Context: an optimization exercise on an open-source flow, tuned for small area. The choices shown serve that exercise and are no tape-out recipe.
Only simulation tests tie the RTL to the original design; equivalence was not proved.
The series may have gaps, and a smaller design here may also do less where the tests do not look.

Figure 1. Path with the least slack (run 1).
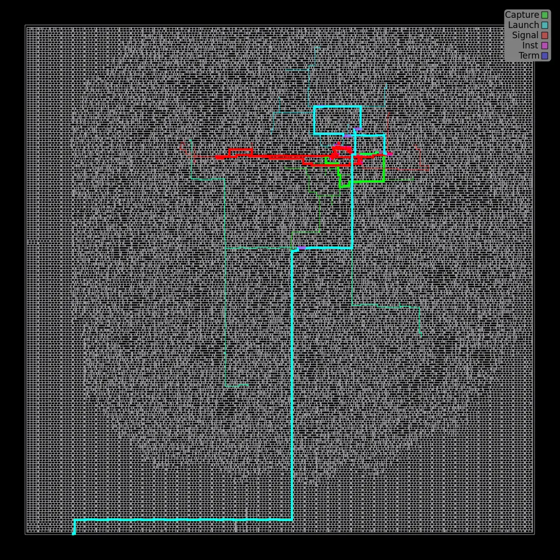
Figure 2. Flops by top-level scope (run 1).
Scale bar: 200 um. Other sequential cells in the stronger grey, the rest of the logic in the fainter grey.
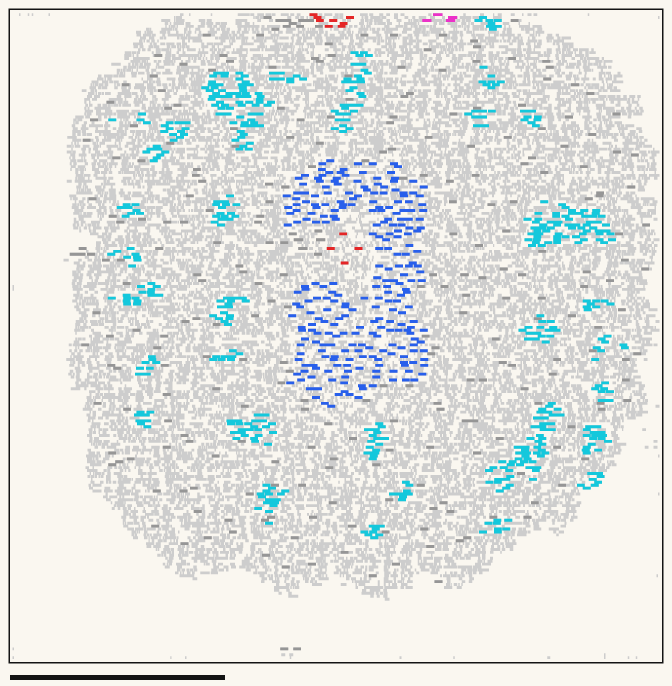
Figure 3. Nets reached from selected ports (run 1).
Scale bar: 200 um.
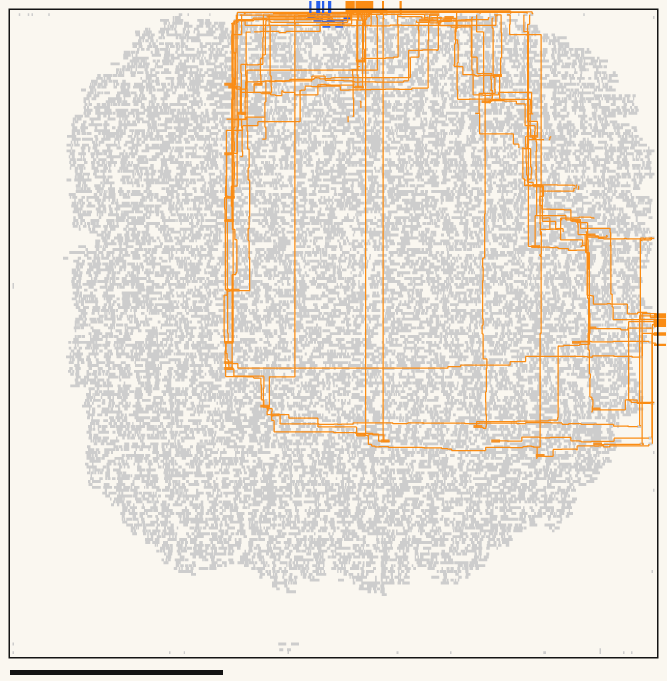
[design/flow/design.v]
module bitCounter (
  input logic [7:0] data,
  output  logic [3:0] count
);
  always @(data) begin
    count <= count_ones(data);
  end
  function logic [3:0] count_ones (input logic [7:0] data);
    logic [3:0] county;
    county = 0;
    for (integer i = 0; i < 8; i++) begin
      if (data[i] == 1) begin
        county++;
      end
    end
    count_ones = county;
  endfunction
endmodule
module cCell(
  input logic clk, gameState,
  input logic [7:0]  neighbros,
  input logic userInput,
  input logic freeze,
  output logic status
);
logic nextStatus;
logic [3:0] count;
bitCounter counter_inst (.data(neighbros), .count(count));
always_comb begin
  case(status)
   1'b0: begin
    if( count == 4'b0011 ) nextStatus = 1'b1;
    else nextStatus = 1'b0;
   end
   1'b1: begin
     if( (count == 4'b0011) | (count == 4'b0010)) nextStatus = 1'b1;
    else nextStatus = 1'b0;
   end
   default: begin
    nextStatus = 1'bx;
   end
  endcase
end
always_ff @(posedge clk) begin
		 if (freeze) status <= status | userInput;
     else if (!gameState) status <= userInput;
     else status <= nextStatus;
	  end
endmodule
module gameOfLife(
  input logic clk,
  input logic gameState,
  input logic freeze,
  input logic  [15:0] [15:0] userInput,
  output logic [15:0] [15:0] cellStatus
  );
parameter gridSize = 16;
cCell cell_inst0 (.clk(clk),
      .gameState(gameState),
      .freeze(freeze),
      .neighbros({
      cellStatus[gridSize-1][gridSize-1],
      cellStatus[gridSize-1][0],
      cellStatus[gridSize-1][1],
      cellStatus[0][gridSize-1],
      cellStatus[0][1],
      cellStatus[1][gridSize -1],
      cellStatus[1][0],
      cellStatus[1][1]}),
      .userInput(userInput[0][0]),
      .status(cellStatus[0][0]));
generate
  genvar k;
    for ( k = 1; k < gridSize; k++) begin : gen_block_in
    cCell cell_inst (
      .clk(clk),
      .gameState(gameState),
      .freeze(freeze),
      .neighbros({
      cellStatus[(gridSize-1)][((k-1)%gridSize)],
      cellStatus[(gridSize-1)][(k)%gridSize],
      cellStatus[(gridSize-1)][(k+1)%gridSize],
      cellStatus[0][(k-1)%gridSize],
      cellStatus[0][(k+1)%gridSize],
      cellStatus[1][(k-1)%gridSize],
      cellStatus[1][(k)%gridSize],
      cellStatus[1][(k+1)%gridSize] }),
      .userInput(userInput[0][k]),
      .status(cellStatus[0][k])
    );
    end
  endgenerate
  generate
  genvar i;
  for ( i = 1; i < gridSize; i++) begin  : gen_block_out
    cCell cell_inst (
      .clk(clk),
      .gameState(gameState),
      .freeze(freeze),
      .neighbros({
      cellStatus[((i-1)%gridSize)][(gridSize)-1],
      cellStatus[(i-1)%gridSize][0],
      cellStatus[(i-1)%gridSize][1],
      cellStatus[(i)%gridSize][gridSize-1],
      cellStatus[(i)%gridSize][1],
      cellStatus[(i+1)%gridSize][(gridSize)-1],
      cellStatus[(i+1)%gridSize][0],
      cellStatus[(i+1)%gridSize][1] }),
      .userInput(userInput[i][0]),
      .status(cellStatus[i][0])
    );
  end
  endgenerate
 generate
  genvar x;
  genvar y;
  for ( x = 1; x < gridSize; x++) begin  : gen_block_out_2
    for ( y = 1; y < gridSize; y++) begin : gen_block_in_2
    cCell cell_inst (
      .clk(clk),
      .gameState(gameState),
      .freeze(freeze),
      .neighbros({
      cellStatus[((x-1)%gridSize)][((y-1)%gridSize)],
      cellStatus[(x-1)%gridSize][(y)%gridSize],
      cellStatus[(x-1)%gridSize][(y+1)%gridSize],
      cellStatus[(x)%gridSize][(y-1)%gridSize],
      cellStatus[(x)%gridSize][(y+1)%gridSize],
      cellStatus[(x+1)%gridSize][(y-1)%gridSize],
      cellStatus[(x+1)%gridSize][(y)%gridSize],
      cellStatus[(x+1)%gridSize][(y+1)%gridSize] }),
      .userInput(userInput[x][y]),
      .status(cellStatus[x][y])
    );
    end
  end
  endgenerate
endmodule
module cellSelector(
  input clk,
  input logic [3:0] counterValue1,
  input logic [3:0] counterValue2,
  input logic reset,
  input logic KEY,
  input logic [15:0][15:0] prevGame,
  output logic [15:0][15:0] userInput
);
integer decimalValue1;
integer decimalValue2;
logic debug;
always_comb begin
  decimalValue1 = $unsigned(counterValue1);
  decimalValue2 = $unsigned(counterValue2);
  if (KEY) debug= ~(userInput[decimalValue1][decimalValue2]);
  else debug = userInput[decimalValue1][decimalValue2];
end
always_ff @(posedge clk) begin
    if (reset) begin
      userInput <= prevGame;
		end
    else if (!reset)
      userInput[decimalValue1][decimalValue2] <= debug;
  end
endmodule
module bigSync(
  input logic clk,
  input logic [15:0][15:0] KEY,
  output logic [15:0][15:0] sync_KEY_out
);
	logic [15:0][15:0] sync_KEY;
  always_ff @(posedge clk) begin
   sync_KEY <= KEY;
	sync_KEY_out <= sync_KEY;
  end
endmodule  
module four_bit_counter (
  input logic clk,
  input logic count,
  input logic deCount,
  input logic reset,
  output logic [3:0] out
);
 logic [3:0] fOut;
  always_comb begin
    if (count) begin
	   if (out == 4'b1111) fOut = 4'b0000;
	   else fOut = out + 1'b1;
	  end
	 else if(deCount) begin
     if (out == 4'b0000) fOut = 4'b1111;
	   else fOut = out - 1'b1;
   end
   else
    fOut = out;
  end
  always_ff @(posedge clk) begin
    if (reset)
      out <= 1'b0;
    else if (count | deCount)
      out <= fOut;
  end
endmodule
module doubleCounterDisplay(
  input logic clk,
  input logic reset,
  input logic count,
  input logic deCount,
  output logic [6:0] out1,
  output logic [6:0] out2,
  output logic [3:0] counterValue
);
 four_bit_counter counter(.clk(clk), .reset(reset), .count(count), .deCount(deCount), .out(counterValue));
 logic [6:0] fOut1;
 logic [6:0] fOut2;
always_comb begin
  case(counterValue)
   4'b0000: begin
    fOut1 =  ~7'b0111111;
    fOut2 =  ~7'b0111111;
   end
   4'b0001: begin
    fOut1 = ~7'b0111111;
    fOut2 =  ~7'b0000110;
   end
   4'b0010: begin
    fOut1 =  ~7'b0111111;
    fOut2 =  ~7'b1011011;
   end
   4'b0011: begin
    fOut1 = ~7'b0111111;
    fOut2 =  ~7'b1001111;
   end
   4'b0100: begin
    fOut1 =  ~7'b0111111;
    fOut2 =  ~7'b1100110;
   end
   4'b0101: begin
    fOut1 = ~7'b0111111;
    fOut2 =  ~7'b1101101;
   end
   4'b0110: begin
    fOut1 =  ~7'b0111111;
    fOut2 =  ~7'b1111101;
   end
   4'b0111: begin
    fOut1 = ~7'b0111111;
    fOut2 =  ~7'b0000111;
   end
   4'b1000: begin
    fOut1 = ~7'b0111111;
    fOut2 =  ~7'b1111111;
   end
   4'b1001: begin
    fOut1 = ~7'b0111111;
    fOut2 =  ~7'b1101111;
   end
   4'b1010: begin
    fOut1 = ~7'b0000110;
    fOut2 =  ~7'b0111111;
   end
   4'b1011: begin
    fOut1 = ~7'b0000110;
    fOut2 =  ~7'b0000110;
   end
   4'b1100: begin
    fOut1 = ~7'b0000110;
    fOut2 =  ~7'b1011011;
   end
   4'b1101: begin
    fOut1 = ~7'b0000110;
    fOut2 =  ~7'b1001111;
   end
   4'b1110: begin
    fOut1 = ~7'b0000110;
    fOut2 =  ~7'b1100110;
   end
   4'b1111: begin
    fOut1 = ~7'b0000110;
    fOut2 =  ~7'b1101101;
   end
  endcase
end
always_ff @(posedge clk) begin
		 if(reset) begin
      out1 <= ~7'b0111111;
      out2 <= ~7'b0111111;
     end
     else begin
      out1 <= fOut1;
      out2 <= fOut2;
     end
	  end
endmodule  
module Mux8to1 (
  input logic [15:0][15:0] data0,
  input logic [15:0][15:0] data1,
  input logic [15:0][15:0] data2,
  input logic [15:0][15:0] data3,
  input logic [15:0][15:0] data4,
  input logic [15:0][15:0] data5,
  input logic [15:0][15:0] data6,
  input logic [15:0][15:0] data7,
  input logic [2:0] select,
  input logic reset,
  output logic [15:0][15:0] outputU
);
  always @* begin
    if (reset)
      outputU <= 0;
    else begin
    case (select)
      3'b000: outputU <= data0;
      3'b001: outputU <= data1;
      3'b010: outputU <= data2;
      3'b011: outputU <= data3;
      3'b100: outputU <= data4;
      3'b101: outputU <= data5;
      3'b110: outputU <= data6;
      3'b111: outputU <= data7;
    endcase
    end
  end
endmodule
module LEDDriver #(parameter FREQDIV = 0) (GPIO_1, RedPixels, GrnPixels, EnableCount, CLK, RST);
    output logic [35:0] GPIO_1;
    input logic [15:0][15:0] RedPixels ;
    input logic [15:0][15:0] GrnPixels ;
    input logic EnableCount, CLK, RST;
    reg [(FREQDIV + 3):0] Counter;
    logic [3:0] RowSelect;
    assign RowSelect = Counter[(FREQDIV + 3):FREQDIV];
    always_ff @(posedge CLK)
    begin
        if(RST) Counter <= 'b0;
        else if(EnableCount) Counter <= Counter + 1'b1;
    end
    assign GPIO_1[35:32] = RowSelect;
    assign GPIO_1[31:16] = { GrnPixels[RowSelect][0], GrnPixels[RowSelect][1], GrnPixels[RowSelect][2], GrnPixels[RowSelect][3], GrnPixels[RowSelect][4], GrnPixels[RowSelect][5], GrnPixels[RowSelect][6], GrnPixels[RowSelect][7], GrnPixels[RowSelect][8], GrnPixels[RowSelect][9], GrnPixels[RowSelect][10], GrnPixels[RowSelect][11], GrnPixels[RowSelect][12], GrnPixels[RowSelect][13], GrnPixels[RowSelect][14], GrnPixels[RowSelect][15] };
    assign GPIO_1[15:0] = { RedPixels[RowSelect][0], RedPixels[RowSelect][1], RedPixels[RowSelect][2], RedPixels[RowSelect][3], RedPixels[RowSelect][4], RedPixels[RowSelect][5], RedPixels[RowSelect][6], RedPixels[RowSelect][7], RedPixels[RowSelect][8], RedPixels[RowSelect][9], RedPixels[RowSelect][10], RedPixels[RowSelect][11], RedPixels[RowSelect][12], RedPixels[RowSelect][13], RedPixels[RowSelect][14], RedPixels[RowSelect][15] };
endmodule
module synchronizer(
  input logic clk,
  input logic KEY,
  output logic sync_KEY_out
);
  logic sync_KEY;
  always_ff @(posedge clk) begin
    sync_KEY <= KEY;
    sync_KEY_out <= sync_KEY;
  end
endmodule
module edgeDetector(
  input logic clk,
  input logic reset,
  input logic KEY,
  output logic KEY_O
);
  logic prev;
  always_ff @(posedge clk) begin
    if (reset) prev <= 1'b0;
    else prev <= KEY;
  end
  assign KEY_O = KEY & ~prev;
endmodule
module DE1_SoC
   ( output logic [6:0]  HEX0, HEX1, HEX2, HEX3, HEX4, HEX5,
	 output logic [9:0]  LEDR,
    input  logic [3:0]  KEY,
    input  logic [9:0]  SW,
    output logic [35:0] GPIO_1,
    input logic CLOCK_50);
   logic [15:0] [15:0] preset0;
   always_comb begin
   preset0 = 256'b0;
   preset0[0][0] = 1;
preset0[0][1] = 1;
preset0[0][2] = 1;
preset0[1][2] = 1;
preset0[2][1] = 1;
   end
   logic [15:0] [15:0] preset1;
   always_comb begin
   preset1 = 256'b0;
preset1[8][1] = 1;
preset1[8][2] = 1;
preset1[9][3] = 1;
preset1[10][3] = 1;
preset1[11][3] = 1;
preset1[12][3] = 1;
preset1[13][2] = 1;
preset1[13][1] = 1;
preset1[14][0] = 1;
preset1[1][0] = 1;
preset1[2][0] = 1;
preset1[3][0] = 1;
preset1[5][0] = 1;
preset1[6][0] = 1;
preset1[7][1] = 1;
preset1[7][3] = 1;
preset1[6][4] = 1;
preset1[7][5] = 1;
preset1[8][5] = 1;
preset1[9][5] = 1;
preset1[10][4] = 1;
preset1[12][2] = 1;
preset1[12][1] = 1;
preset1[13][0] = 1;
preset1[0][0] = 1;
   end
   logic [15:0] [15:0] preset2;
   always_comb begin
   preset2 = 256'b0;
preset2[3][2] = 1;
preset2[4][2] = 1;
preset2[6][2] = 1;
preset2[2][3] = 1;
preset2[4][3] = 1;
preset2[6][3] = 1;
preset2[7][3] = 1;
preset2[8][3] = 1;
preset2[9][3] = 1;
preset2[10][3] = 1;
preset2[11][3] = 1;
preset2[12][3] = 1;
preset2[1][4] = 1;
preset2[6][4] = 1;
preset2[11][4] = 1;
preset2[0][5] = 1;
preset2[5][5] = 1;
preset2[10][5] = 1;
preset2[12][5] = 1;
   end
   logic [15:0] [15:0] preset3;
   always_comb begin
   preset3 = 256'b0;
   preset3[3][2] = 1;
preset3[4][2] = 1;
preset3[5][2] = 1;
preset3[6][2] = 1;
preset3[3][3] = 1;
preset3[4][3] = 1;
preset3[5][3] = 1;
preset3[6][3] = 1;
preset3[7][3] = 1;
preset3[8][3] = 1;
preset3[9][3] = 1;
preset3[2][4] = 1;
preset3[3][4] = 1;
preset3[4][4] = 1;
preset3[5][4] = 1;
preset3[6][4] = 1;
preset3[7][4] = 1;
preset3[8][4] = 1;
preset3[9][4] = 1;
preset3[10][4] = 1;
preset3[3][5] = 1;
preset3[4][5] = 1;
preset3[5][5] = 1;
preset3[6][5] = 1;
preset3[7][5] = 1;
preset3[8][5] = 1;
preset3[9][5] = 1;
preset3[3][6] = 1;
preset3[4][6] = 1;
preset3[5][6] = 1;
preset3[6][6] = 1;
   end
   logic [15:0] [15:0] preset4;
   always_comb begin
   preset4 = 256'b0;
   preset4[5][2] = 1;
preset4[6][3] = 1;
preset4[7][4] = 1;
preset4[4][5] = 1;
preset4[5][5] = 1;
preset4[6][5] = 1;
preset4[7][5] = 1;
preset4[4][6] = 1;
preset4[5][7] = 1;
   end
   logic [15:0] [15:0] preset5;
   always_comb begin
   preset5 = 256'b0;
   preset5[0][0] = 0;
preset5[1][0] = 0;
preset5[2][0] = 0;
preset5[0][1] = 0;
preset5[1][1] = 0;
preset5[2][1] = 0;
preset5[0][2] = 1;
preset5[1][2] = 1;
preset5[2][2] = 1;
preset5[0][3] = 1;
preset5[1][3] = 0;
preset5[2][3] = 1;
preset5[0][4] = 1;
preset5[1][4] = 0;
preset5[2][4] = 1;
   end
   logic [15:0] [15:0] preset6;
   always_comb begin
   preset6 = 256'b0;
   end
	 logic SYSTEM_CLOCK;
	 logic GAME_CLOCK;
	 assign SYSTEM_CLOCK = CLOCK_50;
	 assign GAME_CLOCK = CLOCK_50;
	 assign HEX2 = 7'b0;
	 assign HEX5 = 7'b0;
	 assign LEDR = 10'b0;
	 logic [15:0][15:0]RedPixels;  
    logic [15:0][15:0]GrnPixels;  
	 logic RST;                    
	 assign RST = SW[9];
	 LEDDriver Driver (.CLK(SYSTEM_CLOCK), .RST, .EnableCount(1'b1), .RedPixels, .GrnPixels, .GPIO_1);
   logic [3:0] counterValue1;
   logic [3:0] counterValue2;
   logic [15:0][15:0] userInput;
      logic [15:0][15:0] userInput2;
	logic syncKEY0;
   synchronizer synchronizerKEY0 (.clk(GAME_CLOCK), .KEY(~KEY[0]), .sync_KEY_out(syncKEY0));
   logic syncKEY2;
   synchronizer synchronizerKEY2 (.clk(GAME_CLOCK), .KEY(~KEY[2]), .sync_KEY_out(syncKEY2));
   logic syncKEY3;
   synchronizer synchronizerKEY3 (.clk(GAME_CLOCK), .KEY(~KEY[3]), .sync_KEY_out(syncKEY3));
   logic syncKEY1;
   synchronizer synchronizerKEY1 (.clk(GAME_CLOCK), .KEY(~KEY[1]), .sync_KEY_out(syncKEY1));
   logic clockedKEY1;
   edgeDetector edgeDetectorKEY1(.clk(GAME_CLOCK), .reset(SW[8]& ~(SW[4])), .KEY(syncKEY1), .KEY_O(clockedKEY1));
   logic clockedKEY0;
   edgeDetector edgeDetectorKEY0(.clk(GAME_CLOCK), .reset(SW[8] & ~(SW[4])), .KEY(syncKEY0), .KEY_O(clockedKEY0));
   logic clockedKEY2;
   edgeDetector edgeDetectorKEY2(.clk(GAME_CLOCK), .reset(SW[8]& ~(SW[4])), .KEY(syncKEY2), .KEY_O(clockedKEY2));
   logic clockedKEY3;
   edgeDetector edgeDetectorKEY3(.clk(GAME_CLOCK), .reset(SW[8]& ~(SW[4])), .KEY(syncKEY3), .KEY_O(clockedKEY3));
   doubleCounterDisplay counter1(.clk(GAME_CLOCK), .reset(SW[8]& ~(SW[4])), .count(clockedKEY3), .deCount(clockedKEY1) ,.out1(HEX4), .out2(HEX3), .counterValue(counterValue1));
   doubleCounterDisplay counter2(.clk(GAME_CLOCK), .reset(SW[8]& ~(SW[4])), .count(clockedKEY2), .deCount(clockedKEY1) ,.out1(HEX1), .out2(HEX0), .counterValue(counterValue2));
   cellSelector selector(.clk(GAME_CLOCK),.counterValue1(counterValue1), .counterValue2(counterValue2), .reset(SW[8] & ~(SW[4])), .KEY(clockedKEY0), .prevGame(userInput2) ,.userInput(userInput));
   Mux8to1 mux(.reset(SW[8] & ~(SW[4])), .data0(userInput), .data1(preset0), .data2(preset1), .data3(preset2), .data4(preset3), .data5(preset4), .data6(preset5), .data7(preset6), .select(SW[7:5]), .outputU(userInput2));
   gameOfLife game(.clk(GAME_CLOCK), .gameState(SW[8]), .freeze(SW[4]), .cellStatus(RedPixels), .userInput(userInput2));
   bigSync synchronizerLED(.clk(GAME_CLOCK), .KEY(RedPixels), .sync_KEY_out(GrnPixels));
endmodule
[design/flow/run.sh]
#!/bin/bash
# synth_recipe.tcl (not shown) runs the flow's synth.tcl, then flattens the netlist and writes it again
# the make line also repeats each setting of config.mk as NAME=value (left out here)
make -C /OpenROAD-flow-scripts/flow DESIGN_CONFIG=/design/flow/config.mk WORK_HOME=/design/flow/orfs CLKGATE_MAP_FILE= SYNTH_SCRIPT=/design/flow/synth_recipe.tcl finish
[design/flow/config.mk]
export PLATFORM = sky130hd
export DESIGN_NAME = DE1_SoC
export DESIGN_NICKNAME = DE1_SoC
export VERILOG_FILES = /design/flow/design.v
export SDC_FILE = /design/flow/constraint.sdc
export NUM_CORES = 4
export LEC_CHECK = 0
export CAP_MARGIN = 20
export CORE_MARGIN = 2
export CORE_UTILIZATION = 40
export SLEW_MARGIN = 20
[design/flow/constraint.sdc]
create_clock -name core_clock -period 6.0 [get_ports {CLOCK_50}]
set_input_delay 1.2000 -clock core_clock [delete_from_list [all_inputs] [get_ports {CLOCK_50}]]
set_output_delay 1.2000 -clock core_clock [all_outputs]
set_load 0.01 [all_outputs]
==> results.txt, run 1 <==
Worst-path clk slew = 0.07 ns
Final Setup Violations = 0
Die Ht = 607 um
Most used DFF post-synth = dfxtp_1
Vias in the first global route = 118000
Worst hold path type = flop to flop
Cells after DPL = 21800
RSZ-0062 raised after global routing = no
Crit Path Max Fanout = 14
CTS tree = built
Hpwl dp = 366 mm
Largest net degree at the start of global routing = 152
Clock latency (worst-skew pair) = 0.87 ns
Clock Sinks = 1064
Final wirelength = 489 mm
Met2 usage = 40.6%
Worst slew pin tran = 1.19 ns
Status = complete, no violations
Max transition margin = 19.9%
CTS Hold Buffers Added = 0
Asr flop ratio synth = 0%
Count leader, synth = xnor2_1
H-tree levels = 4
Avg Vias per Cell = 5.87
Clock buffer depth = 4
Clock Skew = 0.0715 ns
Nets@finish = 19000
Dpl ws = 0.717 ns
Layout cells sized above 1 = 9.60%
Resized cells post-CTS = 0
Min Hold Slack = 0.292 ns
Crit-path most repeated cell = ha_1
Rows = 221
Antenna viol nets, final = 0
Final Max Tran Viols = 0
GR Layer Usage met1 = 35.2%
CTS root buffer = clkbuf_16
Final hold violation count = 0
I/O Buffers = 68
Die area = 368000 um^2
Post-CTS Setup Repair Bufs = 0
Initial Utilization = 40.2%
Drt wl/cell = 22.1 um
Min Tclk post-route = 5.45 ns
GR peak layer = met2
CP arrival = 6.17 ns
Die Wd = 607 um
I/O pin count = 103
GRT Util Overall = 25.6%
Grt ovf = 0
Number of synthesized register bits = 1064
Critical Path Max Stage Delay = 0.95 ns
Synth Warn # = 11
Sequential area share after synthesis = 14.7%
Drt first pass iters = 8
Syn_area_per_cell = 8.28 um^2
Mapped Area = 145000 um^2
Tcrit/Tclk final = 90.9%
Max Cap Viol = 0
R2R Setup Slk = 0.55 ns
Buf/Inv on CP = 3
Synth Instances = 17600
Largest delay share family, worst path = adder cells
Post-synth EDFFs = 0
Max Clk Rate = 183 MHz
Slowest cell on the critical path = dfxtp_1
Crit. End Element = flop
Residual DRC = 0
Top cells by count, synth = xnor2_1, nand2_1, ha_1, dfxtp_1, nor2_1
Vias post-DR = 130000
Startpoint Class = flop
CP cell instances = inv_2 -> ha_1 -> xor2_1 -> ha_1 -> nor2b_1 -> a31oi_1 -> ha_1 -> nand2_1 -> inv_1 -> or2_2 -> ha_1 -> nand2b_1 -> o31ai_1 -> inv_1 -> ha_1 -> nand2_1 -> xor2_1 -> nand2_1 -> and3_1 -> a2111oi_0 -> a211oi_1
Leading area contributor after synthesis = ha_1
Core area = 362000 um^2
First-pass GRT wire length = 732 mm
Synth top area share = 15.6%
1st-iter DRT viols = 12000
Synth unique cells = 91
Top cells by area, synth = ha_1, dfxtp_1, xnor2_1
Routability cong. = 0.924
Critical path type = flop to flop
CP required = 6.72 ns
Met3 Use GR = 2.85%
Synth-to-layout area growth = 7.78%
Num CTS Buffers = 144
Antenna violations before repair = 32
-- Figure 1 (at the start) --
Final WS setup: 0.547 ns
Fin Setup TNS: 0 ns
fin cells: 22100

-- Figure 2 (at the start) --
legend:
  blue:
    scope: `selector`
    flops: 256
    where: middle
  cyan:
    scope: `synchronizerLED`
    flops: 512
    where: spread over the die
  magenta:
    scope: `Driver`
    flops: 4
  red:
    scope: `counter1`
    flops: 12
not coloured: 280

-- Figure 3 (at the start) --
legend:
  blue:
    port: `HEX3`
    bits: 7
    direction: output
    edge: top
    end_cells: 7
    buffers: 7
    wire: 161 um
  orange:
    port: `GPIO_1`
    bits: 36
    direction: output
    edge: 25 top, 11 right
    end_cells: 36
    buffers: 40
    wire: 14100 um

==> run 1: metrics by stage <==
stage | instance area (um^2) | util (%)
2_1_floorplan | 145000 | -
3_5_place_dp | 152000 | 41.9
4_1_cts | 157000 | 43.3
3_3_place_gp | 152000 | 41.9
5_1_grt | 157000 | 43.3
6_report | 157000 | 43.3
==> run 1: final timing paths <==
| kind | from | to | cells after the start |
|---|---|---|---|
| setup / recovery | flop | flop | 21 |
| hold / removal | synchronizerLED.sync_KEY[68]$_DFF_P_ | synchronizerLED.sync_KEY_out[68]$_DFF_P_ | 0 |
| setup reg to reg | flop | flop | 21 |
| hold reg to reg | synchronizerLED.sync_KEY[68]$_DFF_P_ | synchronizerLED.sync_KEY_out[68]$_DFF_P_ | 0 |
==> run 1: registers in the layout, summed over array words and instances, names as in the netlist, 4 cells and up <==
| signal | count |
|---|---|
| counter2.out2 | 7 |
| synchronizerLED.sync_KEY_out | 256 |
| counter1.counter.out | 4 |
| Driver.Counter | 4 |
| selector.userInput | 256 |
| game.gen_block_out.cell_inst.status | 15 |
| game.gen_block_in.cell_inst.status | 15 |
| counter2.counter.out | 4 |
| game.gen_block_out_2.gen_block_in_2.cell_inst.status | 225 |
| synchronizerLED.sync_KEY | 256 |
| counter1.out2 | 7 |
==> run 1: cells by family after synthesis <==
group	count (synthesis)	synth area share, %
adder cells (fa/ha/maj)	1809	15.6
XOR/XNOR	3437	24.0
AO/OA/AOI/OAI	3356	16.4
other	2	0.00517
AND/OR/NAND/NOR	5188	16.7
buffers and inverters	1899	5.07
flip-flops	1064	14.7
multiplexers	798	7.62
==> run 1: metal layers <==
layer	share of wire, %	vias to the layer above
li1	-	62000
met1	45	62500
met2	44	4200
met3	7.0	827
met4	4.6	12
met5	0.016	-
==> run 1: area by class of cell <==
type	instances	area, um^2
Clock inverter	65	815
Antenna cell	22	55.1
Tap cell	4794	6000
Clock buffer	180	3990
Multi-Input combinational cell	14600	117000
Fill cell	35800	205000
Timing Repair Buffer	583	4840
Inverter	741	2780
Sequential cell	1064	21300
==> run 1: cell usage in the layout (no fill, tap or decap), types with 205 or more instances in the layout <==
cell type	netlist	layout
and2_1	302	302
a31oi_1	205	205
dfxtp_1	1064	1053
ha_1	1809	1809
nand2_1	1936	1935
mux4_2	205	205
a21oi_1	637	637
mux2_2	422	422
inv_1	548	548
xnor3_1	228	228
xnor2_1	2083	2082
nor3_1	222	219
a311oi_1	297	297
xor2_1	1019	1019
o31ai_1	333	333
nor2_1	1053	1050
buf_4	47	490
nand3_1	651	651
o21ai_0	448	447
--- run 2 (changed files replaced; the others as in run 1) ---
==> design/flow/design.v <==
module DE1_SoC
   ( output logic [6:0]  HEX0, HEX1, HEX2, HEX3, HEX4, HEX5,
	 output logic [9:0]  LEDR,
    input  logic [3:0]  KEY,
    input  logic [9:0]  SW,
    output logic [35:0] GPIO_1,
    input logic CLOCK_50);
   logic [15:0] [15:0] preset0;
   always_comb begin
   preset0 = 256'b0;
   preset0[0][0] = 1;
preset0[0][1] = 1;
preset0[0][2] = 1;
preset0[1][2] = 1;
preset0[2][1] = 1;
   end
   logic [15:0] [15:0] preset1;
   always_comb begin
   preset1 = 256'b0;
preset1[8][1] = 1;
preset1[8][2] = 1;
preset1[9][3] = 1;
preset1[10][3] = 1;
preset1[11][3] = 1;
preset1[12][3] = 1;
preset1[13][2] = 1;
preset1[13][1] = 1;
preset1[14][0] = 1;
preset1[1][0] = 1;
preset1[2][0] = 1;
preset1[3][0] = 1;
preset1[5][0] = 1;
preset1[6][0] = 1;
preset1[7][1] = 1;
preset1[7][3] = 1;
preset1[6][4] = 1;
preset1[7][5] = 1;
preset1[8][5] = 1;
preset1[9][5] = 1;
preset1[10][4] = 1;
preset1[12][2] = 1;
preset1[12][1] = 1;
preset1[13][0] = 1;
preset1[0][0] = 1;
   end
   logic [15:0] [15:0] preset2;
   always_comb begin
   preset2 = 256'b0;
preset2[3][2] = 1;
preset2[4][2] = 1;
preset2[6][2] = 1;
preset2[2][3] = 1;
preset2[4][3] = 1;
preset2[6][3] = 1;
preset2[7][3] = 1;
preset2[8][3] = 1;
preset2[9][3] = 1;
preset2[10][3] = 1;
preset2[11][3] = 1;
preset2[12][3] = 1;
preset2[1][4] = 1;
preset2[6][4] = 1;
preset2[11][4] = 1;
preset2[0][5] = 1;
preset2[5][5] = 1;
preset2[10][5] = 1;
preset2[12][5] = 1;
   end
   logic [15:0] [15:0] preset3;
   always_comb begin
   preset3 = 256'b0;
   preset3[3][2] = 1;
preset3[4][2] = 1;
preset3[5][2] = 1;
preset3[6][2] = 1;
preset3[3][3] = 1;
preset3[4][3] = 1;
preset3[5][3] = 1;
preset3[6][3] = 1;
preset3[7][3] = 1;
preset3[8][3] = 1;
preset3[9][3] = 1;
preset3[2][4] = 1;
preset3[3][4] = 1;
preset3[4][4] = 1;
preset3[5][4] = 1;
preset3[6][4] = 1;
preset3[7][4] = 1;
preset3[8][4] = 1;
preset3[9][4] = 1;
preset3[10][4] = 1;
preset3[3][5] = 1;
preset3[4][5] = 1;
preset3[5][5] = 1;
preset3[6][5] = 1;
preset3[7][5] = 1;
preset3[8][5] = 1;
preset3[9][5] = 1;
preset3[3][6] = 1;
preset3[4][6] = 1;
preset3[5][6] = 1;
preset3[6][6] = 1;
   end
   logic [15:0] [15:0] preset4;
   always_comb begin
   preset4 = 256'b0;
   preset4[5][2] = 1;
preset4[6][3] = 1;
preset4[7][4] = 1;
preset4[4][5] = 1;
preset4[5][5] = 1;
preset4[6][5] = 1;
preset4[7][5] = 1;
preset4[4][6] = 1;
preset4[5][7] = 1;
   end
   logic [15:0] [15:0] preset5;
   always_comb begin
   preset5 = 256'b0;
   preset5[0][0] = 0;
preset5[1][0] = 0;
preset5[2][0] = 0;
preset5[0][1] = 0;
preset5[1][1] = 0;
preset5[2][1] = 0;
preset5[0][2] = 1;
preset5[1][2] = 1;
preset5[2][2] = 1;
preset5[0][3] = 1;
preset5[1][3] = 0;
preset5[2][3] = 1;
preset5[0][4] = 1;
preset5[1][4] = 0;
preset5[2][4] = 1;
   end
   logic [15:0] [15:0] preset6;
   always_comb begin
   preset6 = 256'b0;
   end
   wire       rst = SW[8] & ~SW[4];
   wire [2:0] sel = SW[7:5];
   assign HEX2 = 7'b0;
   assign HEX5 = 7'b0;
   assign LEDR = 10'b0;
   logic [3:0] ks1, ks2, kprev;
   always_ff @(posedge CLOCK_50) begin
      ks1   <= ~KEY;
      ks2   <= ks1;
      kprev <= rst ? 4'b0 : ks2;
   end
   wire [3:0] press = ks2 & ~kprev;
   logic [3:0] dr, dc;
   logic [3:1] kq;
   wire [3:0] cr = kq[3] ? dr + 4'd1 : kq[1] ? dr - 4'd1 : dr;
   wire [3:0] cc = kq[2] ? dc + 4'd1 : kq[1] ? dc - 4'd1 : dc;
   always_ff @(posedge CLOCK_50) begin
      dr <= rst ? 4'd0 : cr;
      dc <= rst ? 4'd0 : cc;
      kq <= rst ? 3'd0 : press[3:1];
   end
   function automatic logic [6:0] seg(input logic [3:0] v);
      case (v)
        4'd0: seg = 7'h40;
        4'd1: seg = 7'h79;
        4'd2: seg = 7'h24;
        4'd3: seg = 7'h30;
        4'd4: seg = 7'h19;
        4'd5: seg = 7'h12;
        4'd6: seg = 7'h02;
        4'd7: seg = 7'h78;
        4'd8: seg = 7'h00;
        4'd9: seg = 7'h10;
        default: seg = 7'bx;
      endcase
   endfunction
   wire rten = dr > 4'd9;
   wire cten = dc > 4'd9;
   assign HEX4 = rten ? 7'h79 : 7'h40;
   assign HEX3 = seg(rten ? dr - 4'd10 : dr);
   assign HEX1 = cten ? 7'h79 : 7'h40;
   assign HEX0 = seg(cten ? dc - 4'd10 : dc);
   logic [255:0] user, board, mux, life, vs, vc;
   logic [15:0] rowhit, colhit;
   genvar gi, gj;
   generate
      for (gi = 0; gi < 16; gi++) begin : g_hit
         assign rowhit[gi] = press[0] & (cr == gi);
         assign colhit[gi] = (cc == gi);
      end
   endgenerate
   always_comb begin
      if (rst) mux = '0;
      else case (sel)
        3'd0: mux = user;
        3'd1: mux = preset0;
        3'd2: mux = preset1;
        3'd3: mux = preset2;
        3'd4: mux = preset3;
        3'd5: mux = preset4;
        3'd6: mux = preset5;
        default: mux = preset6;
      endcase
   end
   generate
      for (gi = 0; gi < 16; gi++) begin : g_row
         for (gj = 0; gj < 16; gj++) begin : g_col
            localparam int C  = 16*gi + gj;
            localparam int U  = 16*((gi+15)%16) + gj;
            localparam int D  = 16*((gi+1)%16) + gj;
            localparam int L  = 16*gi + (gj+15)%16;
            localparam int R  = 16*gi + (gj+1)%16;
            assign vs[C] = board[U] ^ board[C] ^ board[D];
            assign vc[C] = (board[U] & board[C]) | (board[U] & board[D]) | (board[C] & board[D]);
            wire [3:0] t = {2'b0, vc[L], vs[L]} + {2'b0, vc[C], vs[C]} + {2'b0, vc[R], vs[R]};
            assign life[C] = (t == 4'd3) | ((t == 4'd4) & board[C]);
            always_ff @(posedge CLOCK_50) begin
               user[C] <= ~rst & (user[C] ^ (rowhit[gi] & colhit[gj]));
               if (SW[4])       board[C] <= board[C] | mux[C];
               else if (!SW[8]) board[C] <= mux[C];
               else             board[C] <= life[C];
            end
         end
      end
   endgenerate
   logic [3:0]  row;
   logic [15:0] gz, gn, grn;
   wire  [3:0]  ahead = SW[9] ? 4'd1 : row + 4'd2;
   always_ff @(posedge CLOCK_50) begin
      row <= SW[9] ? 4'd0 : row + 4'd1;
      gz  <= board[15:0];
      gn  <= board[16*ahead +: 16];
      grn <= SW[9] ? gz : gn;
   end
   wire [15:0] red = board[16*row +: 16];
   generate
      for (gj = 0; gj < 16; gj++) begin : g_out
         assign GPIO_1[15-gj] = red[gj];
         assign GPIO_1[31-gj] = grn[gj];
      end
   endgenerate
   assign GPIO_1[35:32] = row;
endmodule
==> design/flow/config.mk <==
export PLATFORM = sky130hd
export DESIGN_NAME = DE1_SoC
export DESIGN_NICKNAME = DE1_SoC
export VERILOG_FILES = /design/flow/design.v
export SDC_FILE = /design/flow/constraint.sdc
export NUM_CORES = 4
export LEC_CHECK = 0
export ABC_AREA = 1
export CAP_MARGIN = 20
export CORE_MARGIN = 2
export CORE_UTILIZATION = 40
export SLEW_MARGIN = 20
Figure 4. Path with the least slack (run 2).
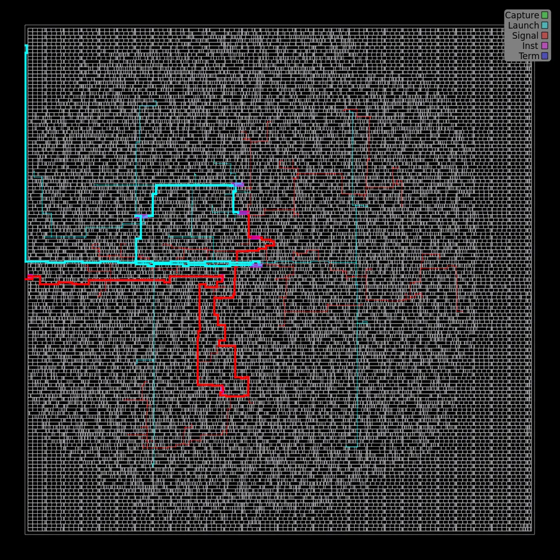
min Tclk post-route: 5.51 ns
Final WS setup: 0.486 ns
post-layout util: 43.4%
fin cells: 10500

==> run 2 against run 1 <==
  * Clock-buffer cell count shrank 77
  * Global-route usage up 2.8 points
  * Critical path depth fell by 15
  * Highest routed layer unchanged
==> results.txt, run 2 <==
Synth Instances = 8542
R2R Setup Slk = 2.18 ns
Clock latency (worst-skew pair) = 0.74 ns
Worst hold path type = flop to flop
Vias in the first global route = 54100
Worst slew pin tran = 1.14 ns
Hpwl dp = 167 mm
CP required = 4.80 ns
Worst r2r src = row[0]$_SDFF_PP0_
RSZ-0062 raised after global routing = no
Count leader, synth = nand2_1
Combinational family with the most area after synthesis = adder cells
I/O pin count = 103
Top cells by count, synth = nand2_1, inv_1, nand3_1, a21oi_1, dfxtp_1
Layout cells sized above 1 = 3.46%
Clock Skew = 0.0505 ns
Max Cap Viol = 0
CP arrival = 4.31 ns
Clock buffer depth = 3
Rows = 143
Post-Synth Simple-Gate Area = 22.9%
XOR/XNOR Fraction of Synth Area = 3.14%
Core area = 152000 um^2
Crit. End Element = output pin
Critical path type = flop to output pin
Antenna violations before repair = 13
Commonest cells after routing, fill and taps aside = nand2_1, inv_1, nand3_1
Routability cong. = 0.946
Fin Setup TNS = 0 ns
Final hold violation count = 0
Die Wd = 394 um
Critical Path Max Stage Delay = 0.83 ns
Residual DRC = 0
Number of synthesized register bits = 587
CTS Hold Buffers Added = 0
Startpoint Class = flop
Post-synth EDFFs = 0
Max Clk Rate = 181 MHz
Tcrit/Tclk final = 91.9%
Final wirelength = 225 mm
First-pass GRT wire length = 337 mm
Initial Utilization = 40.2%
Post-synthesis adder-cell area fraction = 28.1%
Synth top area share = 19.3%
Die Ht = 394 um
Mux share of post-synthesis cell area = 0.0164%
Max transition margin = 23.3%
Compound-gate portion of the synthesized area = 14.4%
Drt wl/cell = 21.4 um
Reg2Reg Depth = 7
Die area = 155000 um^2
I/O Buffers = 68
Synth unique cells = 48
Most used DFF post-synth = dfxtp_1
R2r endpoint = gn[11]$_DFF_P_
H-tree levels = 3
CP cell instances = buf_12 -> o21ai_0 -> o22ai_1 -> o21ai_0 -> o21ai_0 -> clkdlybuf4s50_1
Sequential area share after synthesis = 19.3%
CTS root buffer = clkbuf_16
Commonest non-fill, non-tap cell in the layout = nand2_1
Slowest cell on the critical path = o21ai_0
Synth-to-layout area growth = 8.12%
Crit-path most repeated cell = o21ai_0
Vias post-DR = 57900
Leading area contributor after synthesis = dfxtp_1
Antenna viol nets, final = 0
Top cells by area, synth = dfxtp_1, fa_1, ha_1
Status = complete, no violations
Biggest regs = board x256, user x256
Num CTS Buffers = 75
GRT Util Overall = 28.4%
Final Max Tran Viols = 0
Largest net degree at the start of global routing = 169
Clock Sinks = 587
Avg Vias per Cell = 5.52
Mapped Area = 60900 um^2
Worst-path clk slew = 0.06 ns
1st-iter DRT viols = 5394
CP startpoint = row[0]$_SDFF_PP0_
Crit Path Max Fanout = 127
CTS tree = built
Post-CTS Setup Repair Bufs = 0
Min Hold Slack = 0.326 ns
Final Setup Violations = 0
Resized cells post-CTS = 0
Grt ovf = 0
Nets@finish = 9486
Syn_area_per_cell = 7.13 um^2
Drt first pass iters = 6
Synth Warn # = 1
Crit path capture = GPIO_1[7]
Asr flop ratio synth = 0%
Figure 5. Zoomed window (run 2).
Scale bar: 10 um. Region (185, 106) to (210, 131) um. Cells in grey, sequential cells in the stronger grey; small squares are vias.
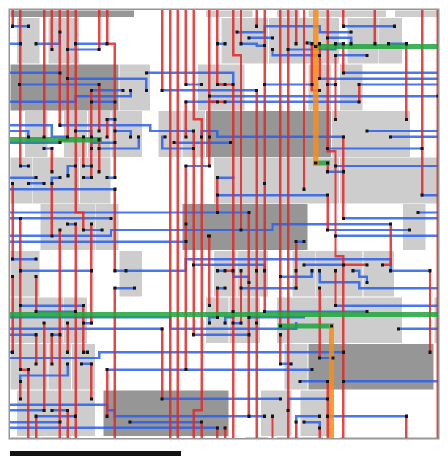
legend:
  red:
    layer: metal 2
  blue:
    layer: metal 1
  orange:
    layer: metal 4
  green:
    layer: metal 3
cells with their middle in the window: 50
netlist names of flops here include: `user` (3), `board` (2)
most frequent: nand2_1 (9), inv_1 (7), dfxtp_1 (5)
sequential cells in the window: 5

==> run 2: changes by cell type after synthesis, sizes merged, moves of 325 or more <==
cell | previous run | this run
ha | 1809 | 572
o31ai | 333 | 8
mux2 | 422 | 0
fa | 0 | 496
clkbuf | 843 | 175
xor2 | 1019 | 188
dfxtp | 1064 | 587
xnor2 | 2083 | 30
nor2 | 1053 | 555
inv | 660 | 1489
==> run 2: routing by layer <==
| layer | global-route usage, % | vias to the layer above | part of all wire (%) |
|---|---|---|---|
| li1 | - | 27400 | - |
| met1 | 37.9 | 27600 | 42 |
| met2 | 44.5 | 2426 | 44 |
| met3 | 5.37 | 497 | 9.3 |
| met4 | 12.8 | 10 | 4.8 |
| met5 | 0 | - | 0.041 |
==> run 2: kinds of logic after synthesis <==
logic type                 Yosys count
xor gates and xnor gates           218
and+or+nand+nor                   3271
adders and majority gates         1068
muxes                                1
buffers and inverters             1882
other                                2
DFF                                587
AOI/OAI and AO/OA                 1513
==> run 2: metrics by stage <==
step                instances  worst slack [ns]  area (um^2)
finish                  10500             0.486        65800
global placement        10400              1.59        63200
CTS                     10500             0.792        65800
floorplan                8570              2.86        61000
detailed placement      10400              1.61        63300
global route            10500             0.565        65800
==> run 2: layout make-up <==
cell class	instances	area, um^2
clock buffers	103	2140
multi-input cells	6101	41900
repair buffers	147	1420
clock inverters	32	443
well taps	2030	2540
diodes	1	2.50
flip-flops and latches	587	11800
fillers	15500	85700
inverters	1491	5610
==> run 2: how the worst min path moves through the flow <==
stage              startpoint              to  slack (ns)  cells after the start
2_1_floorplan  ks1[0]$_DFF_P_  ks2[0]$_DFF_P_        0.31                      0
3_3_place_gp   ks1[1]$_DFF_P_  ks2[1]$_DFF_P_        0.31                      0
3_5_place_dp   ks1[3]$_DFF_P_  ks2[3]$_DFF_P_        0.32                      0
4_1_cts        ks1[3]$_DFF_P_  ks2[3]$_DFF_P_        0.33                      0
5_1_grt        ks1[3]$_DFF_P_  ks2[3]$_DFF_P_        0.33                      0
6_report       ks1[3]$_DFF_P_  ks2[3]$_DFF_P_        0.33                      0
==> run 2: critical path, delay by kind of cell (launching register included) <==
kind,cells,cell delay [ns]
buffers and inverters,2,1.22
flip-flops,1,0.66
AO/OA/AOI/OAI,4,1.58
## Run 3: files that changed since run 2, shown whole
==> design/flow/design.v <==
module DE1_SoC
   ( output logic [6:0]  HEX0, HEX1, HEX2, HEX3, HEX4, HEX5,
	 output logic [9:0]  LEDR,
    input  logic [3:0]  KEY,
    input  logic [9:0]  SW,
    output logic [35:0] GPIO_1,
    input logic CLOCK_50);
   logic [15:0] [15:0] preset0;
   always_comb begin
   preset0 = 256'b0;
   preset0[0][0] = 1;
preset0[0][1] = 1;
preset0[0][2] = 1;
preset0[1][2] = 1;
preset0[2][1] = 1;
   end
   logic [15:0] [15:0] preset1;
   always_comb begin
   preset1 = 256'b0;
preset1[8][1] = 1;
preset1[8][2] = 1;
preset1[9][3] = 1;
preset1[10][3] = 1;
preset1[11][3] = 1;
preset1[12][3] = 1;
preset1[13][2] = 1;
preset1[13][1] = 1;
preset1[14][0] = 1;
preset1[1][0] = 1;
preset1[2][0] = 1;
preset1[3][0] = 1;
preset1[5][0] = 1;
preset1[6][0] = 1;
preset1[7][1] = 1;
preset1[7][3] = 1;
preset1[6][4] = 1;
preset1[7][5] = 1;
preset1[8][5] = 1;
preset1[9][5] = 1;
preset1[10][4] = 1;
preset1[12][2] = 1;
preset1[12][1] = 1;
preset1[13][0] = 1;
preset1[0][0] = 1;
   end
   logic [15:0] [15:0] preset2;
   always_comb begin
   preset2 = 256'b0;
preset2[3][2] = 1;
preset2[4][2] = 1;
preset2[6][2] = 1;
preset2[2][3] = 1;
preset2[4][3] = 1;
preset2[6][3] = 1;
preset2[7][3] = 1;
preset2[8][3] = 1;
preset2[9][3] = 1;
preset2[10][3] = 1;
preset2[11][3] = 1;
preset2[12][3] = 1;
preset2[1][4] = 1;
preset2[6][4] = 1;
preset2[11][4] = 1;
preset2[0][5] = 1;
preset2[5][5] = 1;
preset2[10][5] = 1;
preset2[12][5] = 1;
   end
   logic [15:0] [15:0] preset3;
   always_comb begin
   preset3 = 256'b0;
   preset3[3][2] = 1;
preset3[4][2] = 1;
preset3[5][2] = 1;
preset3[6][2] = 1;
preset3[3][3] = 1;
preset3[4][3] = 1;
preset3[5][3] = 1;
preset3[6][3] = 1;
preset3[7][3] = 1;
preset3[8][3] = 1;
preset3[9][3] = 1;
preset3[2][4] = 1;
preset3[3][4] = 1;
preset3[4][4] = 1;
preset3[5][4] = 1;
preset3[6][4] = 1;
preset3[7][4] = 1;
preset3[8][4] = 1;
preset3[9][4] = 1;
preset3[10][4] = 1;
preset3[3][5] = 1;
preset3[4][5] = 1;
preset3[5][5] = 1;
preset3[6][5] = 1;
preset3[7][5] = 1;
preset3[8][5] = 1;
preset3[9][5] = 1;
preset3[3][6] = 1;
preset3[4][6] = 1;
preset3[5][6] = 1;
preset3[6][6] = 1;
   end
   logic [15:0] [15:0] preset4;
   always_comb begin
   preset4 = 256'b0;
   preset4[5][2] = 1;
preset4[6][3] = 1;
preset4[7][4] = 1;
preset4[4][5] = 1;
preset4[5][5] = 1;
preset4[6][5] = 1;
preset4[7][5] = 1;
preset4[4][6] = 1;
preset4[5][7] = 1;
   end
   logic [15:0] [15:0] preset5;
   always_comb begin
   preset5 = 256'b0;
   preset5[0][0] = 0;
preset5[1][0] = 0;
preset5[2][0] = 0;
preset5[0][1] = 0;
preset5[1][1] = 0;
preset5[2][1] = 0;
preset5[0][2] = 1;
preset5[1][2] = 1;
preset5[2][2] = 1;
preset5[0][3] = 1;
preset5[1][3] = 0;
preset5[2][3] = 1;
preset5[0][4] = 1;
preset5[1][4] = 0;
preset5[2][4] = 1;
   end
   logic [15:0] [15:0] preset6;
   always_comb begin
   preset6 = 256'b0;
   end
   wire       rst  = SW[8] & ~SW[4];    
   wire [2:0] sel  = SW[7:5];
   wire       selz = (sel == 3'd0) & ~rst;   
   assign HEX2 = 7'b0;
   assign HEX5 = 7'b0;
   assign LEDR = 10'b0;
   logic [3:0] ks1, ks2, kprev;
   always_ff @(posedge CLOCK_50) begin
      ks1   <= ~KEY;
      ks2   <= ks1;
      kprev <= rst ? 4'b0 : ks2;
   end
   wire [3:0] press = ks2 & ~kprev;
   logic [3:0] dr, dc;
   logic [3:1] kq;
   wire [3:0] cr = kq[3] ? dr + 4'd1 : kq[1] ? dr - 4'd1 : dr;
   wire [3:0] cc = kq[2] ? dc + 4'd1 : kq[1] ? dc - 4'd1 : dc;
   always_ff @(posedge CLOCK_50) begin
      dr <= rst ? 4'd0 : cr;
      dc <= rst ? 4'd0 : cc;
      kq <= rst ? 3'd0 : press[3:1];
   end
   function automatic logic [6:0] seg(input logic [3:0] v);
      case (v)
        4'd0: seg = 7'h40;
        4'd1: seg = 7'h79;
        4'd2: seg = 7'h24;
        4'd3: seg = 7'h30;
        4'd4: seg = 7'h19;
        4'd5: seg = 7'h12;
        4'd6: seg = 7'h02;
        4'd7: seg = 7'h78;
        4'd8: seg = 7'h00;
        4'd9: seg = 7'h10;
        default: seg = 7'bx;
      endcase
   endfunction
   wire rten = dr > 4'd9;
   wire cten = dc > 4'd9;
   assign HEX4 = rten ? 7'h79 : 7'h40;
   assign HEX3 = seg(rten ? dr - 4'd10 : dr);
   assign HEX1 = cten ? 7'h79 : 7'h40;
   assign HEX0 = seg(cten ? dc - 4'd10 : dc);
   logic [255:0] user, board, life, vs, vc, bnext, unext;
   localparam logic [255:0] PMASK = 256'h000000010007002e001800380038003e003a007d00fd007c007d001f0015003f;  
   logic [15:0] rowhit, colhit;
   logic [7:1]  psel;
   genvar gi, gj;
   generate
      for (gi = 0; gi < 16; gi++) begin : g_hit
         assign rowhit[gi] = press[0] & (cr == gi);
         assign colhit[gi] = (cc == gi);
      end
      for (gi = 1; gi < 8; gi++) begin : g_psel
         assign psel[gi] = (sel == gi) & ~rst;
      end
   endgenerate
   generate
      for (gi = 0; gi < 16; gi++) begin : g_row
         for (gj = 0; gj < 16; gj++) begin : g_col
            localparam int C = 16*gi + gj;
            localparam int U = 16*((gi+15)%16) + gj;
            localparam int D = 16*((gi+1)%16) + gj;
            localparam int L = 16*gi + (gj+15)%16;
            localparam int R = 16*gi + (gj+1)%16;
            c_fa vsum (.a(board[U]), .b(board[C]), .c(board[D]), .s(vs[C]), .co(vc[C]));
            life_rule rule (.cL(vc[L]), .sL(vs[L]), .cC(vc[C]), .sC(vs[C]),
                            .cR(vc[R]), .sR(vs[R]), .self(board[C]), .y(life[C]));
            wire ld;
            if (PMASK[C]) begin : g_p
               wire pc = |(psel & {preset6[gi][gj], preset5[gi][gj], preset4[gi][gj],
                                    preset3[gi][gj], preset2[gi][gj], preset1[gi][gj],
                                    preset0[gi][gj]});
               c_a221o ldg (.A1(user[C]), .A2(selz), .B1(board[C]), .B2(SW[4]), .C1(pc), .X(ld));
            end else begin : g_n
               c_a22o  ldg (.A1(user[C]), .A2(selz), .B1(board[C]), .B2(SW[4]), .X(ld));
            end
            c_a21o bmux (.A1(rst), .A2(life[C]), .B1(ld), .X(bnext[C]));
            wire tn, xn;
            c_nand2 ut (.A(rowhit[gi]), .B(colhit[gj]), .Y(tn));
            c_xor2  ux (.A(user[C]), .B(tn), .X(xn));
            c_nor2  ur (.A(xn), .B(rst), .Y(unext[C]));
         end
      end
   endgenerate
   always_ff @(posedge CLOCK_50) begin
      board <= bnext;
      user  <= unext;
   end
   logic [3:0]  row;
   logic [15:0] gz, gn, grn, rs, as, red, ahead;
   generate
      for (gi = 0; gi < 16; gi++) begin : g_rs
         assign rs[gi] = (row == gi);
         if (gi == 1) begin : g_a1
            assign as[gi] = SW[9] | rs[15];
         end else begin : g_an
            assign as[gi] = ~SW[9] & rs[(gi+14)%16];
         end
      end
      for (gj = 0; gj < 16; gj++) begin : g_sel
         wire [15:0] colv;
         for (gi = 0; gi < 16; gi++) begin : g_cv
            assign colv[gi] = board[16*gi + gj];
         end
         sel16 sr (.s(rs), .d(colv), .y(red[gj]));
         sel16 sa (.s(as), .d(colv), .y(ahead[gj]));
      end
   endgenerate
   always_ff @(posedge CLOCK_50) begin
      row <= SW[9] ? 4'd0 : row + 4'd1;
      gz  <= board[15:0];
      gn  <= ahead;
      grn <= SW[9] ? gz : gn;
   end
   generate
      for (gj = 0; gj < 16; gj++) begin : g_out
         assign GPIO_1[15-gj] = red[gj];
         assign GPIO_1[31-gj] = grn[gj];
      end
   endgenerate
   assign GPIO_1[35:32] = row;
endmodule
module c_fa(input a, b, c, output s, co); assign s = a ^ b ^ c; assign co = (a & b) | (a & c) | (b & c); endmodule
module c_a21o(input A1, A2, B1, output X); assign X = (A1 & A2) | B1; endmodule
module c_a221o(input A1, A2, B1, B2, C1, output X); assign X = (A1 & A2) | (B1 & B2) | C1; endmodule
module c_a222oi(input A1, A2, B1, B2, C1, C2, output Y); assign Y = ~((A1 & A2) | (B1 & B2) | (C1 & C2)); endmodule
module c_a22o(input A1, A2, B1, B2, output X); assign X = (A1 & A2) | (B1 & B2); endmodule
module c_a31o(input A1, A2, A3, B1, output X); assign X = (A1 & A2 & A3) | B1; endmodule
module c_and4(input A, B, C, D, output X); assign X = A & B & C & D; endmodule
module c_inv(input A, output Y); assign Y = ~A; endmodule
module c_nand2(input A, B, output Y); assign Y = ~(A & B); endmodule
module c_nand3(input A, B, C, output Y); assign Y = ~(A & B & C); endmodule
module c_nand4(input A, B, C, D, output Y); assign Y = ~(A & B & C & D); endmodule
module c_nor2(input A, B, output Y); assign Y = ~(A | B); endmodule
module c_o21ai(input A1, A2, B1, output Y); assign Y = ~((A1 | A2) & B1); endmodule
module c_o22ai(input A1, A2, B1, B2, output Y); assign Y = ~((A1 | A2) & (B1 | B2)); endmodule
module c_or2(input A, B, output X); assign X = A | B; endmodule
module c_or3(input A, B, C, output X); assign X = A | B | C; endmodule
module c_xor2(input A, B, output X); assign X = A ^ B; endmodule
module life_rule(input cL, sL, cC, sC, cR, sR, self, output y);
  wire n00, n01, n02, n03, n04, n05, n06, n07, n08, n09, n10;
  c_or3 g0 (.A(sL), .B(sR), .C(sC), .X(n10));
  c_a22o g1 (.A1(cL), .A2(cR), .B1(cC), .B2(n10), .X(n00));
  c_inv g2 (.A(n00), .Y(n01));
  c_o22ai g3 (.A1(cL), .A2(cR), .B1(cC), .B2(n10), .Y(n02));
  c_nand2 g4 (.A(n01), .B(n02), .Y(n03));
  c_nand3 g5 (.A(sL), .B(sR), .C(sC), .Y(n04));
  c_nand2 g6 (.A(sL), .B(sR), .Y(n05));
  c_o21ai g7 (.A1(sL), .A2(sR), .B1(sC), .Y(n06));
  c_a31o g8 (.A1(n10), .A2(n05), .A3(n06), .B1(self), .X(n07));
  c_or2 g9 (.A(n01), .B(n02), .X(n08));
  c_nand4 g10 (.A(n04), .B(n07), .C(n03), .D(n08), .Y(n09));
  c_o21ai g11 (.A1(n03), .A2(n04), .B1(n09), .Y(y));
endmodule
module sel16(input [15:0] s, input [15:0] d, output y);
  wire t0, t1, t2, t3, t4, t5, a;
  c_a222oi m0 (.A1(s[0]),  .A2(d[0]),  .B1(s[1]),  .B2(d[1]),  .C1(s[2]),  .C2(d[2]),  .Y(t0));
  c_a222oi m1 (.A1(s[3]),  .A2(d[3]),  .B1(s[4]),  .B2(d[4]),  .C1(s[5]),  .C2(d[5]),  .Y(t1));
  c_a222oi m2 (.A1(s[6]),  .A2(d[6]),  .B1(s[7]),  .B2(d[7]),  .C1(s[8]),  .C2(d[8]),  .Y(t2));
  c_a222oi m3 (.A1(s[9]),  .A2(d[9]),  .B1(s[10]), .B2(d[10]), .C1(s[11]), .C2(d[11]), .Y(t3));
  c_a222oi m4 (.A1(s[12]), .A2(d[12]), .B1(s[13]), .B2(d[13]), .C1(s[14]), .C2(d[14]), .Y(t4));
  c_nand2  m5 (.A(s[15]), .B(d[15]), .Y(t5));
  c_and4   m6 (.A(t0), .B(t1), .C(t2), .D(t3), .X(a));
  c_nand3  m7 (.A(a), .B(t4), .C(t5), .Y(y));
endmodule
==> design/flow/config.mk <==
export PLATFORM = sky130hd
export DESIGN_NAME = DE1_SoC
export DESIGN_NICKNAME = DE1_SoC
export VERILOG_FILES = /design/flow/design.v
export SDC_FILE = /design/flow/constraint.sdc
export NUM_CORES = 4
export LEC_CHECK = 0
export CAP_MARGIN = 20
export CORE_MARGIN = 2
export CORE_UTILIZATION = 55
export SLEW_MARGIN = 20
export SYNTH_HIERARCHICAL = 1
Figure 6. Zoomed window (run 3).
Scale bar: 10 um. Region (136, 77) to (161, 102) um. Cells in grey, sequential cells in the stronger grey; small squares are vias.
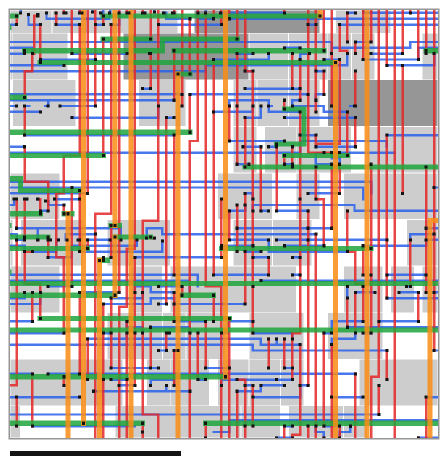
legend:
  green:
    layer: metal 3
  orange:
    layer: metal 4
  blue:
    layer: metal 1
  red:
    layer: metal 2
sequential cells in the window: 2
netlist names of flops here include: `board` (1), `user` (1)
cells with their middle in the window: 47
most frequent: fa_1 (6), nand2_1 (6)

==> run 3 against run 2 <==
  * Highest routed layer unchanged
  * Sequential share of layout area grew 4.4 points
  * Hold slack lost 0.00071 ns
  * Non-clock buffer count grew 69
  * Via count shrank 14%
  * Critical path type unchanged
  * Critical endpoint is now GPIO_1[4]
==> results.txt, run 3 <==
Resized cells post-CTS = 0
Routability cong. = 1.02
Critical Path Max Stage Delay = 0.98 ns
DP Area = 50600 um^2
Worst r2r src = dc[0]$_SDFF_PP0_
1st-iter DRT viols = 6702
RSZ-0062 raised after global routing = no
Syn_area_per_cell = 8.15 um^2
CTS root buffer = clkbuf_16
Vias in the first global route = 43700
Mapped Area = 47400 um^2
Synth-to-layout area growth = 11.5%
Antenna viol nets, final = 0
CTS tree = built
Die area = 88600 um^2
Clock Sinks = 587
CP cell instances = nor2b_1 -> and2_1 -> a222oi_1 -> and4_1 -> nand3_1 -> clkdlybuf4s50_1
Largest net degree at the start of global routing = 179
CP startpoint = row[3]$_SDFF_PP0_
Asr flop ratio synth = 0%
Post-CTS Setup Repair Bufs = 0
Final hold violation count = 0
Final wirelength = 182 mm
Top cells by area, synth = dfxtp_1, fa_1, a22o_1
R2R Setup Slk = 2.08 ns
Residual DRC = 0
Layout cells sized above 1 = 5.44%
Core area = 85300 um^2
Initial Utilization = 55.6%
Vias post-DR = 50000
Antenna violations before repair = 4
Max transition margin = 22.7%
Crit. End Element = output pin
# fillers = 7579
I/O pin count = 103
Synth top area share = 24.8%
Count leader, synth = nand2_1
Tcrit/Tclk final = 91.2%
Startpoint Class = flop
Reg2Reg Depth = 10
CP arrival = 4.27 ns
Top cells by count, synth = nand2_1, dfxtp_1, o21ai_1, a22o_1, nor2_1
Avg Vias per Cell = 6.88
Final Cell Area = 52900 um^2
Max Clk Rate = 183 MHz
Number of synthesized register bits = 587
Grt ovf = 0
Clock Skew = 0.0198 ns
Worst slew pin tran = 1.16 ns
Slowest cell on the critical path = a222oi_1
Synth unique cells = 64
Num CTS Buffers = 71
Nets@finish = 6361
CTS Hold Buffers Added = 0
Drt wl/cell = 25.0 um
Final Max Tran Viols = 0
Hpwl dp = 128 mm
Biggest regs = board x256, user x256
CP required = 4.80 ns
Die Ht = 298 um
Rows = 107
Worst hold path type = flop to flop
Clock latency (worst-skew pair) = 0.63 ns
Most used DFF post-synth = dfxtp_1
Commonest non-fill, non-tap cell in the layout = nand2_1
Crit Path Max Fanout = 16
Synth Warn # = 7
Leading area contributor after synthesis = dfxtp_1
H-tree levels = 3
Die Wd = 298 um
Max Cap Viol = 0
Drt first pass iters = 13
Worst-path clk slew = 0.05 ns
Crit path capture = GPIO_1[4]
Commonest cells after routing, fill and taps aside = nand2_1, dfxtp_1, o21ai_1
First-pass GRT wire length = 272 mm
Post-synth EDFFs = 0
Clock buffer depth = 3
R2r endpoint = user[219]$_DFF_P_
GRT Util Overall = 39.7%
Sequential area share after synthesis = 24.8%
Critical path type = flop to output pin
Status = complete, no violations
I/O Buffers = 68
Synth Instances = 5816
Final Setup Violations = 0
Figure 7. Path with the least slack (run 3).
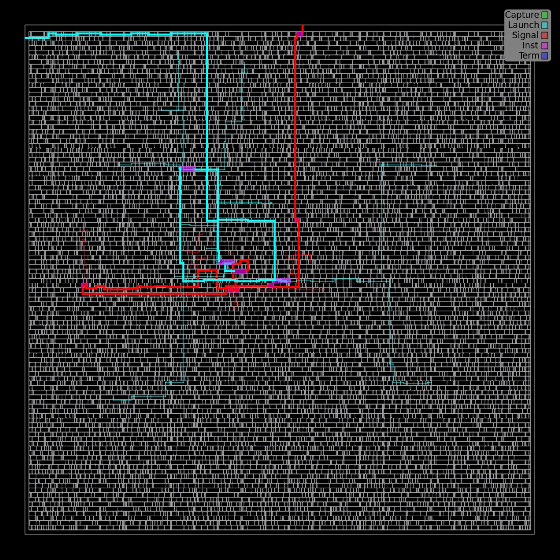
fin cells: 7266
post-layout util: 62.0%
min Tclk post-route: 5.47 ns

==> run 3: cell types whose count changed after synthesis, sizes merged, moves of 258 or more <==
cell   delta
ha      -556
a21oi   -593
a22o    +449
nand2   -952
or3     +258
inv    -1220
nand3   -504
==> run 3: per-module statistics from Yosys, one instance, submodules excluded, excerpt <==
module / copies in the design / cell area, um^2 / flops+latches
c_nand4: 256 / 6.26 / 0
c_a31o: 256 / 8.76 / 0
c_inv: 256 / 3.75 / 0
c_o21ai: 512 / 5.00 / 0
c_or2: 256 / 6.26 / 0
c_fa: 256 / 20.0 / 0
c_or3: 256 / 6.26 / 0
c_a221o: 63 / 10.0 / 0
c_nor2: 256 / 3.75 / 0
c_o22ai: 256 / 6.26 / 0
c_a22o: 449 / 8.76 / 0
c_xor2: 256 / 8.76 / 0
c_nand3: 288 / 5.00 / 0
c_a21o: 256 / 7.51 / 0
DE1_SoC: 1 / 14100 / 587
c_nand2: 800 / 3.75 / 0
==> run 3: logic make-up after synthesis <==
group           after synthesis  share of synthesized area, %
simple gates               2325                          24.1
compound gates             2016                          31.5
flops                       587                          24.8
buf+inv                     328                          2.94
fa+ha+maj                   272                          11.2
xor+xnor                    269                          5.02
mux                          17                         0.404
other cells                   2                        0.0158
==> run 3: layout make-up <==
type | count | area [um^2] | area share, %
Antenna cell | 2 | 5.00 | 0.00946
Timing Repair Buffer | 216 | 1830 | 3.47
Sequential cell | 587 | 11800 | 22.2
Clock inverter | 28 | 230 | 0.435
Inverter | 269 | 1020 | 1.92
Clock buffer | 91 | 2000 | 3.79
Multi-Input combinational cell | 4929 | 34600 | 65.5
Tap cell | 1144 | 1430 | 2.71
==> run 3: how the worst min path moves through the flow <==
stage	startpoint	to	slack, ns	depth (start not counted)
after floorplan	ks1[0]$_DFF_P_	ks2[0]$_DFF_P_	0.31	0
after global placement	ks1[2]$_DFF_P_	ks2[2]$_DFF_P_	0.31	0
after detailed placement	ks1[3]$_DFF_P_	ks2[3]$_DFF_P_	0.31	0
after CTS	ks1[3]$_DFF_P_	ks2[3]$_DFF_P_	0.33	0
after global routing	ks1[2]$_DFF_P_	ks2[2]$_DFF_P_	0.33	0
final	ks1[2]$_DFF_P_	ks2[2]$_DFF_P_	0.33	0
==> run 3: through the flow <==
stage	TNS (ns)	setup WS [ns]	cells	hold slack, ns
after floorplan	-514.85	-2.10	5844	0.310
after global placement	0	1.60	7145	0.311
after detailed placement	0	1.55	7145	0.313
after CTS	0	0.894	7264	0.326
after global routing	0	0.504	7264	0.331
final	0	0.529	7266	0.326
==> run 3: metal layers <==
| layer | vias to the layer above | GRT usage, % | part of all wire [%] |
|---|---|---|---|
| met1 | 24000 | 52.6 | 39 |
| met5 | - | 0 | 0.011 |
| li1 | 22800 | - | - |
| met2 | 2547 | 60.1 | 43 |
| met3 | 592 | 8.49 | 11 |
| met4 | 4 | 22.5 | 6.8 |
==> run 3: worst max-delay path, delay by kind of cell (launching register included) <==
kind	cells	cell delay, ns
buf+inv	1	0.57
simple gates	4	1.26
flops	1	0.83
compound gates	1	0.98
==> inputs of run 4 (changes only) <==
--- a/design/flow/design.v
+++ b/design/flow/design.v
@@ -207,13 +207,14 @@
                             .cR(vc[R]), .sR(vs[R]), .self(board[C]), .y(life[C]));
             wire ld;
+            wire bn;
+            c_a222oi ldg (.A1(rst), .A2(life[C]), .B1(user[C]), .B2(selz), .C1(board[C]), .C2(SW[4]), .Y(bn));
             if (PMASK[C]) begin : g_p
-               wire pc = |(psel & {preset6[gi][gj], preset5[gi][gj], preset4[gi][gj],
-                                    preset3[gi][gj], preset2[gi][gj], preset1[gi][gj],
-                                    preset0[gi][gj]});
-               c_a221o ldg (.A1(user[C]), .A2(selz), .B1(board[C]), .B2(SW[4]), .C1(pc), .X(ld));
+               wire pcn = ~|(psel & {preset6[gi][gj], preset5[gi][gj], preset4[gi][gj],
+                                     preset3[gi][gj], preset2[gi][gj], preset1[gi][gj],
+                                     preset0[gi][gj]});
+               c_nand2 bor (.A(bn), .B(pcn), .Y(bnext[C]));
             end else begin : g_n
-               c_a22o  ldg (.A1(user[C]), .A2(selz), .B1(board[C]), .B2(SW[4]), .X(ld));
+               c_inv   binv (.A(bn), .Y(bnext[C]));
             end
-            c_a21o bmux (.A1(rst), .A2(life[C]), .B1(ld), .X(bnext[C]));
             wire tn, xn;
             c_nand2 ut (.A(rowhit[gi]), .B(colhit[gj]), .Y(tn));
@@ -262,34 +263,31 @@
 endmodule
 module c_fa(input a, b, c, output s, co); assign s = a ^ b ^ c; assign co = (a & b) | (a & c) | (b & c); endmodule
-module c_a21o(input A1, A2, B1, output X); assign X = (A1 & A2) | B1; endmodule
-module c_a221o(input A1, A2, B1, B2, C1, output X); assign X = (A1 & A2) | (B1 & B2) | C1; endmodule
 module c_a222oi(input A1, A2, B1, B2, C1, C2, output Y); assign Y = ~((A1 & A2) | (B1 & B2) | (C1 & C2)); endmodule
 module c_a22o(input A1, A2, B1, B2, output X); assign X = (A1 & A2) | (B1 & B2); endmodule
-module c_a31o(input A1, A2, A3, B1, output X); assign X = (A1 & A2 & A3) | B1; endmodule
+module c_a31oi(input A1, A2, A3, B1, output Y); assign Y = ~((A1 & A2 & A3) | B1); endmodule
+module c_and3(input A, B, C, output X); assign X = A & B & C; endmodule
 module c_and4(input A, B, C, D, output X); assign X = A & B & C & D; endmodule
 module c_inv(input A, output Y); assign Y = ~A; endmodule
 module c_nand2(input A, B, output Y); assign Y = ~(A & B); endmodule
 module c_nand3(input A, B, C, output Y); assign Y = ~(A & B & C); endmodule
-module c_nand4(input A, B, C, D, output Y); assign Y = ~(A & B & C & D); endmodule
 module c_nor2(input A, B, output Y); assign Y = ~(A | B); endmodule
 module c_o21ai(input A1, A2, B1, output Y); assign Y = ~((A1 | A2) & B1); endmodule
+module c_o221a(input A1, A2, B1, B2, C1, output X); assign X = (A1&B1&C1) | (A2&B1&C1) | (A1&B2&C1) | (A2&B2&C1); endmodule
 module c_o22ai(input A1, A2, B1, B2, output Y); assign Y = ~((A1 | A2) & (B1 | B2)); endmodule
-module c_or2(input A, B, output X); assign X = A | B; endmodule
 module c_or3(input A, B, C, output X); assign X = A | B | C; endmodule
 module c_xor2(input A, B, output X); assign X = A ^ B; endmodule
 module life_rule(input cL, sL, cC, sC, cR, sR, self, output y);
-  wire n00, n01, n02, n03, n04, n05, n06, n07, n08, n09, n10;
-  c_or3 g0 (.A(sL), .B(sR), .C(sC), .X(n10));
-  c_a22o g1 (.A1(cL), .A2(cR), .B1(cC), .B2(n10), .X(n00));
+  wire n00, n01, n02, n03, n04, n05, n06, n07, n08, n09;
+  c_or3 g0 (.A(sL), .B(sR), .C(sC), .X(n09));
+  c_a22o g1 (.A1(cL), .A2(cR), .B1(cC), .B2(n09), .X(n00));
   c_inv g2 (.A(n00), .Y(n01));
-  c_o22ai g3 (.A1(cL), .A2(cR), .B1(cC), .B2(n10), .Y(n02));
+  c_o22ai g3 (.A1(cL), .A2(cR), .B1(cC), .B2(n09), .Y(n02));
   c_nand2 g4 (.A(n01), .B(n02), .Y(n03));
-  c_nand3 g5 (.A(sL), .B(sR), .C(sC), .Y(n04));
+  c_and3 g5 (.A(sL), .B(sR), .C(sC), .X(n04));
   c_nand2 g6 (.A(sL), .B(sR), .Y(n05));
   c_o21ai g7 (.A1(sL), .A2(sR), .B1(sC), .Y(n06));
-  c_a31o g8 (.A1(n10), .A2(n05), .A3(n06), .B1(self), .X(n07));
-  c_or2 g9 (.A(n01), .B(n02), .X(n08));
-  c_nand4 g10 (.A(n04), .B(n07), .C(n03), .D(n08), .Y(n09));
-  c_o21ai g11 (.A1(n03), .A2(n04), .B1(n09), .Y(y));
+  c_a31oi g8 (.A1(n09), .A2(n05), .A3(n06), .B1(self), .Y(n07));
+  c_o21ai g9 (.A1(n04), .A2(n07), .B1(n03), .Y(n08));
+  c_o221a g10 (.A1(n01), .A2(n02), .B1(n03), .B2(n04), .C1(n08), .X(y));
 endmodule
 module sel16(input [15:0] s, input [15:0] d, output y);
--- a/design/flow/config.mk
+++ b/design/flow/config.mk
@@ -8,5 +8,7 @@
 export CAP_MARGIN = 20
 export CORE_MARGIN = 2
-export CORE_UTILIZATION = 55
+export CORE_UTILIZATION = 50
+export CTS_CLUSTER_DIAMETER = 80
+export CTS_CLUSTER_SIZE = 25
 export SLEW_MARGIN = 20
 export SYNTH_HIERARCHICAL = 1
Figure 8. Zoomed window (run 4).
Scale bar: 10 um. Region (141, 80) to (166, 105) um. Cells in grey, sequential cells in the stronger grey; small squares are vias.
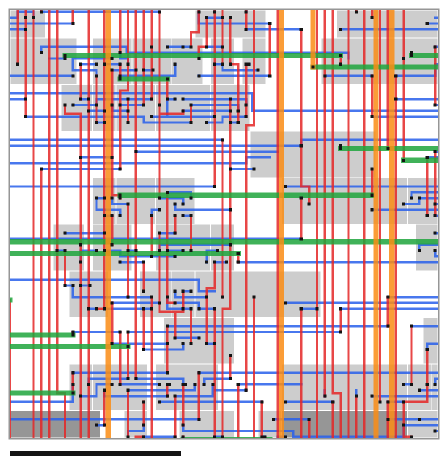
legend:
  red:
    layer: metal 2
  orange:
    layer: metal 4
  green:
    layer: metal 3
  blue:
    layer: metal 1
cells with their middle in the window: 42
netlist names of flops here include: `board` (1), `user` (1)
sequential cells in the window: 2
most frequent: fa_1 (7), nand2_1 (6), o21ai_1 (6)

==> run 4 against run 3 <==
  * Critical path depth is the same
  * First-iteration DRC count grew 15%
  * Wire length shrank 0.66%
  * Register-to-register slack gained 0.19 ns
==> results.txt, run 4 <==
Status = complete, no violations
Die Wd = 308 um
Final hold violation count = 0
I/O Buffers = 68
Clock latency (worst-skew pair) = 0.66 ns
Largest net degree at the start of global routing = 188
Worst slew pin tran = 1.26 ns
Post-Synth Simple-Gate Area = 19.2%
Antenna viol nets, final = 0
Final wirelength = 180 mm
Mapped Area = 46200 um^2
Number of synthesized register bits = 587
Fin cells = 6995
Num CTS Buffers = 45
RSZ-0062 raised after global routing = no
Avg Vias per Cell = 6.94
Rows = 111
Fin Setup TNS = 0 ns
Grt ovf = 0
Post-CTS Setup Repair Bufs = 0
Clock Sinks = 587
CTS tree = built
Max transition margin = 15.3%
Crit. End Element = output pin
Die Ht = 308 um
Synth Instances = 5570
Cells after DPL = 6910
Critical path type = flop to output pin
Worst-path clk slew = 0.09 ns
CP required = 4.80 ns
Area of the multi-input gates = 32600 um^2
Die area = 94800 um^2
Worst hold path type = flop to flop
Biggest regs = board x256, user x256
Residual DRC = 0
Min Hold Slack = 0.329 ns
Commonest cells after routing, fill and taps aside = nand2_1, dfxtp_1, o21ai_1
I/O pin count = 103
Synth unique cells = 67
Compound-gate portion of the synthesized area = 33.6%
Post-synth EDFFs = 0
Sequential Area = 11800 um^2
XOR/XNOR Fraction of Synth Area = 5.12%
Vias in the first global route = 41700
Drt wl/cell = 25.8 um
Buf/Inv on CP = 1
# fillers = 8518
H-tree levels = 2
Max Clk Rate = 195 MHz
Synth top area share = 25.5%
Resized cells post-CTS = 0
CP arrival = 3.94 ns
Count leader, synth = nand2_1
Vias post-DR = 48500
Post-synthesis adder-cell area fraction = 11.5%
Slowest cell on the critical path = a222oi_1
Startpoint Class = flop
First-pass GRT wire length = 265 mm
Hpwl dp = 127 mm
Crit Path Max Fanout = 17
Asr flop ratio synth = 0%
Top cells by area, synth = dfxtp_1, fa_1, a222oi_1
Tcrit/Tclk final = 85.6%
Leading area contributor after synthesis = dfxtp_1
Figure 9. Clock network drawn from the DEF (run 4).
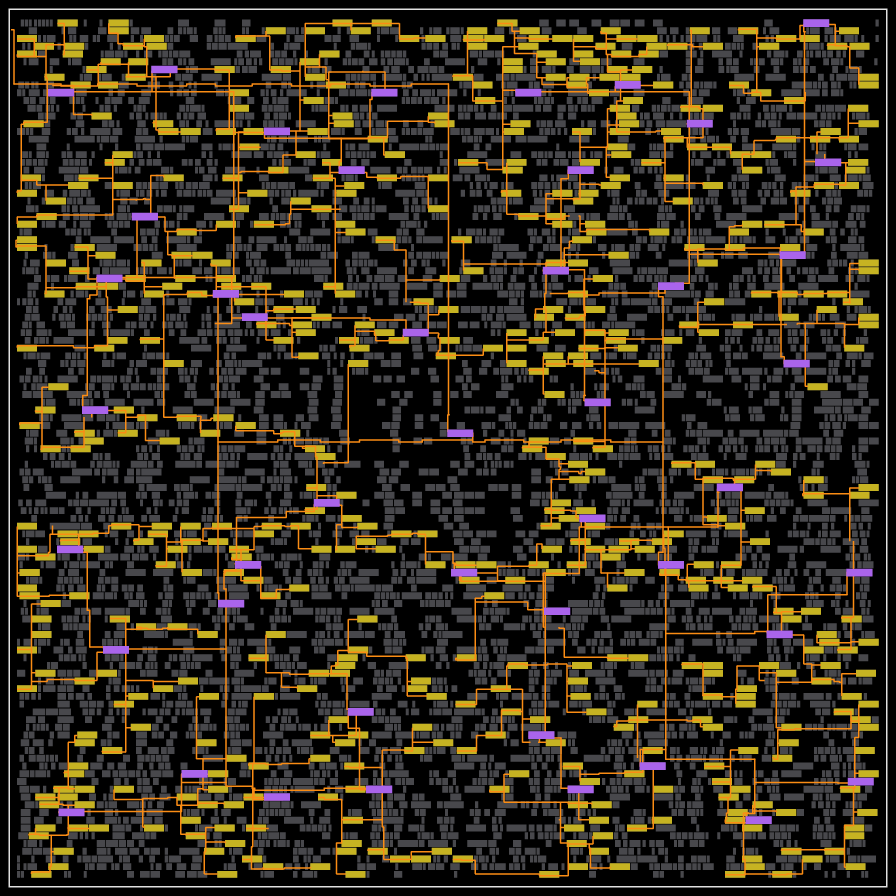
legend:
  orange:
    item: clock wires
    length: 8680 um
  yellow:
    item: flip-flops
    count: 587
  purple:
    item: clock drivers
    count: 45
flops lie: spread over the die
routed clock nets: 46

-- run 4: changes by cell type after synthesis, sizes merged, moves of 64 or more --
cell,delta
or2,-258
a222oi,+256
a31o,-256
a31oi,+256
nand4,-256
o221a,+256
a21o,-255
and3,+249
nand3,-247
inv,+196
a22o,-193
nand2,+64
-- run 4: cell families (layout without fill, tap and decap cells) --
family / after synthesis / in the layout
other: 2 / 32
adders and majority gates: 272 / 272
and+or+nand+nor: 1881 / 1881
muxes: 17 / 17
buffers and inverters: 525 / 734
DFF: 587 / 587
xor gates and xnor gates: 269 / 269
AOI/OAI and AO/OA: 2017 / 2017
-- run 4: final cells by class --
| cell class | count | area share [%] |
|---|---|---|
| diodes | 2 | 0.00985 |
| inverters | 465 | 3.47 |
| clock buffers | 50 | 2.36 |
| clock inverters | 32 | 0.763 |
| multi-input cells | 4486 | 64.1 |
| repair buffers | 187 | 3.23 |
| flip-flops and latches | 587 | 23.1 |
| well taps | 1186 | 2.92 |
-- run 4: worst paths after layout --
kind | from | to | slack [ns] | cells past startpoint
setup / recovery | row[2]$_SDFF_PP0_ | GPIO_1[9] | 0.86 | 6
hold / removal | ks1[2]$_DFF_P_ | ks2[2]$_DFF_P_ | 0.33 | 0
setup reg to reg | dc[0]$_SDFF_PP0_ | user[79]$_DFF_P_ | 2.27 | 9
hold reg to reg | ks1[2]$_DFF_P_ | ks2[2]$_DFF_P_ | 0.33 | 0
-- run 4: per-module statistics from Yosys, one instance, submodules excluded, excerpt --
module / cell area [um^2] / flops+latches / cells inside / times used
c_nor2: 3.75 / 0 / 1 / 256
c_o221a: 11.3 / 0 / 1 / 256
DE1_SoC: 14200 / 587 / 962 / 1
c_xor2: 8.76 / 0 / 1 / 256
c_o21ai: 5.00 / 0 / 1 / 512
c_o22ai: 6.26 / 0 / 1 / 256
c_inv: 3.75 / 0 / 1 / 449
c_nand3: 5.00 / 0 / 1 / 32
c_a31oi: 6.26 / 0 / 1 / 256
c_a22o: 8.76 / 0 / 1 / 256
c_fa: 20.0 / 0 / 1 / 256
c_and3: 6.26 / 0 / 1 / 256
c_or3: 6.26 / 0 / 1 / 256
c_nand2: 3.75 / 0 / 1 / 863
-- run 4: per-layer routing --
| layer | up-vias | global-route usage [%] | wire length [um] | share of wire [%] |
|---|---|---|---|---|
| met5 | - | 0 | 33 | 0.018 |
| met4 | 4 | 19.4 | 10900 | 6.0 |
| met3 | 471 | 7.21 | 19000 | 11 |
| met2 | 2433 | 55.8 | 77500 | 43 |
| met1 | 23400 | 49.6 | 73000 | 40 |
| li1 | 22200 | - | - | - |
-- run 4: through the flow --
| step | cell area, um^2 | setup WS, ns | utilization (%) |
|---|---|---|---|
| after global placement | 49200 | 1.86 | 53.8 |
| after CTS | 50800 | 1.16 | 55.5 |
| final | 50800 | 0.864 | 55.5 |
| after floorplan | 46300 | -2.50 | - |
| after global routing | 50800 | 0.847 | 55.5 |
| after detailed placement | 49200 | 1.86 | 53.8 |
==> inputs of run 5 (changes only) <==
--- a/design/flow/config.mk
+++ b/design/flow/config.mk
@@ -9,6 +9,6 @@
 export CORE_MARGIN = 2
 export CORE_UTILIZATION = 50
-export CTS_CLUSTER_DIAMETER = 80
-export CTS_CLUSTER_SIZE = 25
+export CTS_CLUSTER_DIAMETER = 150
+export CTS_CLUSTER_SIZE = 20
 export SLEW_MARGIN = 20
 export SYNTH_HIERARCHICAL = 1
Figure 10. Zoomed window (run 5).
Scale bar: 10 um. Region (141, 80) to (166, 105) um. Cells in grey, sequential cells in the stronger grey; small squares are vias.
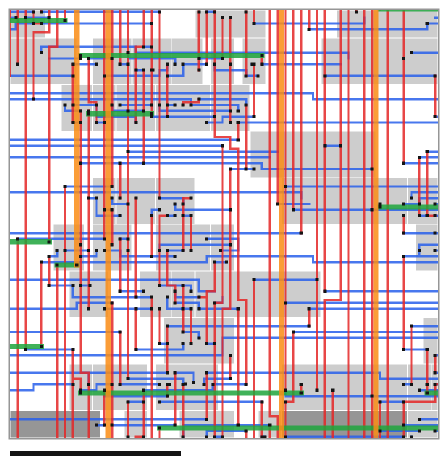
legend:
  blue:
    layer: metal 1
  orange:
    layer: metal 4
  red:
    layer: metal 2
  green:
    layer: metal 3
sequential cells in the window: 2
most frequent: fa_1 (7), nand2_1 (6), o21ai_1 (6)
netlist names of flops here include: `board` (1), `user` (1)
cells with their middle in the window: 42

==> run 5 against run 4 <==
  * Final area down 1.3%
  * Utilization shrank 0.71 points
  * Non-clock buffer count did not move
  * Still clean on timing, DRC and antenna
  * Critical path depth stayed put
  * Largest cell class unchanged
  * Synthesized cell count did not move
  * Critical path type unchanged
==> results.txt, run 5 <==
Status = complete, no violations
Synth Instances = 5570
Largest delay share family, worst path = simple AND/OR/NAND/NOR gates
Antenna violations before repair = 3
Combinational family with the most area after synthesis = compound AO/OA/AOI/OAI gates
Final hold violation count = 0
I/O pin count = 103
Count leader, synth = nand2_1
CP cell instances = nor2_1 -> and2_1 -> a222oi_1 -> and4_1 -> nand3_1 -> clkdlybuf4s50_1
Worst slew pin tran = 1.25 ns
Crit. End Element = output pin
R2r endpoint = user[15]$_DFF_P_
Buf/Inv on CP = 1
Clock latency (worst-skew pair) = 0.62 ns
Core area = 91500 um^2
Grt ovf = 0
Die Ht = 308 um
Worst r2r src = dc[0]$_SDFF_PP0_
Final WS setup = 0.967 ns
Crit Path Max Fanout = 17
Critical Path Max Stage Delay = 0.74 ns
Synth unique cells = 67
Met3 wire len = 18.6 mm
# fillers = 8564
Syn_area_per_cell = 8.29 um^2
CTS Hold Buffers Added = 0
Highest routed metal layer = met5
Routability cong. = 1.00
Nets@finish = 6049
CTS tree = built
Compound-gate portion of the synthesized area = 33.6%
H-tree levels = 2
Routed met1 length = 73.2 mm
Die Wd = 308 um
Max transition margin = 15.9%
Resized cells post-CTS = 0
Clock Sinks = 587
Worst-path clk slew = 0.09 ns
Max Cap Viol = 0
Min Hold Slack = 0.332 ns
Drt first pass iters = 14
XOR/XNOR Fraction of Synth Area = 5.12%
Post-layout util = 54.8%
WP depth = 6
Clock buffer depth = 3
Layout cells sized above 1 = 4.01%
Num CTS Buffers = 35
Synth top area share = 25.5%
Post-Synth Simple-Gate Area = 19.2%
Max Clk Rate = 199 MHz
CP startpoint = row[2]$_SDFF_PP0_
Number of synthesized register bits = 587
Final wirelength = 180 mm
Post-synth EDFFs = 0
Top cells by area, synth = dfxtp_1, fa_1, a222oi_1
Commonest cells after routing, fill and taps aside = nand2_1, dfxtp_1, o21ai_1
I/O Buffers = 68
Mapped Area = 46200 um^2
GRT Util Overall = 36.7%
Final Setup Violations = 0
Residual DRC = 0
1st-iter DRT viols = 8109
Synth-to-layout area growth = 8.66%
Synth Warn # = 7
Mux share of post-synthesis cell area = 0.415%
Antenna viol nets, final = 0
Slowest cell on the critical path = a222oi_1
Tcrit/Tclk final = 83.9%
Reg2Reg Depth = 9
Sequential area share after synthesis = 25.5%
Worst hold path type = flop to flop
R2R Setup Slk = 2.27 ns
Critical path type = flop to output pin
Avg Vias per Cell = 6.95
Most used DFF post-synth = dfxtp_1
CP arrival = 3.83 ns
First-pass GRT wire length = 264 mm
Startpoint Class = flop
Vias post-DR = 48300
Post-synthesis adder-cell area fraction = 11.5%
Fin Setup TNS = 0 ns
Clock Skew = 0.0350 ns
Asr flop ratio synth = 0%
Leading area contributor after synthesis = dfxtp_1
Hpwl dp = 127 mm
Biggest regs = board x256, user x256
Final Max Tran Viols = 0
Die area = 94800 um^2
Vias in the first global route = 41500
CTS root buffer = clkbuf_16
CP required = 4.80 ns
Met2 wire len = 77.2 mm
Hold Path Depth = 0
Top cells by count, synth = nand2_1, dfxtp_1, o21ai_1, inv_1, a222oi_1
Drt wl/cell = 25.9 um
Commonest non-fill, non-tap cell in the layout = nand2_1
Crit path capture = GPIO_1[9]
Post-CTS Setup Repair Bufs = 0
Largest net degree at the start of global routing = 188
Initial Utilization = 50.4%
RSZ-0062 raised after global routing = no
Dpl ws = 1.86 ns
Rows = 111
Figure 11. Path with the least slack (run 5).
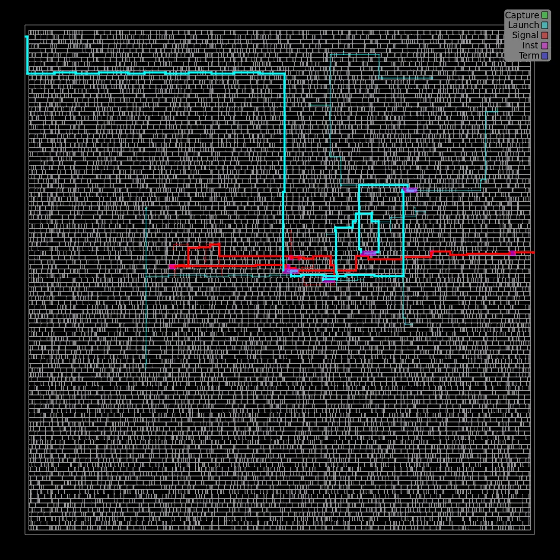
min Tclk post-route: 5.03 ns
fin cells: 6950

-- run 5: cell types whose count changed in the layout (fill, tap and decap cells not counted), moves of 2 or more --
cell | before | now
inv_8 | 7 | 0
clkinv_4 | 2 | 0
bufinv_16 | 2 | 0
clkinv_2 | 4 | 0
clkinv_8 | 6 | 1
clkbuf_1 | 2 | 0
inv_6 | 8 | 0
clkbuf_16 | 47 | 37
-- run 5: layer usage --
layer  vias to the layer above  GRT usage, %
li1                      22200             -
met1                     23300          49.5
met2                      2331          55.6
met3                       465          7.17
met4                         4          19.1
met5                         -             0
-- run 5: Yosys stat by module, one instance, submodules excluded, excerpt --
module   area [um^2]  cells inside
c_xor2          8.76             1
c_or3           6.26             1
c_inv           3.75             1
c_o21ai         5.00             1
c_nor2          3.75             1
c_fa            20.0             1
c_a22o          8.76             1
-- run 5: through the flow --
step                cell area, um^2  std cells
floorplan                     46300       5598
global placement              49200       6910
detailed placement            49200       6910
CTS                           50200       6948
global route                  50200       6949
finish                        50200       6950
-- run 5: cell families after synthesis --
logic type	Yosys count
AO/OA/AOI/OAI	2017
other	2
multiplexers	17
buffers and inverters	525
adder cells (fa/ha/maj)	272
flip-flops	587
XOR/XNOR	269
AND/OR/NAND/NOR	1881
-- run 5: worst reg2reg max path: cells and delay by family (launching register included) --
family,cells,cell delay [ns]
XOR/XNOR,1,0.21
buffers and inverters,1,0.22
AND/OR/NAND/NOR,5,1.81
flip-flops,1,0.77
AO/OA/AOI/OAI,1,0.13
adder cells (fa/ha/maj),1,0.43
-- run 5: worst min-delay path by stage --
stage,startpoint,to,slack [ns]
after floorplan,ks1[0]$_DFF_P_,ks2[0]$_DFF_P_,0.31
after global placement,ks1[2]$_DFF_P_,ks2[2]$_DFF_P_,0.31
after detailed placement,ks1[2]$_DFF_P_,ks2[2]$_DFF_P_,0.31
after CTS,ks1[2]$_DFF_P_,ks2[2]$_DFF_P_,0.33
after global routing,ks1[3]$_DFF_P_,ks2[3]$_DFF_P_,0.34
final,ks1[3]$_DFF_P_,ks2[3]$_DFF_P_,0.33
-- run 5: cell type report --
type	instances	area, um^2	share of cell area [%]
Multi-Input combinational cell	4486	32600	65.0
Sequential cell	587	11800	23.4
Inverter	465	1760	3.51
Timing Repair Buffer	187	1640	3.27
Tap cell	1186	1480	2.96
Clock buffer	37	926	1.85
Clock inverter	1	16.3	0.0324
Antenna cell	1	2.50	0.00499

## Gallery

Nets reached from selected ports.
Scale bar: 100 um.
image #1
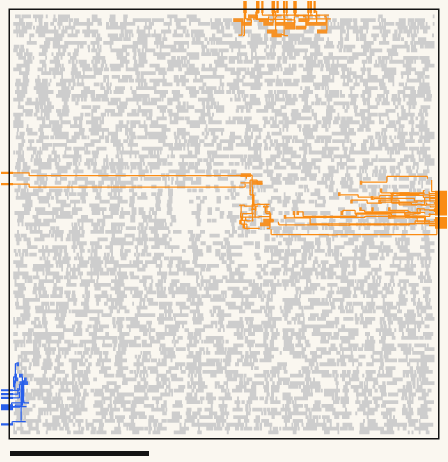
image #2
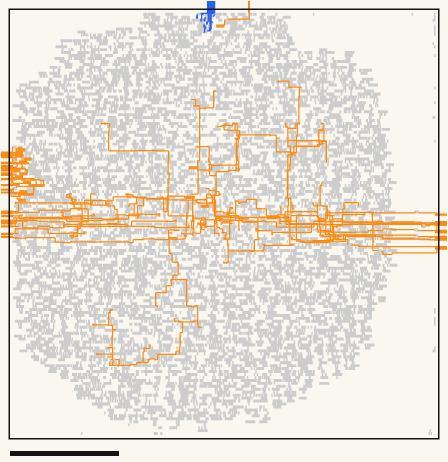
Of these, largest die: image #2
Of these, most cells: image #2
Run 5 is image #1.
Run 2 is image #2.


==> notes/layouts.md <==
Pictures saved along the way, in no particular order.

Sequential cells coloured by netlist name.
picture 1
Scale bar: 100 um. Other sequential cells in the stronger grey, the rest of the logic in the fainter grey.
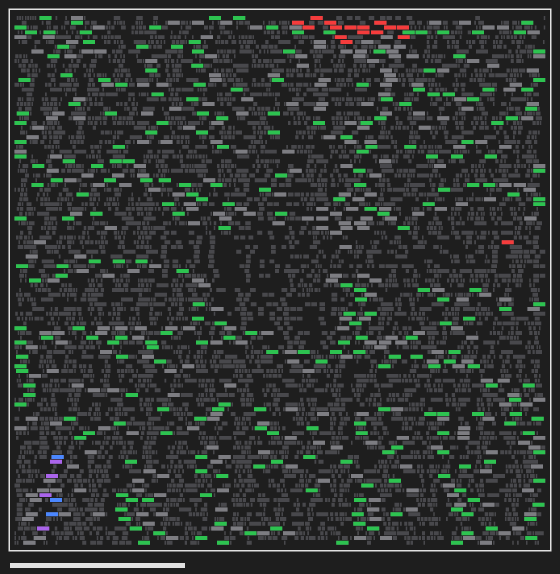
picture 2
Scale bar: 200 um. Other sequential cells in the stronger grey, the rest of the logic in the fainter grey.
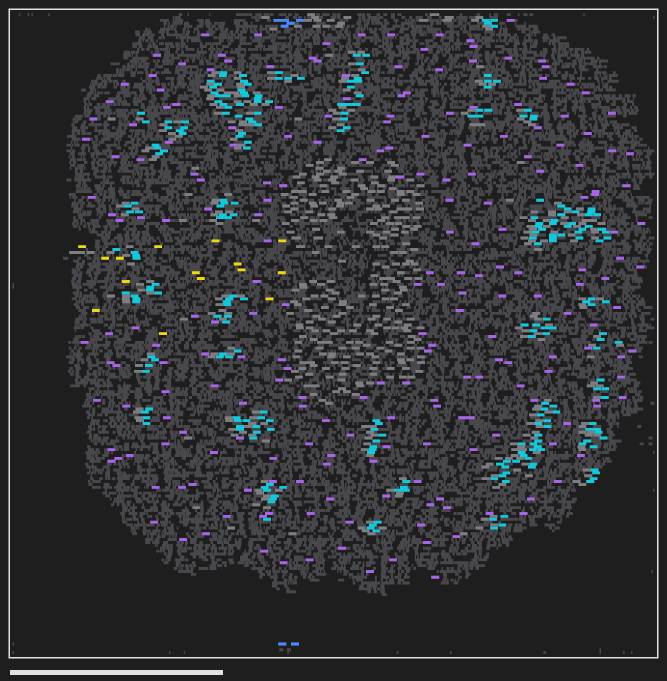
picture 3
Scale bar: 100 um. Other sequential cells in the stronger grey, the rest of the logic in the fainter grey.
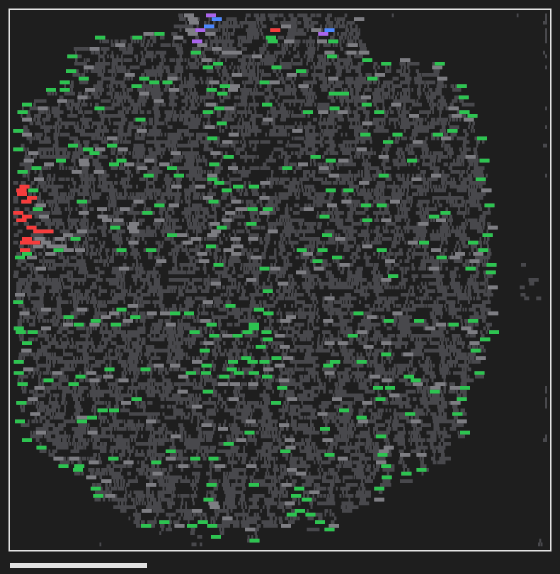
picture 3: run 2
picture 1: run 5
picture 2: run 1
The one with the largest die is picture 2.

Key to picture 1:
legend:
  purple:
    netlist_name: `kprev`
    flops: 4
    where: bottom left
  blue:
    netlist_name: `kq`
    flops: 3
  green:
    netlist_name: `user`
    flops: 256
    where: spread over the die
  red:
    netlist_name: `grn`
    flops: 16

afterwards: timing with drivers on the ports:
The flow's constraints put no driver on any port. The routed layouts listed below were extracted and timed again, unchanged, in two steps. Step 1 sets driving cells, clkbuf_16 on the clock port and buf_2 on the other inputs (assumed; they add their load-dependent delay and slew). Step 2 also shifts input and output timing later by t, the mid clock arrival at the registers, as if the neighbouring blocks saw the same clock. a / b / c = ideal / step 1 / step 2; a / b = the first two.
| run | t, ns | setup WS [ns] | worst setup path at the end | worst slew at a driven data input, ns | cell pins on the clock port's net |
|---|---|---|---|---|---|
| run 1 | 0.960 | 0.547 / 0.547 / 0.547 | register to register | 0.08 | 1 |
| run 2 | 0.786 | 0.486 / 0.409 / 1.196 | register to output | 0.10 | 1 |
| run 3 | 0.697 | 0.529 / 0.455 / 1.152 | register to output | 0.12 | 1 |
| run 4 | 0.714 | 0.864 / 0.786 / 1.500 | register to output | 0.05 | 1 |
| run 5 | 0.678 | 0.967 / 0.890 / 1.568 | register to output | 0.05 | 1 |
After both steps every run listed still meets setup and hold.
